Context: an optimization exercise on an open-source flow, tuned for small area and few clock cycles. The choices shown serve that exercise and are no tape-out recipe.
Function was checked by simulation only, so behaviour that the tests miss may differ from the original.
Some runs may be left out. An edit can pass the tests and still lose a function that they never use.
No activity file was given, so power comes from the tool's default toggle rates.

==> flow/design.v <==
module cache(
    clk,
    proc_reset,
    proc_read,
    proc_write,
    proc_addr,
    proc_wdata,
    proc_stall,
    proc_rdata,
    mem_read,
    mem_write,
    mem_addr,
    mem_rdata,
    mem_wdata,
    mem_ready
);
    input          clk;
    input          proc_reset;
    input          proc_read, proc_write;
    input   [29:0] proc_addr;
    input   [31:0] proc_wdata;
    output 	reg        proc_stall;
    output  reg [31:0] proc_rdata;
    input  [127:0] mem_rdata;
    input          mem_ready;
    output   reg    mem_read, mem_write;
    output reg [27:0] mem_addr;
    output reg [127:0] mem_wdata;
    wire [1:0]read_and_write;
	assign read_and_write = {proc_read , proc_write};
	reg [127:0]block_0, block_1, block_2, block_3, block_4, block_5, block_6, block_7,block;
	reg [127:0]block_next_0, block_next_1, block_next_2, block_next_3, block_next_4, block_next_5, block_next_6, block_next_7, block_next;
	reg [7:0]dirty;
	reg [7:0]dirty_next;
	reg [7:0]valid;
	reg [7:0]valid_next;
	reg [24:0]tag_0, tag_1, tag_2, tag_3, tag_4, tag_5, tag_6, tag_7;
	reg [24:0]tag_next_0, tag_next_1, tag_next_2, tag_next_3, tag_next_4, tag_next_5, tag_next_6, tag_next_7;
	reg [31:0] block_to_read;
	reg [127:0]block_to_write;
	reg [24:0]tag;
	reg [1:0]block_offset;
	reg dirty_now;
	reg valid_now;
	reg [31:0] proc_wdata_place;
	reg [1:0] state, next_state;						 
	reg hit, stall;
	always@(*)							 
	begin
		case (proc_addr[4:2])
			3'b000:
				begin
					tag = tag_0;
					dirty_now = dirty[0];
					valid_now = valid[0];
					block = block_0;
				end
			3'b001:
				begin
					tag = tag_1;
					dirty_now = dirty[1];
					valid_now = valid[1];
					block = block_1;
				end
			3'b010:
				begin
					tag = tag_2;
					dirty_now = dirty[2];
					valid_now = valid[2];
					block = block_2;
				end
			3'b011:
				begin
					tag = tag_3;
					dirty_now = dirty[3];
					valid_now = valid[3];
					block = block_3;
				end
			3'b100:
				begin
					tag = tag_4;
					dirty_now = dirty[4];
					valid_now = valid[4];
					block = block_4;
				end
			3'b101:
				begin
					tag = tag_5;
					dirty_now = dirty[5];
					valid_now = valid[5];
					block = block_5;
				end
			3'b110:
				begin
					tag = tag_6;
					dirty_now = dirty[6];
					valid_now = valid[6];
					block = block_6;
				end
			3'b111:
				begin
					tag = tag_7;
					dirty_now = dirty[7];
					valid_now = valid[7];
					block = block_7;
				end
		endcase
	end
	always@(*)					 
	begin
		if (proc_read)
		begin
		case(proc_addr[1:0])
			2'b00:
				begin
					block_to_read = block[31:0];
				end
			2'b01:
				begin
					block_to_read = block[63:32];
				end
			2'b10:
				begin
					block_to_read = block[95:64];
				end
			2'b11:
				begin
					block_to_read = block[127:96];
				end
			endcase
		end
		else
		begin
			block_to_read = 32'b0;
		end
	end
	always@(*)					 
	begin
		if (proc_write)
		begin
			case (proc_addr[1:0])
			2'b00:
				begin
					block_to_write = {block[127:32], proc_wdata};
				end
			2'b01:
				begin
					block_to_write = {block[127:64], proc_wdata, block[31:0]};
				end
			2'b10:
				begin
					block_to_write = {block[127:96], proc_wdata, block[63:0]};
				end
			2'b11:
				begin
					block_to_write = {proc_wdata , block[95:0]};
				end
			endcase
		end
		else
		begin
			block_to_write = 128'd0;
		end
	end
	always@(*)					 
	begin
		if (valid_now && ~state[1] && ~state[0] && (proc_addr[29:5] == tag ))
			begin
				hit = 1'b1;
				stall = 1'b0;
			end
		else
			begin
				hit = 1'b0;
				stall = 1'b1;
			end
	end
	always@(*)					 
	begin
		case (state)
			2'b00:				 
				begin
					tag_next_0 = tag_0;
					tag_next_1 = tag_1;
					tag_next_2 = tag_2;
					tag_next_3 = tag_3;
					tag_next_4 = tag_4;
					tag_next_5 = tag_5;
					tag_next_6 = tag_6;
					tag_next_7 = tag_7;
					if (proc_write && hit)
						begin
							case(proc_addr[4:2])
								3'b000:
									begin
										valid_next = valid;
										dirty_next = dirty;
										valid_next[0] = 1'b1;
										dirty_next[0] = 1'b1;
										block_next_0 = block_to_write;
										block_next_1 = block_1;
										block_next_2 = block_2;
										block_next_3 = block_3;
										block_next_4 = block_4;
										block_next_5 = block_5;
										block_next_6 = block_6;
										block_next_7 = block_7;
									end
								3'b001:
									begin
										valid_next = valid;
										dirty_next = dirty;
										valid_next[1] = 1'b1;
										dirty_next[1] = 1'b1;
										block_next_0 = block_0;
										block_next_1 = block_to_write;
										block_next_2 = block_2;
										block_next_3 = block_3;
										block_next_4 = block_4;
										block_next_5 = block_5;
										block_next_6 = block_6;
										block_next_7 = block_7;
									end
								3'b010:
									begin
										valid_next = valid;
										dirty_next = dirty;
										valid_next[2] = 1'b1;
										dirty_next[2] = 1'b1;
										block_next_0 = block_0;
										block_next_1 = block_1;
										block_next_2 = block_to_write;
										block_next_3 = block_3;
										block_next_4 = block_4;
										block_next_5 = block_5;
										block_next_6 = block_6;
										block_next_7 = block_7;
									end
								3'b011:
									begin
										valid_next = valid;
										dirty_next = dirty;
										valid_next[3] = 1'b1;
										dirty_next[3] = 1'b1;
										block_next_0 = block_0;
										block_next_1 = block_1;
										block_next_2 = block_2;
										block_next_3 = block_to_write;
										block_next_4 = block_4;
										block_next_5 = block_5;
										block_next_6 = block_6;
										block_next_7 = block_7;
									end
								3'b100:
									begin
										valid_next = valid;
										dirty_next = dirty;
										valid_next[4] = 1'b1;
										dirty_next[4] = 1'b1;
										block_next_0 = block_0;
										block_next_1 = block_1;
										block_next_2 = block_2;
										block_next_3 = block_3;
										block_next_4 = block_to_write;
										block_next_5 = block_5;
										block_next_6 = block_6;
										block_next_7 = block_7;
									end
								3'b101:
									begin
										valid_next = valid;
										dirty_next = dirty;
										valid_next[5] = 1'b1;
										dirty_next[5] = 1'b1;
										block_next_0 = block_0;
										block_next_1 = block_1;
										block_next_2 = block_2;
										block_next_3 = block_3;
										block_next_4 = block_4;
										block_next_5 = block_to_write;
										block_next_6 = block_6;
										block_next_7 = block_7;
									end
								3'b110:
									begin
										valid_next = valid;
										dirty_next = dirty;
										valid_next[6] = 1'b1;
										dirty_next[6] = 1'b1;
										block_next_0 = block_0;
										block_next_1 = block_1;
										block_next_2 = block_2;
										block_next_3 = block_3;
										block_next_4 = block_4;
										block_next_5 = block_5;
										block_next_6 = block_to_write;
										block_next_7 = block_7;
									end
								3'b111:
									begin
										valid_next = valid;
										dirty_next = dirty;
										valid_next[7] = 1'b1;
										dirty_next[7] = 1'b1;
										block_next_0 = block_0;
										block_next_1 = block_1;
										block_next_2 = block_2;
										block_next_3 = block_3;
										block_next_4 = block_4;
										block_next_5 = block_5;
										block_next_6 = block_6;
										block_next_7 = block_to_write;
									end
								endcase
						end
					else
						begin
							valid_next = valid;
							dirty_next = dirty;
							block_next_0 = block_0;
							block_next_1 = block_1;
							block_next_2 = block_2;
							block_next_3 = block_3;
							block_next_4 = block_4;
							block_next_5 = block_5;
							block_next_6 = block_6;
							block_next_7 = block_7;
						end
				end
			2'b01:					 
				begin
					valid_next = valid;
					dirty_next = dirty;				
					tag_next_0 = tag_0;
					tag_next_1 = tag_1;
					tag_next_2 = tag_2;
					tag_next_3 = tag_3;
					tag_next_4 = tag_4;
					tag_next_5 = tag_5;
					tag_next_6 = tag_6;
					tag_next_7 = tag_7;
					block_next_0 = block_0;
					block_next_1 = block_1;
					block_next_2 = block_2;
					block_next_3 = block_3;
					block_next_4 = block_4;
					block_next_5 = block_5;
					block_next_6 = block_6;
					block_next_7 = block_7;
				end
			2'b10:			 
				begin
					case (proc_addr[4:2])
						3'b000:
							begin
							valid_next = valid;
							dirty_next = dirty;
							valid_next[0] = 1'b1;
							dirty_next[0] = 1'b0;
							tag_next_0 = proc_addr[29:5];
							tag_next_1 = tag_1;
							tag_next_2 = tag_2;
							tag_next_3 = tag_3;
							tag_next_4 = tag_4;
							tag_next_5 = tag_5;
							tag_next_6 = tag_6;
							tag_next_7 = tag_7;
							block_next_0 = mem_rdata;
							block_next_1 = block_1;
							block_next_2 = block_2;
							block_next_3 = block_3;
							block_next_4 = block_4;
							block_next_5 = block_5;
							block_next_6 = block_6;
							block_next_7 = block_7;
							end
						3'b001:
							begin
							valid_next = valid;
							dirty_next = dirty;
							valid_next[1] = 1'b1;
							dirty_next[1] = 1'b0;
							tag_next_0 = tag_0;
							tag_next_1 = proc_addr[29:5];
							tag_next_2 = tag_2;
							tag_next_3 = tag_3;
							tag_next_4 = tag_4;
							tag_next_5 = tag_5;
							tag_next_6 = tag_6;
							tag_next_7 = tag_7;
							block_next_0 = block_0;
							block_next_1 = mem_rdata;
							block_next_2 = block_2;
							block_next_3 = block_3;
							block_next_4 = block_4;
							block_next_5 = block_5;
							block_next_6 = block_6;
							block_next_7 = block_7;	
							end
						3'b010:
							begin
							valid_next = valid;
							dirty_next = dirty;
							valid_next[2] = 1'b1;
							dirty_next[2] = 1'b0;
							tag_next_0 = tag_0;
							tag_next_1 = tag_1;
							tag_next_2 = proc_addr[29:5];
							tag_next_3 = tag_3;
							tag_next_4 = tag_4;
							tag_next_5 = tag_5;
							tag_next_6 = tag_6;
							tag_next_7 = tag_7;
							block_next_0 = block_0;
							block_next_1 = block_1;
							block_next_2 = mem_rdata;
							block_next_3 = block_3;
							block_next_4 = block_4;
							block_next_5 = block_5;
							block_next_6 = block_6;
							block_next_7 = block_7;	
							end
						3'b011:
							begin
							valid_next = valid;
							dirty_next = dirty;
							valid_next[3] = 1'b1;
							dirty_next[3] = 1'b0;
							tag_next_0 = tag_0;
							tag_next_1 = tag_1;
							tag_next_2 = tag_2;
							tag_next_3 = proc_addr[29:5];
							tag_next_4 = tag_4;
							tag_next_5 = tag_5;
							tag_next_6 = tag_6;
							tag_next_7 = tag_7;
							block_next_0 = block_0;
							block_next_1 = block_1;
							block_next_2 = block_2;
							block_next_3 = mem_rdata;
							block_next_4 = block_4;
							block_next_5 = block_5;
							block_next_6 = block_6;
							block_next_7 = block_7;	
							end
						3'b100:
							begin
							valid_next = valid;
							dirty_next = dirty;
							valid_next[4] = 1'b1;
							dirty_next[4] = 1'b0;
							tag_next_0 = tag_0;
							tag_next_1 = tag_1;
							tag_next_2 = tag_2;
							tag_next_3 = tag_3;
							tag_next_4 = proc_addr[29:5];
							tag_next_5 = tag_5;
							tag_next_6 = tag_6;
							tag_next_7 = tag_7;
							block_next_0 = block_0;
							block_next_1 = block_1;
							block_next_2 = block_2;
							block_next_3 = block_3;
							block_next_4 = mem_rdata;
							block_next_5 = block_5;
							block_next_6 = block_6;
							block_next_7 = block_7;	
							end
						3'b101:
							begin
							valid_next = valid;
							dirty_next = dirty;
							valid_next[5] = 1'b1;
							dirty_next[5] = 1'b0;
							tag_next_0 = tag_0;
							tag_next_1 = tag_1;
							tag_next_2 = tag_2;
							tag_next_3 = tag_3;
							tag_next_4 = tag_4;
							tag_next_5 = proc_addr[29:5];
							tag_next_6 = tag_6;
							tag_next_7 = tag_7;
							block_next_0 = block_0;
							block_next_1 = block_1;
							block_next_2 = block_2;
							block_next_3 = block_3;
							block_next_4 = block_4;
							block_next_5 = mem_rdata;
							block_next_6 = block_6;
							block_next_7 = block_7;	
							end
						3'b110:
							begin
							valid_next = valid;
							dirty_next = dirty;
							valid_next[6] = 1'b1;
							dirty_next[6] = 1'b0;
							tag_next_0 = tag_0;
							tag_next_1 = tag_1;
							tag_next_2 = tag_2;
							tag_next_3 = tag_3;
							tag_next_4 = tag_4;
							tag_next_5 = tag_5;
							tag_next_6 = proc_addr[29:5];
							tag_next_7 = tag_7;
							block_next_0 = block_0;
							block_next_1 = block_1;
							block_next_2 = block_2;
							block_next_3 = block_3;
							block_next_4 = block_4;
							block_next_5 = block_5;
							block_next_6 = mem_rdata;
							block_next_7 = block_7;	
							end
						3'b111:
							begin
							valid_next = valid;
							dirty_next = dirty;
							valid_next[7] = 1'b1;
							dirty_next[7] = 1'b0;
							tag_next_0 = tag_0;
							tag_next_1 = tag_1;
							tag_next_2 = tag_2;
							tag_next_3 = tag_3;
							tag_next_4 = tag_4;
							tag_next_5 = tag_5;
							tag_next_6 = tag_6;
							tag_next_7 = proc_addr[29:5];
							block_next_0 = block_0;
							block_next_1 = block_1;
							block_next_2 = block_2;
							block_next_3 = block_3;
							block_next_4 = block_4;
							block_next_5 = block_5;
							block_next_6 = block_6;
							block_next_7 = mem_rdata;					
							end
					endcase
				end
			2'b11:					 
				begin
					valid_next = valid;
					dirty_next = dirty;				
					tag_next_0 = tag_0;
					tag_next_1 = tag_1;
					tag_next_2 = tag_2;
					tag_next_3 = tag_3;
					tag_next_4 = tag_4;
					tag_next_5 = tag_5;
					tag_next_6 = tag_6;
					tag_next_7 = tag_7;
					block_next_0 = block_0;
					block_next_1 = block_1;
					block_next_2 = block_2;
					block_next_3 = block_3;
					block_next_4 = block_4;
					block_next_5 = block_5;
					block_next_6 = block_6;
					block_next_7 = block_7;
				end
			endcase	
	end
	always@(*)					 
	begin
		case(state)
			2'b00:				 
				begin
					proc_stall = stall;
					mem_read = 1'b0;
					mem_write= 1'b0;
					mem_addr = 28'b0;
					mem_wdata= 128'b0;
					if (proc_read && hit)
						begin
							proc_rdata = block_to_read;
						end
					else
						begin
							proc_rdata = 32'b0;
						end
				end
			2'b01:				 
				begin
					proc_stall = 1'b1;
					proc_rdata = 32'b0;
					mem_read = 1'b0;
					mem_write= 1'b1;
					mem_addr = {tag , proc_addr[4:2]};
					mem_wdata= block;
				end
			2'b10:				 
				begin
					proc_stall = 1'b1;
					proc_rdata = 32'b0;
					mem_read = 1'b1;
					mem_write= 1'b0;
					mem_addr = proc_addr[29:2];					
					mem_wdata=128'b0;
				end
			2'b11:
				begin
					proc_stall = 1'b1;
					proc_rdata = 32'b0;
					mem_read = 1'b1;
					mem_write= 1'b0;
					mem_addr = proc_addr[29:2];					
					mem_wdata=128'b0;
				end
		endcase
	end
	always@(*)						 
	begin
		case(state)
			2'b00:					 
				begin
					if (hit)
						begin
							next_state = 2'b00;
						end
					else if (dirty_now)
						begin
							next_state = 2'b01;
						end
					else
						begin
							next_state = 2'b10;
						end
				end
			2'b01:					 
				begin
					if (mem_ready)
						begin
						next_state = 2'b10;
						end
					else
						begin
						next_state = 2'b01;
						end
				end
			2'b10:					 
				begin
					if (mem_ready)
						begin
							next_state = 2'b00;
						end
					else
						begin
							next_state = 2'b10;
						end
				end
			2'b11:
				begin
					next_state = 2'b11;
				end
			endcase
	end
always@( posedge clk or posedge proc_reset ) begin
    if( proc_reset ) begin
			state <= 2'b00;
			block_0 <= 128'b0;
			block_1 <= 128'b0;
			block_2 <= 128'b0;
			block_3 <= 128'b0;
			block_4 <= 128'b0;
			block_5 <= 128'b0;
			block_6 <= 128'b0;
			block_7 <= 128'b0;
			valid <= 8'd0;
			dirty <= 8'd0;
			tag_0 <= 25'd0;
			tag_1 <= 25'd0;
			tag_2 <= 25'd0;
			tag_3 <= 25'd0;
			tag_4 <= 25'd0;
			tag_5 <= 25'd0;
			tag_6 <= 25'd0;
			tag_7 <= 25'd0;
    end
    else begin
		valid <= valid_next;
		dirty <= dirty_next;
		tag_0 <= tag_next_0;
		tag_1 <= tag_next_1;
		tag_2 <= tag_next_2;
		tag_3 <= tag_next_3;
		tag_4 <= tag_next_4;
		tag_5 <= tag_next_5;
		tag_6 <= tag_next_6;
		tag_7 <= tag_next_7;
		state <= next_state;
		block_0 <= block_next_0;
		block_1 <= block_next_1;
		block_2 <= block_next_2;
		block_3 <= block_next_3;
		block_4 <= block_next_4;
		block_5 <= block_next_5;
		block_6 <= block_next_6;
		block_7 <= block_next_7;
    end
end
endmodule
==> flow/run.sh <==
#!/bin/bash
# synth_recipe.tcl (not shown) runs the flow's synth.tcl, then flattens the netlist and writes it again
# the make line also repeats each setting of config.mk as NAME=value (left out here)
make -C /OpenROAD-flow-scripts/flow DESIGN_CONFIG=/design/flow/config.mk WORK_HOME=/design/flow/orfs CLKGATE_MAP_FILE= SYNTH_SCRIPT=/design/flow/synth_recipe.tcl finish
==> flow/config.mk <==
export PLATFORM = sky130hd
export DESIGN_NAME = cache
export DESIGN_NICKNAME = cache
export VERILOG_FILES = /design/flow/design.v
export SDC_FILE = /design/flow/constraint.sdc
export NUM_CORES = 4
export LEC_CHECK = 0
export CAP_MARGIN = 20
export CORE_MARGIN = 2
export CORE_UTILIZATION = 30
export PLACE_DENSITY = 0.5
export SLEW_MARGIN = 20
==> flow/constraint.sdc <==
create_clock -name core_clock -period 10.0 [get_ports {clk}]
set_input_delay 2.0000 -clock core_clock [delete_from_list [all_inputs] [get_ports {clk}]]
set_output_delay 2.0000 -clock core_clock [all_outputs]
set_load 0.01 [all_outputs]
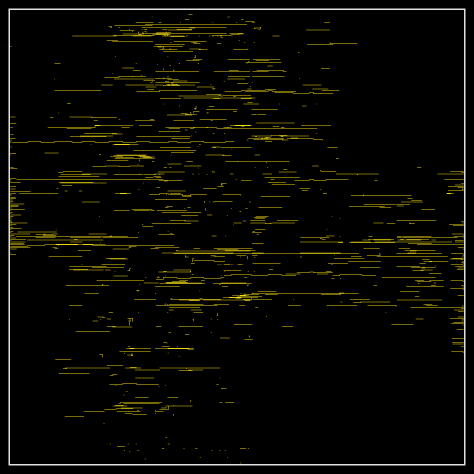
run_1/layer_met3.png
Drawn at 1 px/um.
The longest straight run is 185 um. The layer carries 12100 um of wire. 478 nets have wire on it. The layer holds 4.9% of the routed length.

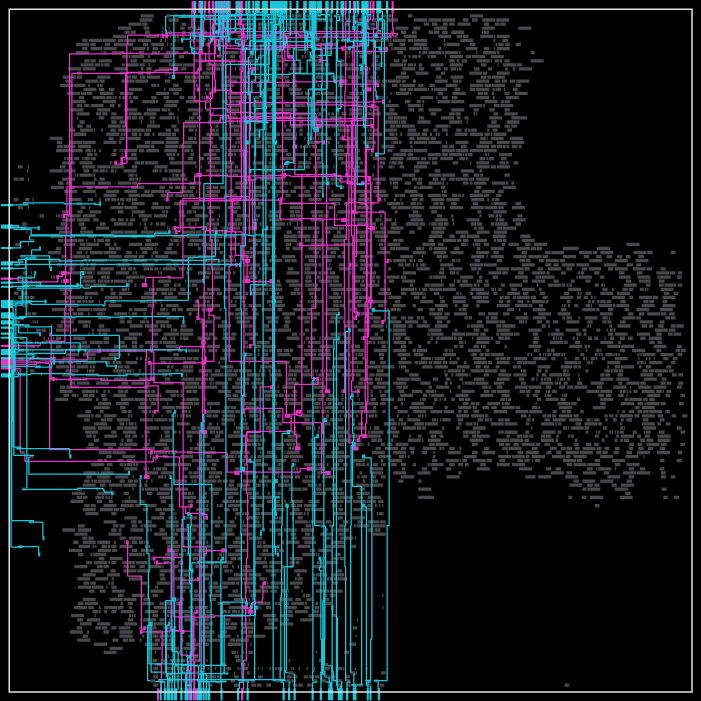
run_1/io_fan.png
Drawn at 1.5 px/um.
Key: magenta = proc_wdata [bits 32, direction input, end cells 128, buffers 32, wire 11100 um]; cyan = mem_wdata [bits 128, direction output, end cells 128, buffers 139, wire 14500 um]
I/O pins: 386
# port buffers: 385

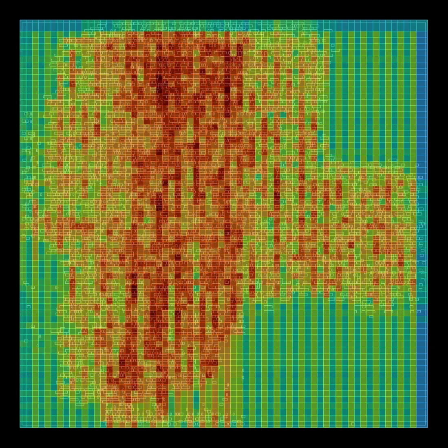
run_1/congestion.png
most crowded layer after global routing: met2
gr usage total: 23.52%
WL/cell: 30.38 um
GRT met1 Usage: 30.33%
final core utilization: 35.75%

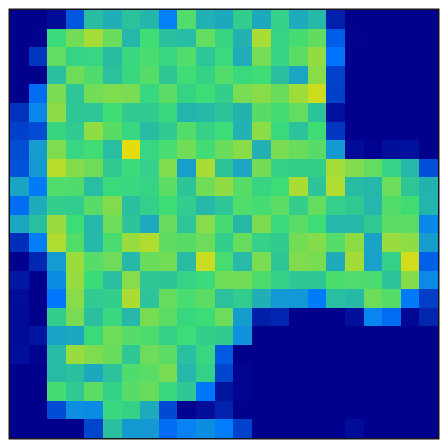
run_1/cell_density.png
23 x 23 tiles, from dark blue (low) to red (high), 0 to 100% covered.
The emptiest ninth of the die: lower right. The mean over all tiles is 33%. 24% of the tiles are nearly empty. The fullest tile reaches 72%.

==> qor.txt, run 1 <==
Ys Warns: 1
post-synthesis compound-gate area fraction: 10.34%
fmax: 116.4 MHz
PD cells: 285.3 nW/um2
multi-input gate share of total cell area: 38.24%
Tmin final: 8.595 ns
Net Sw Frac: 34.08%
Tap Count: 2672
post-synth cell types: 70
# rows: 165
Via density: 5.456
Critical Path RT: 8.00 ns
post-synth top area cell: dfrtp_1
commonest non-fill, non-tap cell in the layout: dfrtp_1
RSZ-0062 raised after global routing: false
P_seq: 8.45 mW
Seq cells: 1242
FF+latch count, synth: 1242
Logic power comb: 6.73 mW
worst r2r src: tag_3[10]$_DFFE_PP0P_
syn nets: 5269
Top pwr grp: sequential cells
sequential cell area share: 43.10%
routing usage on met2: 37.35%
synthesized area: 60780 um2
Async S/R FF share, synth: 100.0%
crit path max fanout: 67
signal buffers share of area: 7.167%
Final Worst Setup Slack: 1.405 ns
arrival time worst endpoint: 6.59 ns
worst skew pair latency: 0.80 ns
Overall Power: 20.58 mW
critical path depth: 13
max_slew headroom: 22.32%
largest cells by area after synthesis: dfrtp_1 (51%), mux2_2 (17%), mux2_1 (5.9%)
main combinational cell family by area after synthesis: multiplexers
Setup Fix Bufs, Post-CTS: 0
Slew Limit Fails: 0
Overflow after GRT: 0
register area: 31080 um2
first-pass iteration count of the detailed router: 5
CTS buffer count: 148
Starting Density: 30.13%
drt drc: 0
area of the multi-input gates: 27580 um2
mux cell area share after synthesis: 28.43%
metal3 WL: 12120 um
initial antenna violation count: 14
Post-synth top cells: dfrtp_1 (1242), mux2_2 (943), nor2_1 (355), o21ai_0 (343), mux2_1 (316)
Reg2Reg Setup Slack: 5.37 ns
clk tree area frac: 6.633%
post-place setup slack: 1.450 ns
hold crit path type: reg2reg
clock buffer count: 226
CTS tree: yes
share of total power in the clock network: 26.2%
#MultiIn Comb: 3374
worst slew pin tran: 1.153 ns
CP Cell Sequence: buf_8, and2_1, a221oi_1, o22a_1, xnor2_1, nor4_1, and3_1, and4_1, nand3_2, buf_4, a211oi_1, buf_4, clkdlybuf4s50_1
Syn Area/Cell: 11.98 um2
Sinks on Clock Net: 1242
Simple-Gate Fraction of Synth Area: 5.994%
status: finished clean
commonest non-fill, non-tap cells in the layout: dfrtp_1 (1242), mux2_2 (943), clkdlybuf4s50_1 (380)
P_clk: 5.39 mW
ANT nets after route: 0
Worst path max stage delay: 0.95 ns
met2 routed WL: 114200 um
Seq/Total Area, Yosys: 51.13%
layout cells sized above 1: 26.41%
Final Instance Area: 72110 um2
type of origin of the critical path: primary input
dominant synthesized flop cell: dfrtp_1
Post-DP Area: 67290 um2
Die W: 454.1 um
count leader, synth: dfrtp_1
die height: 454.1 um
hold path endpoint: valid[5]$_DFFE_PP0P_
Final setup violation count: 0
hold path startpoint: valid[5]$_DFFE_PP0P_
CORE AREA: 201700 um2
global-route wire length before repair: 348900 um
# H-tree levels: 4
Gate power share: 32.7%
delay-heaviest family, CP: simple AND/OR/NAND/NOR gates
Biggest Area Class: registers
setup TNS: 0 ns
worst-path cell with the longest stage delay: and2_1
post-synth top area share: 51.13%
Crit Path Category: in2out
Post-Synth Adder-Cell Area: 0%
via count: 44277
vias in the first global route: 44802
filler cell count: 19784
Syn Inst Count: 5074
Hold Slack: 0.4696 ns
Worst-path clk slew: 0.06 ns
XOR/XNOR share of the synthesized area: 0.2882%
R2R Path End: block_2[72]$_DFFE_PP0P_
Final Hold Fails: 0
number of synthesized flops with an enable pin: 0
Clock Skew: 0.03296 ns
routed wire length: 246500 um
crit path launch: proc_addr[3]
worst IR drop on VDD: 220.0 uV
Max-Cap Viols: 0
hold path cells: 1
P_sw: 7.013 mW
Inverters: 27
CP most frequent cell: buf_4
global-route met3 utilization: 3.579%
crit share post-route: 85.95%
post_cts resized: 0
Post-layout nets: 5514
final std cells w/o fill: 8115
largest net degree at the start of global routing: 167
Top Metal Used: met5
Area Growth Syn to Fin: 18.65%
clk buf depth: 3
Critical Path End: proc_rdata[23]
hold buffer count at CTS: 0
dpl hpwl: 155500 um
CP endpoint kind: output port
ANT cells: 16
GP Congestion: 0.8515
initial drt markers: 3558
Pint: 13.56 mW
nonclk buf count: 526
sequential power share: 41.1%
Die ar.: 206200 um2
Critical path buffers and inverters: 4
Root Buffer: clkbuf_16
worst reg2reg path depth: 11
dpl cells: 7840
Leakage: 30.97 nW
DRT met1 WL: 104000 um
Testbench counts for the RTL of run 1, summed over its fixed seeds: cycles 96,831.
--- run 2 (diff from run 1) ---
==> flow/design.v (replaced) <==
module cache(
    clk,
    proc_reset,
    proc_read,
    proc_write,
    proc_addr,
    proc_wdata,
    proc_stall,
    proc_rdata,
    mem_read,
    mem_write,
    mem_addr,
    mem_rdata,
    mem_wdata,
    mem_ready
);
    input          clk;
    input          proc_reset;
    input          proc_read, proc_write;
    input   [29:0] proc_addr;
    input   [31:0] proc_wdata;
    output reg         proc_stall;
    output reg  [31:0] proc_rdata;
    input  [127:0] mem_rdata;
    input          mem_ready;
    output reg         mem_read, mem_write;
    output reg  [27:0] mem_addr;
    output reg [127:0] mem_wdata;
    localparam S_IDLE = 2'd0;    
    localparam S_WB   = 2'd1;    
    localparam S_RD   = 2'd2;    
    reg [1:0]   state;
    reg [127:0] data [0:7];      
    reg [24:0]  tag  [0:7];
    reg [7:0]   valid, dirty;
    wire [2:0]  idx  = proc_addr[4:2];
    wire [1:0]  offs = proc_addr[1:0];
    wire        req  = proc_read | proc_write;
    wire [127:0] line   = data[idx];
    wire [24:0]  tag_i  = tag[idx];
    wire         hit    = valid[idx] && (tag_i == proc_addr[29:5]);
    wire         dirty_i = dirty[idx];
    wire idle = (state == S_IDLE);
    wire fill = (state == S_RD) && mem_ready;
    reg [127:0] din;
    integer w;
    always @(*) begin
        for (w = 0; w < 4; w = w + 1)
            din[32*w +: 32] = (proc_write && offs == w) ? proc_wdata : mem_rdata[32*w +: 32];
    end
    always @(*) begin
        mem_wdata  = line;
        mem_read   = 1'b0;
        mem_write  = 1'b0;
        mem_addr   = proc_addr[29:2];
        proc_stall = 1'b1;
        proc_rdata = line[32*offs +: 32];
        case (state)
            S_IDLE: begin
                proc_stall = ~hit;
                if (req && !hit) begin
                    if (dirty_i) begin
                        mem_write = 1'b1;
                        mem_addr  = {tag_i, idx};
                    end else
                        mem_read  = 1'b1;
                end
            end
            S_WB: begin
                mem_write = 1'b1;
                mem_addr  = {tag_i, idx};
            end
            default: begin
                mem_read   = 1'b1;
                proc_stall = ~mem_ready;
                proc_rdata = mem_rdata[32*offs +: 32];
            end
        endcase
    end
    always @(posedge clk or posedge proc_reset) begin
        if (proc_reset) begin
            state <= S_IDLE;
            valid <= 8'd0;
            dirty <= 8'd0;
        end else begin
            case (state)
                S_IDLE:
                    if (req && !hit)
                        state <= dirty_i ? S_WB : S_RD;
                    else if (proc_write)
                        dirty[idx] <= 1'b1;
                S_WB:
                    if (mem_ready)
                        state <= S_RD;
                default:
                    if (mem_ready) begin
                        state      <= S_IDLE;
                        valid[idx] <= 1'b1;
                        dirty[idx] <= proc_write;
                    end
            endcase
        end
    end
    integer l;
    always @(posedge clk) begin
        for (l = 0; l < 8; l = l + 1) begin
            if (fill && idx == l)
                tag[l] <= proc_addr[29:5];
            for (w = 0; w < 4; w = w + 1)
                if (idx == l && (fill || (idle && hit && proc_write && offs == w)))
                    data[l][32*w +: 32] <= din[32*w +: 32];
        end
    end
endmodule
--- a/flow/config.mk
+++ b/flow/config.mk
@@ -7,6 +7,7 @@
 export LEC_CHECK = 0
 export CAP_MARGIN = 20
 export CORE_MARGIN = 2
-export CORE_UTILIZATION = 30
-export PLACE_DENSITY = 0.5
+export CORE_UTILIZATION = 60
+export CTS_BUF_LIST = sky130_fd_sc_hd__clkbuf_4 sky130_fd_sc_hd__clkbuf_8
+export PLACE_DENSITY = 0.75
 export SLEW_MARGIN = 20
==> run 2 against run 1 <==
  * Combinational power fell by 71%
  * Core utilization increased by 35 points
  * Critical path depth up 3
  * Worst hold slack about the same
  * Non-clock buffer count fell by 50
  * Routed wire length down 33%
  * First-iteration DRC count rose by 70%
  * Critical endpoint is now mem_addr[21]
  * Largest cell class unchanged
==> qor.txt, run 2 <==
met2 routed WL: 73630 um (-36%)
Biggest Area Class: registers
crit share post-route: 95.30% (+9.4 points)
Clock Skew: 0.04292 ns (+0.009962 ns)
CP endpoint kind: output port
Area Growth Syn to Fin: 17.18%
metal3 WL: 27150 um (+120%)
Die ar.: 85570 um2 (-59%)
Root Buffer: clkbuf_8
dominant synthesized flop cell: edfxtp_1
hold buffer count at CTS: 0 (unchanged)
P_seq: 6.02 mW (-29%)
max_slew headroom: 15.88% (-6.4 points)
Async S/R FF share, synth: 1.449% (-99 points)
Reg2Reg Setup Slack: 4.91 ns (-0.46 ns)
hold path startpoint: valid[2]$_DFFE_PP0P_
# port buffers: 385 (unchanged)
Post-layout nets: 3629 (-34%)
via count: 33700 (-24%)
main combinational cell family by area after synthesis: compound AO/OA/AOI/OAI gates
worst reg2reg path depth: 10 (-1)
drt drc: 0 (unchanged)
Via density: 7.291 (+34%)
status: finished clean
Net Sw Frac: 26.58% (-7.5 points)
signal buffers share of area: 7.794% (+0.63 points)
Sinks on Clock Net: 1242 (unchanged)
Syn Inst Count: 3000 (-41%)
dpl hpwl: 99980 um (-36%)
# H-tree levels: 4 (unchanged)
Tmin final: 9.530 ns (+0.9352 ns)
worst r2r src: tag[3][11]$_DFFE_PP_
P_clk: 3.94 mW (-27%)
Gate power share: 16.4% (-16 points)
Seq cells: 1242 (unchanged)
post-synth top area share: 73.59% (+22 points)
mux cell area share after synthesis: 7.578% (-21 points)
# rows: 105 (-36%)
worst-path cell with the longest stage delay: or4b_1
Final setup violation count: 0 (unchanged)
hold crit path type: reg2reg
CTS buffer count: 183 (+24%)
Tap Count: 1070 (-60%)
Logic power comb: 1.95 mW (-71%)
Max-Cap Viols: 0 (unchanged)
global-route wire length before repair: 230500 um (-34%)
Setup Fix Bufs, Post-CTS: 0 (unchanged)
CP most frequent cell: buf_4
initial drt markers: 6057 (+70%)
Worst path max stage delay: 0.86 ns (-0.09 ns)
final std cells w/o fill: 4622 (-43%)
dpl cells: 4313 (-45%)
I/O pins: 386 (unchanged)
Hold Slack: 0.4691 ns (-0.0004790 ns)
largest cells by area after synthesis: edfxtp_1 (74%), a222oi_1 (4.4%), mux2_2 (3.8%)
post-place setup slack: 0.5325 ns (-0.9179 ns)
Top Metal Used: met5
syn nets: 3201 (-39%)
Worst-path clk slew: 0.06 ns (about the same)
type of origin of the critical path: primary input
multi-input gate share of total cell area: 20.35% (-18 points)
worst IR drop on VDD: 145.7 uV (-34%)
Post-Synth Adder-Cell Area: 0.1503% (+0.15 points)
gr usage total: 38.15% (+15 points)
delay-heaviest family, CP: buffers and inverters
Final Instance Area: 58530 um2 (-19%)
worst slew pin tran: 1.262 ns (+0.1087 ns)
Slew Limit Fails: 0 (unchanged)
Final Hold Fails: 0 (unchanged)
vias in the first global route: 32702 (-27%)
Ys Warns: 3 (+2)
Syn Area/Cell: 16.65 um2 (+39%)
hold path endpoint: valid[2]$_DFFE_PP0P_
synthesized area: 49950 um2 (-18%)
post_cts resized: 0 (unchanged)
nonclk buf count: 476 (-9.5%)
arrival time worst endpoint: 7.53 ns (+0.94 ns)
crit path launch: proc_addr[2]
Critical Path End: mem_addr[21]
clk tree area frac: 5.877% (-0.76 points)
Pint: 8.742 mW (-36%)
layout cells sized above 1: 17.73% (-8.7 points)
Testbench counts for the RTL of run 2, summed over its fixed seeds: cycles 82,961.
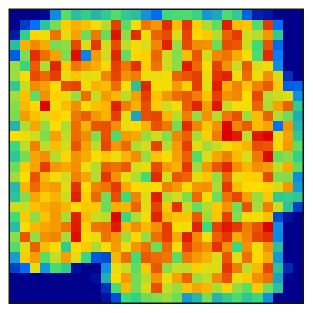
run_2/cell_density.png
Drawn at 1 px/um. 29 x 29 tiles, from dark blue (low) to red (high), 0 to 100% covered.
The fullest tile reaches 100%. The mean over all tiles is 67%. 50% of the tiles are over 75% full.
CORE AREA: 82240 um2
final core utilization: 71.17%
Starting Density: 60.73%

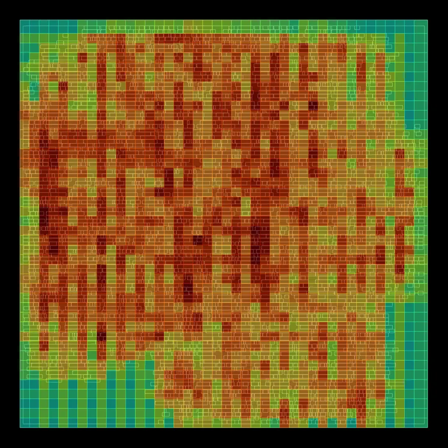
run_2/congestion.png
routing usage on met2: 56.93%
WL/cell: 35.77 um
global-route met3 utilization: 12.94%
GRT met1 Usage: 50.88%

--- run 3 (diff from run 2) ---
==> flow/config.mk (replaced) <==
export PLATFORM = sky130hd
export DESIGN_NAME = cache
export DESIGN_NICKNAME = cache
export VERILOG_FILES = /design/flow/design.v
export SDC_FILE = /design/flow/constraint.sdc
export NUM_CORES = 4
export LEC_CHECK = 0
export CAP_MARGIN = 20
export CORE_MARGIN = 2
export CORE_UTILIZATION = 30
export PLACE_DENSITY = 0.5
export SLEW_MARGIN = 20
==> run 3 against run 2 <==
  * Maximum frequency increased by 1.9%
  * Register-to-register slack worse by 0.03 ns
  * Clock power is 23% higher
  * Sequential share of layout area fell by 2.4 points
  * Synthesized cell count is the same
  * Total power increased by 8.0%
  * Final area increased by 3.9%
  * Critical path type unchanged
==> qor.txt, run 3 <==
final core utilization: 36.83% (-34 points)
post-place setup slack: 0.6547 ns (+0.1221 ns)
gr usage total: 22.15% (-16 points)
P_sw: 3.434 mW
max_slew headroom: 21.75% (+5.9 points)
CP endpoint kind: output port
Pint: 9.430 mW (+7.9%)
drt drc: 0 (unchanged)
signal buffers share of area: 7.648% (-0.15 points)
Tmin final: 9.356 ns (-0.1737 ns)
global-route wire length before repair: 261700 um (+14%)
CORE AREA: 165200 um2 (+100%)
Worst-path clk slew: 0.06 ns (about the same)
I/O pins: 386 (unchanged)
post-synthesis compound-gate area fraction: 12.17%
Syn Inst Count: 3000 (unchanged)
commonest non-fill, non-tap cell in the layout: edfxtp_1
syn nets: 3201 (unchanged)
mux cell area share after synthesis: 7.578% (unchanged)
nonclk buf count: 481 (+1.1%)
Async S/R FF share, synth: 1.449% (unchanged)
clk tree area frac: 6.966% (+1.1 points)
most crowded layer after global routing: met2
setup TNS: 0 ns
Slew Limit Fails: 0 (unchanged)
global-route met3 utilization: 4.558% (-8.4 points)
Final Hold Fails: 0 (unchanged)
hold path endpoint: valid[5]$_DFFE_PP0P_
worst reg2reg path depth: 11 (+1)
R2R Path End: data[2][77]$_DFFE_PP_
post_cts resized: 0 (unchanged)
Clock Skew: 0.04534 ns (+0.002425 ns)
hold crit path type: reg2reg
Ys Warns: 3 (unchanged)
type of origin of the critical path: primary input
largest cells by area after synthesis: edfxtp_1 (74%), a222oi_1 (4.4%), mux2_2 (3.8%)
Seq/Total Area, Yosys: 74.49%
layout cells sized above 1: 15.78% (-1.9 points)
WL/cell: 33.84 um (-5.4%)
Post-layout nets: 3585 (-1.2%)
Critical Path End: mem_addr[12]
# rows: 149 (+42%)
P_seq: 6.02 mW (about the same)
vias in the first global route: 30969 (-5.3%)
Worst path max stage delay: 0.62 ns (-0.24 ns)
CTS buffer count: 134 (-27%)
Setup Fix Bufs, Post-CTS: 0 (unchanged)
ANT nets after route: 0
hold buffer count at CTS: 0 (unchanged)
worst-path cell with the longest stage delay: or4b_1
final std cells w/o fill: 5676 (+23%)
worst r2r src: tag[3][11]$_DFFE_PP_
Logic power comb: 2.00 mW (+3%)
Die ar.: 169800 um2 (+98%)
Final Worst Setup Slack: 0.6439 ns
GRT met1 Usage: 31.95% (-19 points)
Seq cells: 1242 (unchanged)
#MultiIn Comb: 1511
P_clk: 4.84 mW (+23%)
initial drt markers: 4987 (-18%)
Starting Density: 30.24% (-30 points)
Top Metal Used: met5
largest registers: data x1024, tag x200
Syn Area/Cell: 16.65 um2 (unchanged)
Biggest register: data
Via density: 5.696 (-22%)
arrival time worst endpoint: 7.36 ns (-0.17 ns)
Final Instance Area: 60840 um2 (+3.9%)
status: finished clean
Overall Power: 12.86 mW
Net Sw Frac: 26.70% (+0.11 points)
Gate power share: 15.6% (-0.8 points)
Tap Count: 2189 (+100%)
Final setup violation count: 0 (unchanged)
synthesized area: 49950 um2 (unchanged)
Sinks on Clock Net: 1242 (unchanged)
Area Growth Syn to Fin: 21.81%
hold path startpoint: valid[5]$_DFFE_PP0P_
Reg2Reg Setup Slack: 4.88 ns (-0.03 ns)
crit path launch: proc_addr[2]
Biggest Area Class: registers
crit share post-route: 93.56% (-1.7 points)
worst IR drop on VDD: 175.2 uV (+20%)
# port buffers: 385 (unchanged)
Hold Slack: 0.4648 ns (-0.004323 ns)
main combinational cell family by area after synthesis: compound AO/OA/AOI/OAI gates
Post-Synth Adder-Cell Area: 0.1503% (unchanged)
Max-Cap Viols: 0 (unchanged)
Largest register FFs: 1024
worst slew pin tran: 1.173 ns (-0.08927 ns)
via count: 32329 (-4.1%)
# H-tree levels: 4 (unchanged)
dpl hpwl: 119100 um (+19%)
multi-input gate share of total cell area: 19.61% (-0.74 points)
Root Buffer: clkbuf_16
post-synth top area share: 73.59% (unchanged)
dominant synthesized flop cell: edfxtp_1
met2 routed WL: 86960 um (+18%)
delay-heaviest family, CP: simple AND/OR/NAND/NOR gates
metal3 WL: 18230 um (-33%)
dpl cells: 5437 (+26%)
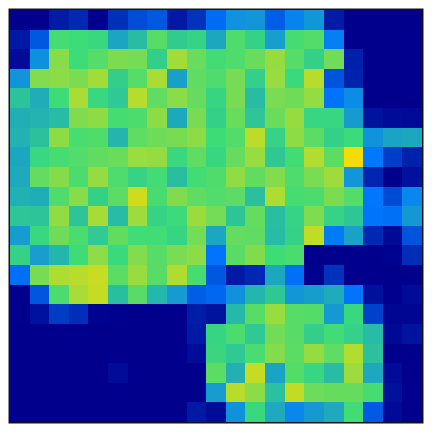
run_3/cell_density.png
Drawn at 1 px/um. 21 x 21 tiles, from dark blue (low) to red (high), 0 to 100% covered.
The fullest tile reaches 74%. 21% of the tiles are nearly empty. The emptiest ninth of the die: lower left.

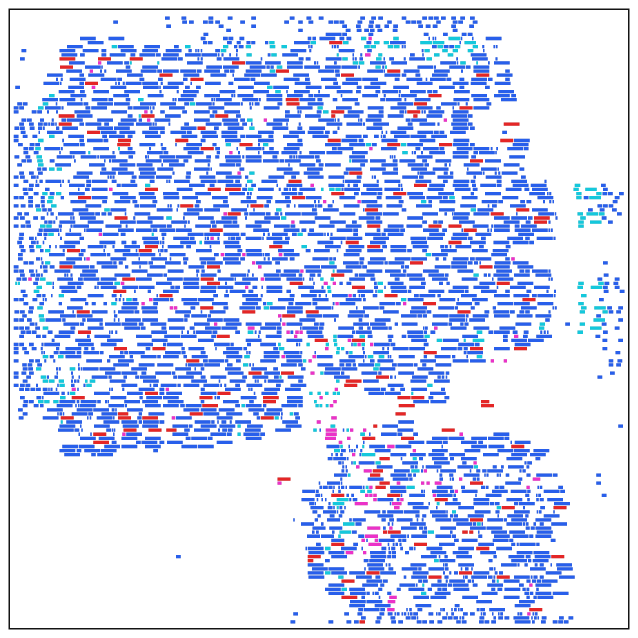
run_3/sizes.png
Drawn at 1.5 px/um.
Key: magenta = _3 and _4 cells [cells 118, most used buf_4]; cyan = _2 cells [cells 265, most used mux2_2]; red = _6 and larger [cells 167, most used clkbuf_16]; blue = _0 and _1 cells [cells 2935, most used edfxtp_1]

==> run 4: a larger rewrite; changed files in full <==
removed: flow/run.sh
==> flow/design.v <==
module cache(
    clk,
    proc_reset,
    proc_read,
    proc_write,
    proc_addr,
    proc_wdata,
    proc_stall,
    proc_rdata,
    mem_read,
    mem_write,
    mem_addr,
    mem_rdata,
    mem_wdata,
    mem_ready
);
    input          clk;
    input          proc_reset;
    input          proc_read, proc_write;
    input   [29:0] proc_addr;
    input   [31:0] proc_wdata;
    output reg         proc_stall;
    output      [31:0] proc_rdata;
    input  [127:0] mem_rdata;
    input          mem_ready;
    output reg         mem_read, mem_write;
    output reg  [27:0] mem_addr;
    output     [127:0] mem_wdata;
    localparam S_IDLE = 2'd0;    
    localparam S_WB   = 2'd1;    
    localparam S_RD   = 2'd2;    
    reg [1:0]   state;
    reg [127:0] data [0:7];      
    reg [24:0]  tag  [0:7];
    reg [7:0]   valid, dirty;
    wire [2:0]  idx  = proc_addr[4:2];
    wire [1:0]  offs = proc_addr[1:0];
    wire        req  = proc_read | proc_write;
    wire [7:0]  sel  = 8'd1 << idx;
    wire [3:0]  wsel = 4'd1 << offs;
    wire [127:0] line;
    wire [24:0]  tag_i;
    cache_sel8 #(.W(153)) u_line (
        .d({data[7], tag[7], data[6], tag[6], data[5], tag[5], data[4], tag[4],
            data[3], tag[3], data[2], tag[2], data[1], tag[1], data[0], tag[0]}),
        .sel(sel),
        .q({line, tag_i})
    );
    wire         hit     = valid[idx] && (tag_i == proc_addr[29:5]);
    wire         dirty_i = dirty[idx];
    wire idle = (state == S_IDLE);
    wire rd   = (state == S_RD);
    wire fill = rd && mem_ready;
    cache_sel8 #(.W(32)) u_word (
        .d({mem_rdata, line}),
        .sel({wsel & {4{rd}}, wsel & {4{~rd}}}),
        .q(proc_rdata)
    );
    assign mem_wdata = line;
    reg [127:0] din;
    integer w;
    always @(*) begin
        for (w = 0; w < 4; w = w + 1)
            din[32*w +: 32] = (proc_write && wsel[w]) ? proc_wdata : mem_rdata[32*w +: 32];
    end
    always @(*) begin
        mem_read   = 1'b0;
        mem_write  = 1'b0;
        mem_addr   = proc_addr[29:2];
        proc_stall = 1'b1;
        case (state)
            S_IDLE: begin
                proc_stall = ~hit;
                if (req && !hit) begin
                    if (dirty_i) begin
                        mem_write = 1'b1;
                        mem_addr  = {tag_i, idx};
                    end else
                        mem_read  = 1'b1;
                end
            end
            S_WB: begin
                mem_write = 1'b1;
                mem_addr  = {tag_i, idx};
            end
            default: begin
                mem_read   = 1'b1;
                proc_stall = ~mem_ready;
            end
        endcase
    end
    always @(posedge clk or posedge proc_reset) begin
        if (proc_reset) begin
            state <= S_IDLE;
            valid <= 8'd0;
            dirty <= 8'd0;
        end else begin
            case (state)
                S_IDLE:
                    if (req && !hit)
                        state <= dirty_i ? S_WB : S_RD;
                    else if (proc_write)
                        dirty[idx] <= 1'b1;
                S_WB:
                    if (mem_ready)
                        state <= S_RD;
                default:
                    if (mem_ready) begin
                        state      <= S_IDLE;
                        valid[idx] <= 1'b1;
                        dirty[idx] <= proc_write;
                    end
            endcase
        end
    end
    integer l;
    always @(posedge clk) begin
        for (l = 0; l < 8; l = l + 1) begin
            if (fill && sel[l])
                tag[l] <= proc_addr[29:5];
            for (w = 0; w < 4; w = w + 1)
                if (sel[l] && (fill || (idle && hit && proc_write && wsel[w])))
                    data[l][32*w +: 32] <= din[32*w +: 32];
        end
    end
endmodule
module cache_sel8 #(parameter W = 1) (
    input  [8*W-1:0] d,
    input  [7:0]     sel,
    output [W-1:0]   q
);
    wire [W-1:0] n0, n1, n2;
    cache_aoi3 #(.W(W)) u0 (.a(d[0*W +: W]), .b(d[1*W +: W]), .c(d[2*W +: W]),
                            .sa(sel[0]), .sb(sel[1]), .sc(sel[2]), .y_n(n0));
    cache_aoi3 #(.W(W)) u1 (.a(d[3*W +: W]), .b(d[4*W +: W]), .c(d[5*W +: W]),
                            .sa(sel[3]), .sb(sel[4]), .sc(sel[5]), .y_n(n1));
    cache_aoi2 #(.W(W)) u2 (.a(d[6*W +: W]), .b(d[7*W +: W]),
                            .sa(sel[6]), .sb(sel[7]), .y_n(n2));
    assign q = ~(n0 & n1 & n2);
endmodule
module cache_aoi3 #(parameter W = 1) (
    input  [W-1:0] a, b, c,
    input          sa, sb, sc,
    output [W-1:0] y_n
);
    assign y_n = ~((a & {W{sa}}) | (b & {W{sb}}) | (c & {W{sc}}));
endmodule
module cache_aoi2 #(parameter W = 1) (
    input  [W-1:0] a, b,
    input          sa, sb,
    output [W-1:0] y_n
);
    assign y_n = ~((a & {W{sa}}) | (b & {W{sb}}));
endmodule
==> flow/flow/run.sh <==
#!/bin/bash
# Standard layout, except that the port buffers are the smallest buffer cell.
set -euo pipefail
EXTRA=(BUFFER_PORTS_ARGS="-buffer_cell sky130_fd_sc_hd__buf_1")
bash standard.sh synth > synth.log 2>&1
bash standard.sh "${EXTRA[@]}" floorplan > floorplan.log 2>&1
bash standard.sh "${EXTRA[@]}" place > place.log 2>&1
bash standard.sh "${EXTRA[@]}" cts > cts.log 2>&1
bash standard.sh "${EXTRA[@]}" route > route.log 2>&1
bash standard.sh "${EXTRA[@]}" finish > finish.log 2>&1
==> flow/standard.sh <==
#!/bin/bash
# synth_recipe.tcl (not shown) runs the flow's synth.tcl, then flattens the netlist and writes it again
# the make line also repeats each setting of config.mk as NAME=value (left out here)
make -C /OpenROAD-flow-scripts/flow DESIGN_CONFIG=/design/flow/config.mk WORK_HOME=/design/flow/orfs CLKGATE_MAP_FILE= SYNTH_SCRIPT=/design/flow/synth_recipe.tcl "${@:-finish}"
==> flow/config.mk <==
export PLATFORM = sky130hd
export DESIGN_NAME = cache
export DESIGN_NICKNAME = cache
export VERILOG_FILES = /design/flow/design.v
export SDC_FILE = /design/flow/constraint.sdc
export NUM_CORES = 4
export LEC_CHECK = 0
export CAP_MARGIN = 20
export CORE_MARGIN = 2
export CORE_UTILIZATION = 60
export CTS_BUF_LIST = sky130_fd_sc_hd__clkbuf_8
export CTS_CLUSTER_DIAMETER = 60
export CTS_CLUSTER_SIZE = 15
export PLACE_DENSITY = 0.75
export SLEW_MARGIN = 20
export SYNTH_HIERARCHICAL = 1
==> run 4 against run 3 <==
  * Setup slack better by 0.40 ns
  * Synthesized area is 4.0% lower
  * Sequential cell count stayed put
  * Die area is 52% lower
  * Critical path depth grew 2
==> qor.txt, run 4 <==
Seq/Total Area, Yosys: 77.60% (+3.1 points)
Die ar.: 82190 um2 (-52%)
vias in the first global route: 27862 (-10%)
PD cells: 191.6 nW/um2
largest registers: data x1024, tag x200
metal3 WL: 24860 um (+36%)
max_slew headroom: 18.81% (-2.9 points)
most crowded layer after global routing: met2
Post-layout nets: 3077 (-14%)
worst r2r src: tag[3][17]$_DFFE_PP_
Final Worst Setup Slack: 1.048 ns (+0.4045 ns)
hold path startpoint: valid[0]$_DFFE_PP0P_
commonest non-fill, non-tap cell in the layout: edfxtp_1
Overall Power: 9.934 mW (-23%)
Biggest Area Class: registers
hold path endpoint: valid[0]$_DFFE_PP0P_
largest cells by area after synthesis: edfxtp_1 (77%), a222oi_1 (7.7%), mux2_2 (3.6%)
Worst-path clk slew: 0.09 ns (+0.03 ns)
hold buffer count at CTS: 0 (unchanged)
Seq cells: 1242 (unchanged)
P_seq: 6.00 mW (about the same)
status: finished clean
Ys Warns: 9 (+6)
Tap Count: 1050 (-52%)
syn nets: 2723 (-15%)
layout cells sized above 1: 16.46% (+0.68 points)
Inverters: 14
Top pwr grp: sequential cells
fmax: 111.7 MHz
multi-input gate share of total cell area: 18.86% (-0.75 points)
nonclk buf count: 443 (-7.9%)
P_clk: 2.45 mW (-49%)
# H-tree levels: 3 (-1)
Syn Area/Cell: 19.01 um2 (+14%)
post-synth top area share: 76.66% (+3.1 points)
Worst path max stage delay: 0.60 ns (-0.02 ns)
post-place setup slack: 1.229 ns (+0.5740 ns)
synthesized area: 47950 um2 (-4.0%)
Setup Fix Bufs, Post-CTS: 0 (unchanged)
Pint: 7.250 mW (-23%)
via count: 29323 (-9.3%)
final std cells w/o fill: 3958 (-30%)
crit share post-route: 89.52% (-4.0 points)
Syn Inst Count: 2522 (-16%)
Starting Density: 60.69% (+30 points)
Via density: 7.409 (+30%)
setup TNS: 0 ns (unchanged)
Clock Skew: 0.04693 ns (+0.001584 ns)
I/O pins: 386 (unchanged)
drt drc: 0 (unchanged)
#MultiIn Comb: 1079 (-29%)
type of origin of the critical path: primary input
CTS buffer count: 96 (-28%)
dpl hpwl: 93170 um (-22%)
Critical Path End: mem_addr[20]
Reg2Reg Setup Slack: 5.50 ns (+0.62 ns)
post-synthesis compound-gate area fraction: 12.04% (-0.13 points)
crit path launch: proc_addr[3]
dpl cells: 3826 (-30%)
main combinational cell family by area after synthesis: compound AO/OA/AOI/OAI gates
delay-heaviest family, CP: buffers and inverters
area of the multi-input gates: 9781 um2
CP endpoint kind: output port
Largest register FFs: 1024 (unchanged)
crit path max fanout: 67
# rows: 103 (-31%)
Final Hold Fails: 0 (unchanged)
P_sw: 2.684 mW (-22%)
Async S/R FF share, synth: 1.449% (unchanged)
Tmin final: 8.952 ns (-0.4045 ns)
Sinks on Clock Net: 1242 (unchanged)
Post-synth top cells: edfxtp_1 (1224), a222oi_1 (370), nand3_1 (188), mux2_2 (152), a22oi_1 (106)
Post-Synth Adder-Cell Area: 0.1566% (+0.0063 points)
Root Buffer: clkbuf_8
signal buffers share of area: 3.747% (-3.9 points)
Top Metal Used: met5
met2 routed WL: 65470 um (-25%)
Simple-Gate Fraction of Synth Area: 3.035%
Max-Cap Viols: 0 (unchanged)
routed wire length: 146500 um
hold crit path type: reg2reg
worst IR drop on VDD: 105.5 uV (-40%)
ANT nets after route: 0 (unchanged)
Logic power comb: 1.48 mW (-26%)
clk tree area frac: 2.912% (-4.1 points)
initial drt markers: 6567 (+32%)
clock buffer count: 99
CORE AREA: 79000 um2 (-52%)
Biggest register: data
R2R Path End: data[7][25]$_DFFE_PP_
register area: 37210 um2
dominant synthesized flop cell: edfxtp_1
arrival time worst endpoint: 6.95 ns (-0.41 ns)
Hold Slack: 0.4693 ns (+0.004479 ns)
worst-path cell with the longest stage delay: a311oi_1
Slew Limit Fails: 0 (unchanged)
# port buffers: 385 (unchanged)
global-route wire length before repair: 203900 um (-22%)
worst slew pin tran: 1.215 ns (+0.04246 ns)
Net Sw Frac: 27.02% (+0.32 points)
CP Cell Sequence: buf_1, inv_1, ha_1, nand2_1, inv_6, a222oi_1, nand3_1, xor2_1, a311oi_1, nand4_1, nor3_2, buf_4, a211oi_4, buf_4, mux2_2, buf_1
mux cell area share after synthesis: 3.841% (-3.7 points)
Gate power share: 14.9% (-0.7 points)
worst reg2reg path depth: 10 (-1)
Final setup violation count: 0 (unchanged)
post_cts resized: 0 (unchanged)
Testbench counts for the RTL of run 4, summed over its fixed seeds: cycles 82,961.
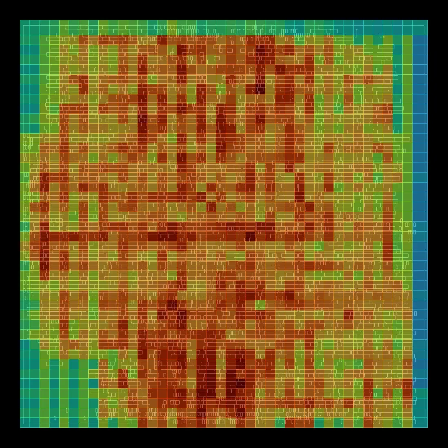
run_4/congestion.png
gr usage total: 35.07%
global-route met3 utilization: 12.14%
final core utilization: 65.64%
WL/cell: 37.01 um
GRT met1 Usage: 49.89%

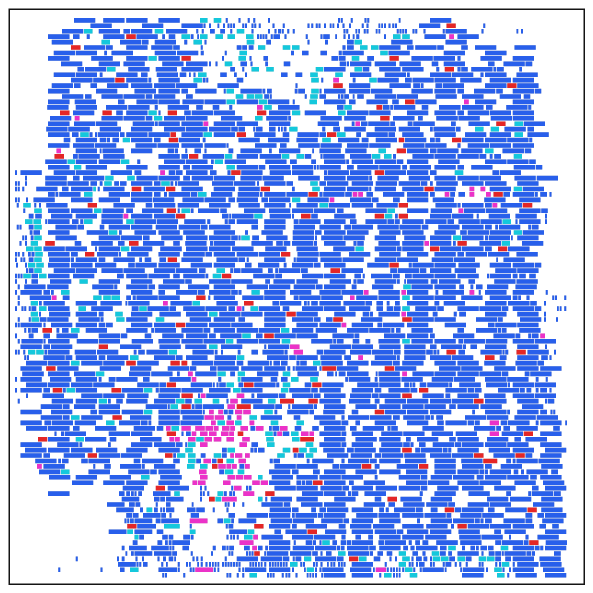
run_4/sizes.png
Drawn at 2 px/um.
Area Growth Syn to Fin: 8.155%
Final Instance Area: 51860 um2

--- run 5 (diff from run 4) ---
--- a/flow/config.mk
+++ b/flow/config.mk
@@ -8,9 +8,9 @@
 export CAP_MARGIN = 20
 export CORE_MARGIN = 2
 export CORE_UTILIZATION = 60
-export CTS_BUF_LIST = sky130_fd_sc_hd__clkbuf_8
-export CTS_CLUSTER_DIAMETER = 60
-export CTS_CLUSTER_SIZE = 15
+export CTS_BUF_LIST = sky130_fd_sc_hd__clkbuf_16
+export CTS_CLUSTER_DIAMETER = 100
+export CTS_CLUSTER_SIZE = 30
 export PLACE_DENSITY = 0.75
 export SLEW_MARGIN = 20
 export SYNTH_HIERARCHICAL = 1
==> run 5 against run 4 <==
  * Still clean
  * Worst hold slack improved by 0.0044 ns
  * Clock-buffer cell count decreased by 51
  * Maximum frequency grew 0.28%
  * Via count decreased by 0.90%
  * Non-clock buffer count unchanged
  * Sequential power about the same
  * Sequential cell count stayed put
  * Die area unchanged
  * Sequential share of layout area increased by 0.30 points
  * First-iteration DRC count down 7.6%
  * Register-to-register slack about the same
  * Routed wire length decreased by 0.49%
  * Critical endpoint unchanged
  * Largest cell class unchanged
  * Highest routed layer unchanged
==> qor.txt, run 5 <==
status: finished clean
WL/cell: 37.49 um (+1.3%)
commonest non-fill, non-tap cells in the layout: edfxtp_1 (1224), buf_1 (385), a222oi_1 (370)
ANT cells: 6
die height: 286.7 um
Syn Inst Count: 2522 (unchanged)
dpl hpwl: 93170 um (unchanged)
Worst-path clk slew: 0.11 ns (+0.02 ns)
worst-path cell with the longest stage delay: a311oi_1
P_clk: 2.37 mW (-3%)
share of total power in the clock network: 24.1%
routed wire length: 145800 um (-0.49%)
synthesized area: 47950 um2 (unchanged)
gr usage total: 34.78% (-0.30 points)
Final Hold Fails: 0 (unchanged)
routing usage on met2: 50.68%
met2 routed WL: 65080 um (-0.59%)
Pint: 7.251 mW (about the same)
final std cells w/o fill: 3888 (-1.8%)
critical path depth: 16
Biggest register: data
CP Cell Sequence: buf_1, inv_1, ha_1, nand2_1, inv_6, a222oi_1, nand3_1, xor2_1, a311oi_1, nand4_1, nor3_2, buf_4, a211oi_4, buf_4, mux2_2, buf_1
mux cell area share after synthesis: 3.841% (unchanged)
Max-Cap Viols: 0 (unchanged)
arrival time worst endpoint: 6.93 ns (-0.02 ns)
Logic power comb: 1.48 mW (about the same)
delay-heaviest family, CP: buffers and inverters
worst reg2reg path depth: 10 (unchanged)
via count: 29060 (-0.90%)
type of origin of the critical path: primary input
main combinational cell family by area after synthesis: compound AO/OA/AOI/OAI gates
worst IR drop on VDD: 157.5 uV (+49%)
drt drc: 0 (unchanged)
count leader, synth: edfxtp_1
worst slew pin tran: 1.189 ns (-0.02620 ns)
Leakage: 15.51 nW
CTS buffer count: 48 (-50%)
filler cell count: 5211
CP endpoint kind: output port
setup TNS: 0 ns (unchanged)
ANT nets after route: 0 (unchanged)
Critical path buffers and inverters: 6
Via density: 7.474 (+0.89%)
CTS tree: yes
commonest non-fill, non-tap cell in the layout: edfxtp_1
area of the multi-input gates: 9781 um2 (unchanged)
Post-DP Area: 50280 um2
clock buffer count: 48 (-52%)
Async S/R FF share, synth: 1.449% (unchanged)
hold path startpoint: valid[0]$_DFFE_PP0P_
clk tree area frac: 2.525% (-0.39 points)
sequential power share: 60.9%
initial drt markers: 6067 (-7.6%)
layout cells sized above 1: 14.76% (-1.7 points)
number of synthesized flops with an enable pin: 1224
clk buf depth: 3
hold path cells: 1
Critical Path RT: 8.00 ns
Seq cells: 1242 (unchanged)
XOR/XNOR share of the synthesized area: 0.4567%
sequential cell area share: 72.05%
worst skew pair latency: 0.65 ns
Final setup violation count: 0 (unchanged)
syn nets: 2723 (unchanged)
GP Congestion: 1.017
signal buffers share of area: 3.763% (+0.016 points)
CORE AREA: 79000 um2 (unchanged)
Die ar.: 82190 um2 (unchanged)
Die W: 286.7 um
Crit Path Category: in2out
dominant synthesized flop cell: edfxtp_1
worst r2r src: tag[0][17]$_DFFE_PP_
final core utilization: 65.37% (-0.27 points)
Tmin final: 8.927 ns (-0.02468 ns)
Reg2Reg Setup Slack: 5.51 ns (about the same)
crit path launch: proc_addr[3]
post-place setup slack: 1.229 ns (unchanged)
hold path endpoint: valid[0]$_DFFE_PP0P_
Overall Power: 9.855 mW (-0.80%)
Simple-Gate Fraction of Synth Area: 3.035% (unchanged)
most crowded layer after global routing: met2
# rows: 103 (unchanged)
DRT met1 WL: 51270 um
Root Buffer: clkbuf_16
largest net degree at the start of global routing: 134
Inverters: 14 (unchanged)
PD cells: 190.8 nW/um2 (-0.39%)
P_seq: 6.00 mW (about the same)
RSZ-0062 raised after global routing: false
P_sw: 2.604 mW (-3.0%)
Post-Synth Adder-Cell Area: 0.1566% (unchanged)
I/O pins: 386 (unchanged)
Top pwr grp: sequential cells
Largest register FFs: 1024 (unchanged)
post-synth top area share: 76.66% (unchanged)
Post-synth top cells: edfxtp_1 (1224), a222oi_1 (370), nand3_1 (188), mux2_2 (152), a22oi_1 (106)
hold buffer count at CTS: 0 (unchanged)
Gate power share: 15.0% (about the same)
fmax: 112.0 MHz (+0.28%)
vias in the first global route: 27446 (-1.5%)
crit share post-route: 89.27% (-0.25 points)
dpl cells: 3826 (unchanged)
Critical Path End: mem_addr[20]
Seq/Total Area, Yosys: 77.60% (unchanged)
Biggest Area Class: registers
global-route met3 utilization: 12.34% (+0.20 points)
Syn Area/Cell: 19.01 um2 (unchanged)
Starting Density: 60.69% (unchanged)
Setup Fix Bufs, Post-CTS: 0 (unchanged)
Worst path max stage delay: 0.59 ns (about the same)
FF+latch count, synth: 1242
post_cts resized: 0 (unchanged)
largest registers: data x1024, tag x200
Sinks on Clock Net: 1242 (unchanged)
Hold Slack: 0.4737 ns (+0.004408 ns)
GRT met1 Usage: 49.41% (-0.48 points)
global-route wire length before repair: 202200 um (-0.80%)
Ys Warns: 9 (unchanged)
post-synthesis compound-gate area fraction: 12.04% (unchanged)
metal3 WL: 24200 um (-2.7%)
# port buffers: 385 (unchanged)
max_slew headroom: 20.56% (+1.8 points)
Top Metal Used: met5
Post-layout nets: 3029 (-1.6%)
post-synth top area cell: edfxtp_1
post-synth cell types: 49
largest cells by area after synthesis: edfxtp_1 (77%), a222oi_1 (7.7%), mux2_2 (3.6%)
#MultiIn Comb: 1079 (unchanged)
first-pass iteration count of the detailed router: 11
Clock Skew: 0.04585 ns (-0.001078 ns)
crit path max fanout: 67 (unchanged)
# H-tree levels: 2 (-1)
Overflow after GRT: 0
Final Instance Area: 51640 um2 (-0.42%)
Slew Limit Fails: 0 (unchanged)
Tap Count: 1050 (unchanged)
hold crit path type: reg2reg
Net Sw Frac: 26.42% (-0.60 points)
R2R Path End: data[2][19]$_DFFE_PP_
multi-input gate share of total cell area: 18.94% (+0.079 points)
register area: 37210 um2 (unchanged)
initial antenna violation count: 10
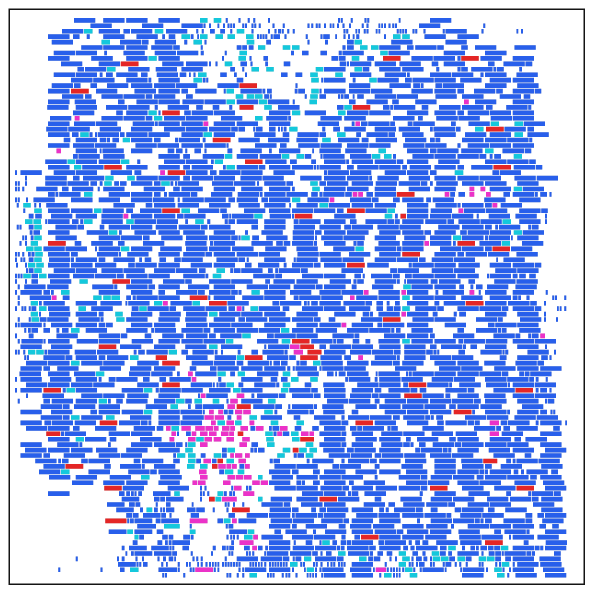
run_5/sizes.png
Drawn at 2 px/um.
Key: blue = _0 and _1 cells [cells 2414, most used edfxtp_1]; magenta = _3 and _4 cells [cells 105, most used buf_4]; cyan = _2 cells [cells 250, most used mux2_2]; red = _6 and larger [cells 63, most used clkbuf_16]
Final Worst Setup Slack: 1.073 ns
nonclk buf count: 443
Area Growth Syn to Fin: 7.703%

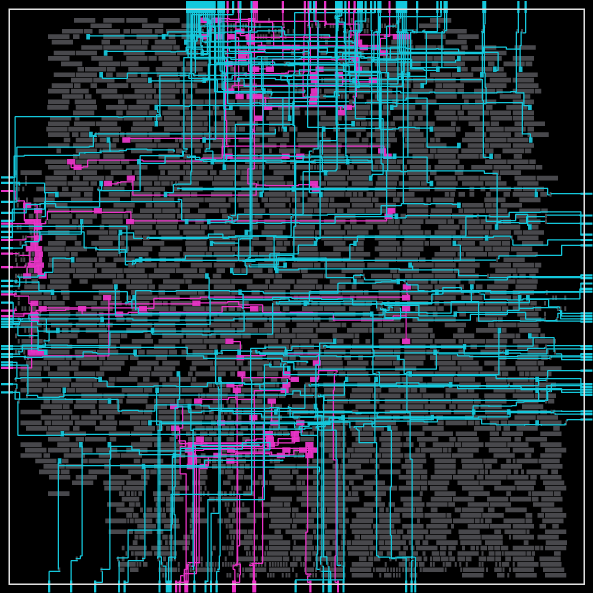
run_5/io_fan.png
Drawn at 2 px/um.
Key: cyan = mem_wdata [bits 128, direction output, end cells 128, buffers 128, wire 18400 um]; magenta = proc_wdata [bits 32, direction input, end cells 128, buffers 32, wire 4080 um]

--- run 6 (diff from run 5) ---
--- a/flow/design.v
+++ b/flow/design.v
@@ -129,14 +129,12 @@
     input  [7:0]     sel,
     output [W-1:0]   q
 );
-    wire [W-1:0] n0, n1, n2;
+    wire [W-1:0] n0, n1;
     cache_aoi3 #(.W(W)) u0 (.a(d[0*W +: W]), .b(d[1*W +: W]), .c(d[2*W +: W]),
                             .sa(sel[0]), .sb(sel[1]), .sc(sel[2]), .y_n(n0));
     cache_aoi3 #(.W(W)) u1 (.a(d[3*W +: W]), .b(d[4*W +: W]), .c(d[5*W +: W]),
                             .sa(sel[3]), .sb(sel[4]), .sc(sel[5]), .y_n(n1));
-    cache_aoi2 #(.W(W)) u2 (.a(d[6*W +: W]), .b(d[7*W +: W]),
-                            .sa(sel[6]), .sb(sel[7]), .y_n(n2));
-    assign q = ~(n0 & n1 & n2);
+    assign q = ~(n0 & n1 & ~((d[6*W +: W] & {W{sel[6]}}) | (d[7*W +: W] & {W{sel[7]}})));
 endmodule
 module cache_aoi3 #(parameter W = 1) (
     input  [W-1:0] a, b, c,
@@ -145,10 +143,3 @@
 );
     assign y_n = ~((a & {W{sa}}) | (b & {W{sb}}) | (c & {W{sc}}));
 endmodule
-module cache_aoi2 #(parameter W = 1) (
-    input  [W-1:0] a, b,
-    input          sa, sb,
-    output [W-1:0] y_n
-);
-    assign y_n = ~((a & {W{sa}}) | (b & {W{sb}}));
-endmodule
--- a/flow/config.mk
+++ b/flow/config.mk
@@ -5,12 +5,12 @@
 export SDC_FILE = /design/flow/constraint.sdc
 export NUM_CORES = 4
 export LEC_CHECK = 0
-export CAP_MARGIN = 20
+export CAP_MARGIN = 10
 export CORE_MARGIN = 2
 export CORE_UTILIZATION = 60
 export CTS_BUF_LIST = sky130_fd_sc_hd__clkbuf_16
 export CTS_CLUSTER_DIAMETER = 100
 export CTS_CLUSTER_SIZE = 30
 export PLACE_DENSITY = 0.75
-export SLEW_MARGIN = 20
+export SLEW_MARGIN = 10
 export SYNTH_HIERARCHICAL = 1
==> run 6 against run 5 <==
  * Highest routed layer unchanged
  * Sequential share of layout area is 0.65 points higher
  * Final area down 0.90%
  * Largest power group unchanged
  * Sequential cell count unchanged
  * Via count increased by 2.1%
  * First-iteration DRC count up 8.1%
  * Still clean
  * Clock skew is 0.021 ns lower
  * Total power fell by 0.60%
  * Critical endpoint unchanged
==> qor.txt, run 6 <==
drt drc: 0 (unchanged)
status: finished clean
dominant synthesized flop cell: edfxtp_1
area of the multi-input gates: 9358 um2 (-4.3%)
Critical Path End: mem_addr[20]
Seq cells: 1242 (unchanged)
Biggest register: data
Final Hold Fails: 0 (unchanged)
share of total power in the clock network: 23.9% (-0.2 points)
mux cell area share after synthesis: 3.873% (+0.032 points)
Syn Inst Count: 2522 (unchanged)
Biggest Area Class: registers
worst slew pin tran: 1.173 ns (-0.01535 ns)
post_cts resized: 0 (unchanged)
Via density: 7.605 (+1.8%)
post-place setup slack: 1.245 ns (+0.01642 ns)
Hold Slack: 0.4719 ns (-0.001726 ns)
Post-layout nets: 3035 (+0.20%)
PD cells: 191.4 nW/um2 (+0.30%)
Starting Density: 60.40% (-0.30 points)
syn nets: 2723 (unchanged)
#MultiIn Comb: 1079 (unchanged)
Root Buffer: clkbuf_16
sequential cell area share: 72.70% (+0.65 points)
gr usage total: 35.37% (+0.60 points)
Top Metal Used: met5
setup TNS: 0 ns (unchanged)
P_seq: 6.00 mW (about the same)
worst-path cell with the longest stage delay: nor3_2
max_slew headroom: 21.52% (+0.96 points)
hold path cells: 1 (unchanged)
signal buffers share of area: 3.777% (+0.015 points)
Net Sw Frac: 26.38% (-0.043 points)
hold path startpoint: valid[0]$_DFFE_PP0P_
Tap Count: 1050 (unchanged)
post-synth cell types: 48 (-2.0%)
layout cells sized above 1: 12.05% (-2.7 points)
Tmin final: 8.894 ns (-0.03251 ns)
metal3 WL: 25460 um (+5.2%)
CP endpoint kind: output port
critical path depth: 15 (-1)
clock buffer count: 48 (unchanged)
dpl hpwl: 90850 um (-2.5%)
Worst-path clk slew: 0.10 ns (about the same)
most crowded layer after global routing: met2
R2R Path End: data[4][64]$_DFFE_PP_
# rows: 103 (unchanged)
GP Congestion: 0.9865 (-3.0%)
met2 routed WL: 66000 um (+1.4%)
ANT nets after route: 0 (unchanged)
CP Cell Sequence: buf_1, inv_1, ha_1, nand2_1, inv_6, a22oi_1, nand3_1, xor2_1, nor4_1, nand4_1, nor3_2, a211oi_4, buf_4, mux2_2, buf_1
Sinks on Clock Net: 1242 (unchanged)
register area: 37210 um2 (unchanged)
Gate power share: 14.9% (about the same)
crit share post-route: 88.94% (-0.33 points)
FF+latch count, synth: 1242 (unchanged)
fmax: 112.4 MHz (+0.37%)
hold buffer count at CTS: 0 (unchanged)
WL/cell: 37.88 um (+1.1%)
P_clk: 2.34 mW (about the same)
CTS buffer count: 47 (-2.1%)
Overflow after GRT: 0 (unchanged)
clk buf depth: 3 (unchanged)
nonclk buf count: 450 (+1.6%)
routing usage on met2: 52.25% (+1.6 points)
Worst path max stage delay: 0.68 ns (+0.09 ns)
CORE AREA: 78740 um2 (-0.33%)
hold crit path type: reg2reg
final core utilization: 64.99% (-0.38 points)
global-route wire length before repair: 204100 um (+0.93%)
Area Growth Syn to Fin: 7.614% (about the same)
Ys Warns: 9 (unchanged)
Post-DP Area: 49890 um2 (-0.78%)
DRT met1 WL: 48370 um (-5.7%)
largest registers: data x1024, tag x200
# H-tree levels: 2 (unchanged)
final std cells w/o fill: 3901 (+0.33%)
clk tree area frac: 2.491% (-0.033 points)
initial antenna violation count: 8 (-2)
Final Worst Setup Slack: 1.106 ns (+0.03251 ns)
type of origin of the critical path: primary input
delay-heaviest family, CP: simple AND/OR/NAND/NOR gates
Max-Cap Viols: 0 (unchanged)
Post-Synth Adder-Cell Area: 0.1579% (+0.0013 points)
dpl cells: 3835 (+0.24%)
sequential power share: 61.2% (+0.3 points)
filler cell count: 5242 (+0.59%)
Die ar.: 81530 um2 (-0.80%)
largest cells by area after synthesis: edfxtp_1 (77%), a222oi_1 (7.8%), mux2_2 (3.6%)
Largest register FFs: 1024 (unchanged)
count leader, synth: edfxtp_1
Crit Path Category: in2out
hold path endpoint: valid[0]$_DFFE_PP0P_
# port buffers: 385 (unchanged)
commonest non-fill, non-tap cells in the layout: edfxtp_1 (1224), buf_1 (385), a222oi_1 (370)
crit path max fanout: 48 (-28%)
main combinational cell family by area after synthesis: compound AO/OA/AOI/OAI gates
GRT met1 Usage: 48.05% (-1.4 points)
worst r2r src: tag[3][21]$_DFFE_PP_
Critical path buffers and inverters: 5 (-1)
crit path launch: proc_addr[2]
multi-input gate share of total cell area: 18.28% (-0.65 points)
Logic power comb: 1.46 mW (about the same)
largest net degree at the start of global routing: 70 (-48%)
synthesized area: 47560 um2 (-0.82%)
Async S/R FF share, synth: 1.449% (unchanged)
Die W: 285.5 um (-0.40%)
arrival time worst endpoint: 6.89 ns (-0.04 ns)
worst skew pair latency: 0.65 ns (about the same)
worst IR drop on VDD: 133.4 uV (-15%)
Overall Power: 9.795 mW (-0.60%)
post-synth top area share: 77.29% (+0.63 points)
Pint: 7.212 mW (-0.54%)
CTS tree: yes
post-synth top area cell: edfxtp_1
vias in the first global route: 28296 (+3.1%)
Leakage: 15.51 nW (about the same)
Critical Path RT: 8.00 ns (about the same)
ANT cells: 5 (-1)
Top pwr grp: sequential cells
Seq/Total Area, Yosys: 78.23% (+0.64 points)
Final Instance Area: 51180 um2 (-0.90%)
first-pass iteration count of the detailed router: 14 (+3)
Syn Area/Cell: 18.86 um2 (-0.82%)
Post-synth top cells: edfxtp_1 (1224), a222oi_1 (370), nand3_1 (188), a22oi_1 (186), mux2_2 (152)
RSZ-0062 raised after global routing: false
I/O pins: 386 (unchanged)
Simple-Gate Fraction of Synth Area: 3.060% (+0.025 points)
post-synthesis compound-gate area fraction: 11.29% (-0.74 points)
XOR/XNOR share of the synthesized area: 0.4604% (+0.0038 points)
die height: 285.5 um (-0.40%)
initial drt markers: 6559 (+8.1%)
worst reg2reg path depth: 9 (-1)
Inverters: 14 (unchanged)
Final setup violation count: 0 (unchanged)
Reg2Reg Setup Slack: 5.00 ns (-0.51 ns)
commonest non-fill, non-tap cell in the layout: edfxtp_1
Testbench counts for the RTL of run 6, summed over its fixed seeds: cycles 82,961.
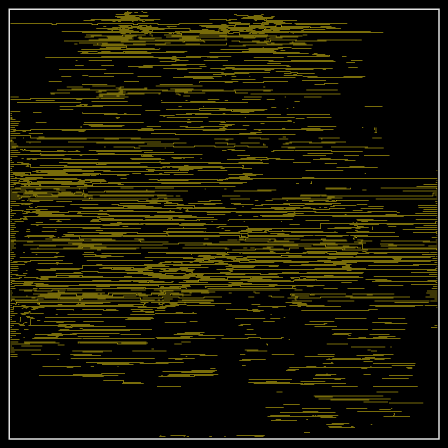
run_6/layer_met3.png
Drawn at 1.5 px/um.
global-route met3 utilization: 11.97%
via count: 29669
routed wire length: 147800 um

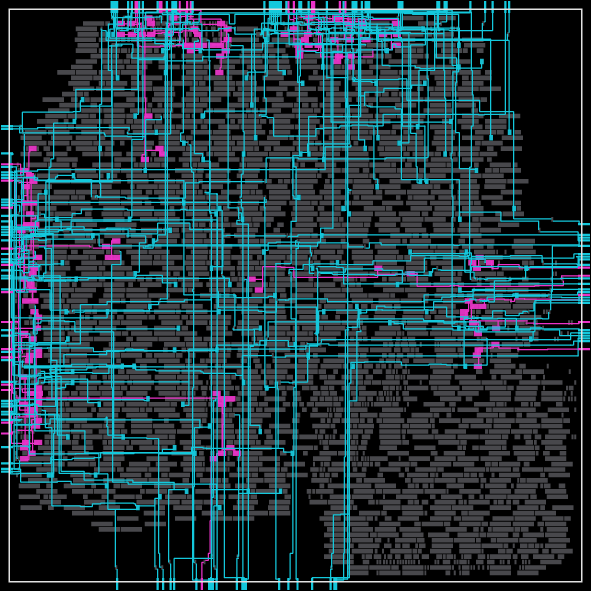
run_6/io_fan.png
Drawn at 2 px/um.
Key: magenta = proc_wdata [bits 32, direction input, end cells 128, buffers 32, wire 2300 um]; cyan = mem_wdata [bits 128, direction output, end cells 128, buffers 128, wire 19000 um]

--- run 7 (diff from run 6) ---
--- a/flow/design.v
+++ b/flow/design.v
@@ -88,6 +88,10 @@
                 proc_stall = ~mem_ready;
             end
         endcase
+        if (proc_reset) begin
+            mem_read  = 1'b0;
+            mem_write = 1'b0;
+        end
     end
     always @(posedge clk or posedge proc_reset) begin
         if (proc_reset) begin
--- a/flow/config.mk
+++ b/flow/config.mk
@@ -7,10 +7,10 @@
 export LEC_CHECK = 0
 export CAP_MARGIN = 10
 export CORE_MARGIN = 2
-export CORE_UTILIZATION = 60
+export CORE_UTILIZATION = 70
 export CTS_BUF_LIST = sky130_fd_sc_hd__clkbuf_16
 export CTS_CLUSTER_DIAMETER = 100
 export CTS_CLUSTER_SIZE = 30
-export PLACE_DENSITY = 0.75
+export PLACE_DENSITY = 0.85
 export SLEW_MARGIN = 10
 export SYNTH_HIERARCHICAL = 1
==> run 7 against run 6 <==
  * Largest cell class unchanged
  * Worst hold slack barely moved
  * Highest routed layer unchanged
  * Register-to-register slack got worse by 0.18 ns
  * Largest power group unchanged
  * Setup slack got worse by 0.12 ns
  * Still clean on timing, DRC and antenna
  * Maximum frequency is 1.4% lower
==> qor.txt, run 7 <==
Area Growth Syn to Fin: 7.161%
worst skew pair latency: 0.65 ns (about the same)
Leakage: 15.93 nW (+2.7%)
Crit Path Category: in2out
crit path max fanout: 34 (-29%)
status: finished clean
global-route wire length before repair: 206100 um (+0.97%)
CTS buffer count: 47 (unchanged)
signal buffers share of area: 3.826% (+0.049 points)
Critical Path End: mem_addr[26]
Net Sw Frac: 26.58% (+0.21 points)
post-synth cell types: 43 (-10%)
register area: 37210 um2 (unchanged)
Critical path buffers and inverters: 5 (unchanged)
# rows: 95 (-7.8%)
sequential power share: 61.2% (about the same)
Post-synth top cells: edfxtp_1 (1224), a222oi_1 (370), nand2_1 (206), nand3_1 (189), a22oi_1 (186)
Post-DP Area: 49670 um2 (-0.44%)
sequential cell area share: 72.97% (+0.27 points)
#MultiIn Comb: 1193 (+11%)
synthesized area: 47580 um2 (about the same)
routed wire length: 147800 um (about the same)
Worst-path clk slew: 0.11 ns (about the same)
vias in the first global route: 29301 (+3.6%)
most crowded layer after global routing: met2
P_seq: 6.06 mW (+1%)
post-synth top area cell: edfxtp_1
routing usage on met2: 61.54% (+9.3 points)
Reg2Reg Setup Slack: 4.82 ns (-0.18 ns)
arrival time worst endpoint: 7.02 ns (+0.13 ns)
Worst path max stage delay: 0.58 ns (-0.10 ns)
Seq/Total Area, Yosys: 78.20% (about the same)
Tmin final: 9.019 ns (+0.1244 ns)
ANT nets after route: 0 (unchanged)
syn nets: 2844 (+4.4%)
post_cts resized: 0 (unchanged)
FF+latch count, synth: 1242 (unchanged)
hold path endpoint: valid[0]$_DFFE_PP0P_
Sinks on Clock Net: 1242 (unchanged)
Tap Count: 873 (-17%)
Seq cells: 1242 (unchanged)
GRT met1 Usage: 54.98% (+6.9 points)
max_slew headroom: 6.669% (-15 points)
met2 routed WL: 65410 um (-0.90%)
worst-path cell with the longest stage delay: a222oi_1
dominant synthesized flop cell: edfxtp_1
dpl hpwl: 92880 um (+2.2%)
Top pwr grp: sequential cells
Hold Slack: 0.4722 ns (+0.0002720 ns)
drt drc: 0 (unchanged)
hold path cells: 1 (unchanged)
Final setup violation count: 0 (unchanged)
first-pass iteration count of the detailed router: 17 (+3)
final std cells w/o fill: 3847 (-1.4%)
filler cell count: 3693 (-30%)
DRT met1 WL: 45520 um (-5.9%)
RSZ-0062 raised after global routing: false
Post-Synth Adder-Cell Area: 0.1578% (about the same)
worst slew pin tran: 1.397 ns (+0.2232 ns)
Simple-Gate Fraction of Synth Area: 4.560% (+1.5 points)
commonest non-fill, non-tap cell in the layout: edfxtp_1
dpl cells: 3773 (-1.6%)
crit share post-route: 90.19% (+1.2 points)
layout cells sized above 1: 9.530% (-2.5 points)
Post-layout nets: 3150 (+3.8%)
largest registers: data x1024, tag x200
post-place setup slack: 1.202 ns (-0.04293 ns)
worst r2r src: tag[3][24]$_DFFE_PP_
Pint: 7.276 mW (+0.89%)
# port buffers: 385 (unchanged)
CP endpoint kind: output port
clk buf depth: 3 (unchanged)
XOR/XNOR share of the synthesized area: 0.4602% (about the same)
clock buffer count: 49 (+2.1%)
global-route met3 utilization: 18.65% (+6.7 points)
hold buffer count at CTS: 0 (unchanged)
Testbench counts for the RTL of run 7, summed over its fixed seeds: cycles 82,961.
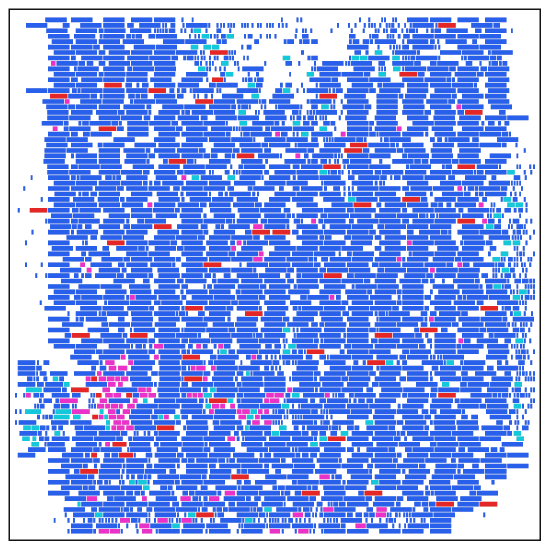
run_7/sizes.png
Drawn at 2 px/um.
Key: cyan = _2 cells [cells 103, most used mux2_2]; red = _6 and larger [cells 57, most used clkbuf_16]; magenta = _3 and _4 cells [cells 122, most used buf_4]; blue = _0 and _1 cells [cells 2677, most used edfxtp_1]
nonclk buf count: 449
Final Instance Area: 50990 um2

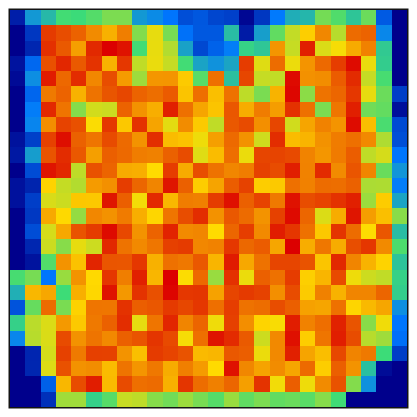
run_7/cell_density.png
Drawn at 1.5 px/um. 26 x 26 tiles, from dark blue (low) to red (high), 0 to 100% covered.
The mean over all tiles is 71%. 64% of the tiles are over 75% full. The fullest tile reaches 100%. 4.3% of the tiles are nearly empty.
Starting Density: 70.72%
final core utilization: 75.78%
CORE AREA: 67280 um2

--- run 8 (diff from run 7) ---
==> flow/config.mk (replaced) <==
export PLATFORM = sky130hd
export DESIGN_NAME = cache
export DESIGN_NICKNAME = cache
export VERILOG_FILES = /design/flow/design.v
export SDC_FILE = /design/flow/constraint.sdc
export NUM_CORES = 4
export LEC_CHECK = 0
export CAP_MARGIN = 20
export CORE_MARGIN = 2
export CORE_UTILIZATION = 60
export CTS_BUF_LIST = sky130_fd_sc_hd__clkbuf_16
export CTS_CLUSTER_DIAMETER = 100
export CTS_CLUSTER_SIZE = 30
export PLACE_DENSITY = 0.75
export SLEW_MARGIN = 20
export SYNTH_HIERARCHICAL = 1
==> run 8 against run 7 <==
  * Still clean
  * Critical path depth fell by 1
  * Core utilization fell by 11 points
  * Global-route usage down 5.7 points
  * Final area is 0.65% higher
==> qor.txt, run 8 <==
syn nets: 2844 (unchanged)
Die W: 285.6 um
#MultiIn Comb: 1193 (unchanged)
CORE AREA: 78740 um2 (+17%)
CTS tree: yes
XOR/XNOR share of the synthesized area: 0.4602% (unchanged)
ANT cells: 10
largest cells by area after synthesis: edfxtp_1 (77%), a222oi_1 (7.8%), a22oi_1 (2.9%)
clk buf depth: 3 (unchanged)
CP Cell Sequence: buf_1, ha_1, nand2_1, inv_6, a222oi_1, nand3_1, xor2_1, nor4_1, nand4_2, o22ai_1, o31a_2, mux2_2, buf_1
clock buffer count: 47 (-4.1%)
DRT met1 WL: 50250 um (+10%)
Die ar.: 81560 um2
Post-DP Area: 49990 um2 (+0.64%)
CP most frequent cell: buf_1
critical path depth: 13
sequential power share: 61.1% (about the same)
CTS buffer count: 47 (unchanged)
routing usage on met2: 52.99% (-8.6 points)
Tap Count: 1050 (+20%)
# rows: 103 (+8.4%)
Overflow after GRT: 0
post-place setup slack: 0.9400 ns (-0.2621 ns)
synthesized area: 47580 um2 (unchanged)
hold buffer count at CTS: 0 (unchanged)
initial drt markers: 6895
register area: 37210 um2 (unchanged)
worst skew pair latency: 0.67 ns (+0.02 ns)
drt drc: 0 (unchanged)
count leader, synth: edfxtp_1
hold path endpoint: valid[0]$_DFFE_PP0P_
Seq cells: 1242 (unchanged)
worst-path cell with the longest stage delay: o31a_2
initial antenna violation count: 18
RSZ-0062 raised after global routing: false
Async S/R FF share, synth: 1.449%
first-pass iteration count of the detailed router: 10 (-7)
Final Hold Fails: 0
arrival time worst endpoint: 7.17 ns (+0.15 ns)
post-synth top area share: 77.25%
CP endpoint kind: output port
commonest non-fill, non-tap cells in the layout: edfxtp_1 (1224), buf_1 (385), a222oi_1 (370)
final std cells w/o fill: 4025 (+4.6%)
dpl hpwl: 93430 um (+0.60%)
worst slew pin tran: 1.228 ns (-0.1688 ns)
WL/cell: 37.08 um
clk tree area frac: 2.485%
global-route wire length before repair: 208100 um (+0.96%)
final core utilization: 65.17% (-11 points)
Hold Slack: 0.4750 ns (+0.002794 ns)
mux cell area share after synthesis: 2.585%
Biggest register: data
commonest non-fill, non-tap cell in the layout: edfxtp_1
hold path cells: 1 (unchanged)
Ys Warns: 9
share of total power in the clock network: 23.5%
sequential cell area share: 72.51% (-0.47 points)
area of the multi-input gates: 9334 um2
Via density: 7.468
multi-input gate share of total cell area: 18.19%
Net Sw Frac: 26.59% (about the same)
Reg2Reg Setup Slack: 5.38 ns (+0.56 ns)
main combinational cell family by area after synthesis: compound AO/OA/AOI/OAI gates
delay-heaviest family, CP: buffers and inverters
nonclk buf count: 456 (+1.6%)
R2R Path End: data[3][26]$_DFFE_PP_
Sinks on Clock Net: 1242 (unchanged)
Syn Area/Cell: 18.00 um2
Post-layout nets: 3157 (+0.22%)
Critical path buffers and inverters: 3 (-2)
Post-synth top cells: edfxtp_1 (1224), a222oi_1 (370), nand2_1 (206), nand3_1 (189), a22oi_1 (186)
largest registers: data x1024, tag x200
vias in the first global route: 28621 (-2.3%)
Worst-path clk slew: 0.11 ns (about the same)
Post-Synth Adder-Cell Area: 0.1578% (unchanged)
fmax: 109.1 MHz
post_cts resized: 0 (unchanged)
routed wire length: 149200 um (+0.95%)
crit share post-route: 91.67% (+1.5 points)
Starting Density: 60.42% (-10 points)
Critical Path End: mem_addr[12]
Leakage: 15.98 nW (+0.33%)
GP Congestion: 1.020
hold path startpoint: valid[0]$_DFFE_PP0P_
Pint: 7.266 mW (-0.13%)
met2 routed WL: 66080 um (+1.0%)
layout cells sized above 1: 9.747% (+0.22 points)
metal3 WL: 26050 um
Clock Skew: 0.03457 ns
Logic power comb: 1.52 mW
GRT met1 Usage: 49.79% (-5.2 points)
die height: 285.6 um
max_slew headroom: 17.70% (+11 points)
P_clk: 2.32 mW
# port buffers: 385 (unchanged)
I/O pins: 386
crit path max fanout: 70 (+110%)
Top pwr grp: sequential cells
Tmin final: 9.167 ns (+0.1484 ns)
Crit Path Category: in2out
Top Metal Used: met5
Seq/Total Area, Yosys: 78.20% (unchanged)
Simple-Gate Fraction of Synth Area: 4.560% (unchanged)
post-synth cell types: 43 (unchanged)
hold crit path type: reg2reg
Worst path max stage delay: 0.77 ns (+0.19 ns)
worst reg2reg path depth: 10
status: finished clean
Final setup violation count: 0 (unchanged)
Syn Inst Count: 2643
Overall Power: 9.899 mW
ANT nets after route: 0 (unchanged)
Slew Limit Fails: 0
post-synth top area cell: edfxtp_1
dpl cells: 3956 (+4.9%)
most crowded layer after global routing: met2
worst r2r src: tag[0][5]$_DFFE_PP_
P_seq: 6.05 mW (about the same)
signal buffers share of area: 4.035% (+0.21 points)
dominant synthesized flop cell: edfxtp_1
FF+latch count, synth: 1242 (unchanged)
filler cell count: 5308 (+44%)
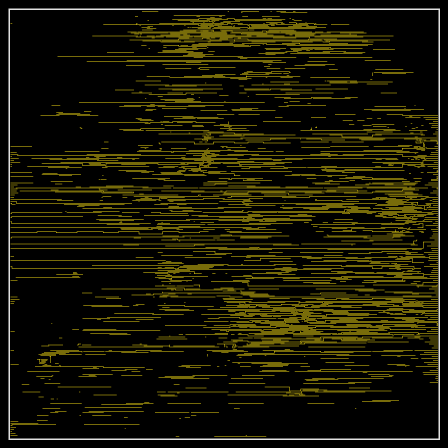
run_8/layer_met3.png
Drawn at 1.5 px/um.
The layer holds 17% of the routed length. The layer carries 26.0 mm of wire. 669 nets have wire on it. The longest straight run is 187 um.
via count: 30060
global-route met3 utilization: 12.85%

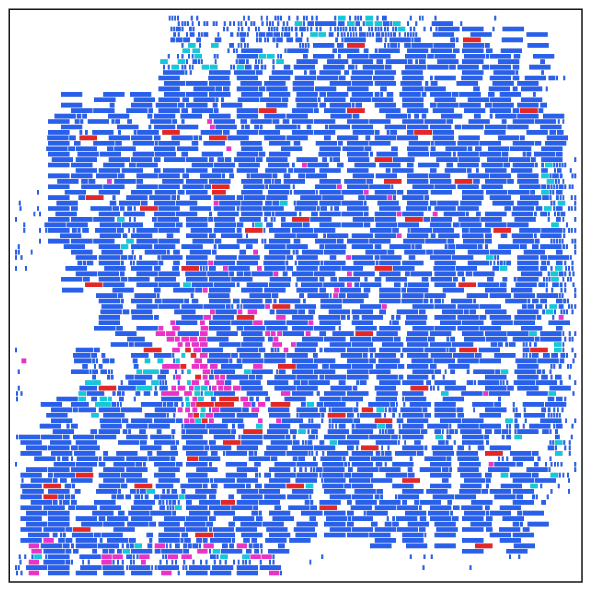
run_8/sizes.png
Drawn at 2 px/um.
Key: red = _6 and larger [cells 62, most used clkbuf_16]; magenta = _3 and _4 cells [cells 125, most used buf_4]; blue = _0 and _1 cells [cells 2676, most used edfxtp_1]; cyan = _2 cells [cells 102, most used mux2_2]
Area Growth Syn to Fin: 7.852%
Final Instance Area: 51310 um2
Final Worst Setup Slack: 0.8328 ns

[port drivers added, routing unchanged]
No port has a modelled driver above. Below, the same layouts with a new extraction and two added sets of constraints. Step 1 assumes that a clkbuf_16 drives the clock port and a buf_2 every other input. Step 2 adds t to the input delays and takes it off the output delays; t is the mean of the earliest and latest rising clock arrival at the registers after step 1. Input paths then give back, and output paths get back, about the clock's delay inside the block. a / b / c = ideal ports / drivers / drivers and shift; a / b = the first two.
| run | shift t [ns] | setup slack, ns | clock arrival spread, ns |
|---|---|---|---|
| run 1 | 0.873 | 1.405 / 1.353 / 1.353 | 0.033 / 0.033 |
| run 2 | 0.904 | 0.470 / 0.444 / 0.444 | 0.046 / 0.046 |
| run 3 | 0.836 | 0.644 / 0.622 / 0.622 | 0.050 / 0.049 |
| run 4 | 0.795 | 1.048 / 1.013 / 1.013 | 0.050 / 0.050 |
| run 5 | 0.710 | 1.073 / 1.038 / 1.038 | 0.050 / 0.051 |
| run 6 | 0.716 | 1.106 / 1.073 / 1.073 | 0.035 / 0.035 |
| run 7 | 0.700 | 0.981 / 0.954 / 0.954 | 0.027 / 0.027 |
| run 8 | 0.713 | 0.833 / 0.809 / 0.809 | 0.035 / 0.034 |
After both steps every run listed still meets setup and hold. The setup slack of run 1, which loses most, moves by -0.052 ns with the drivers and by -0.052 ns with both steps.
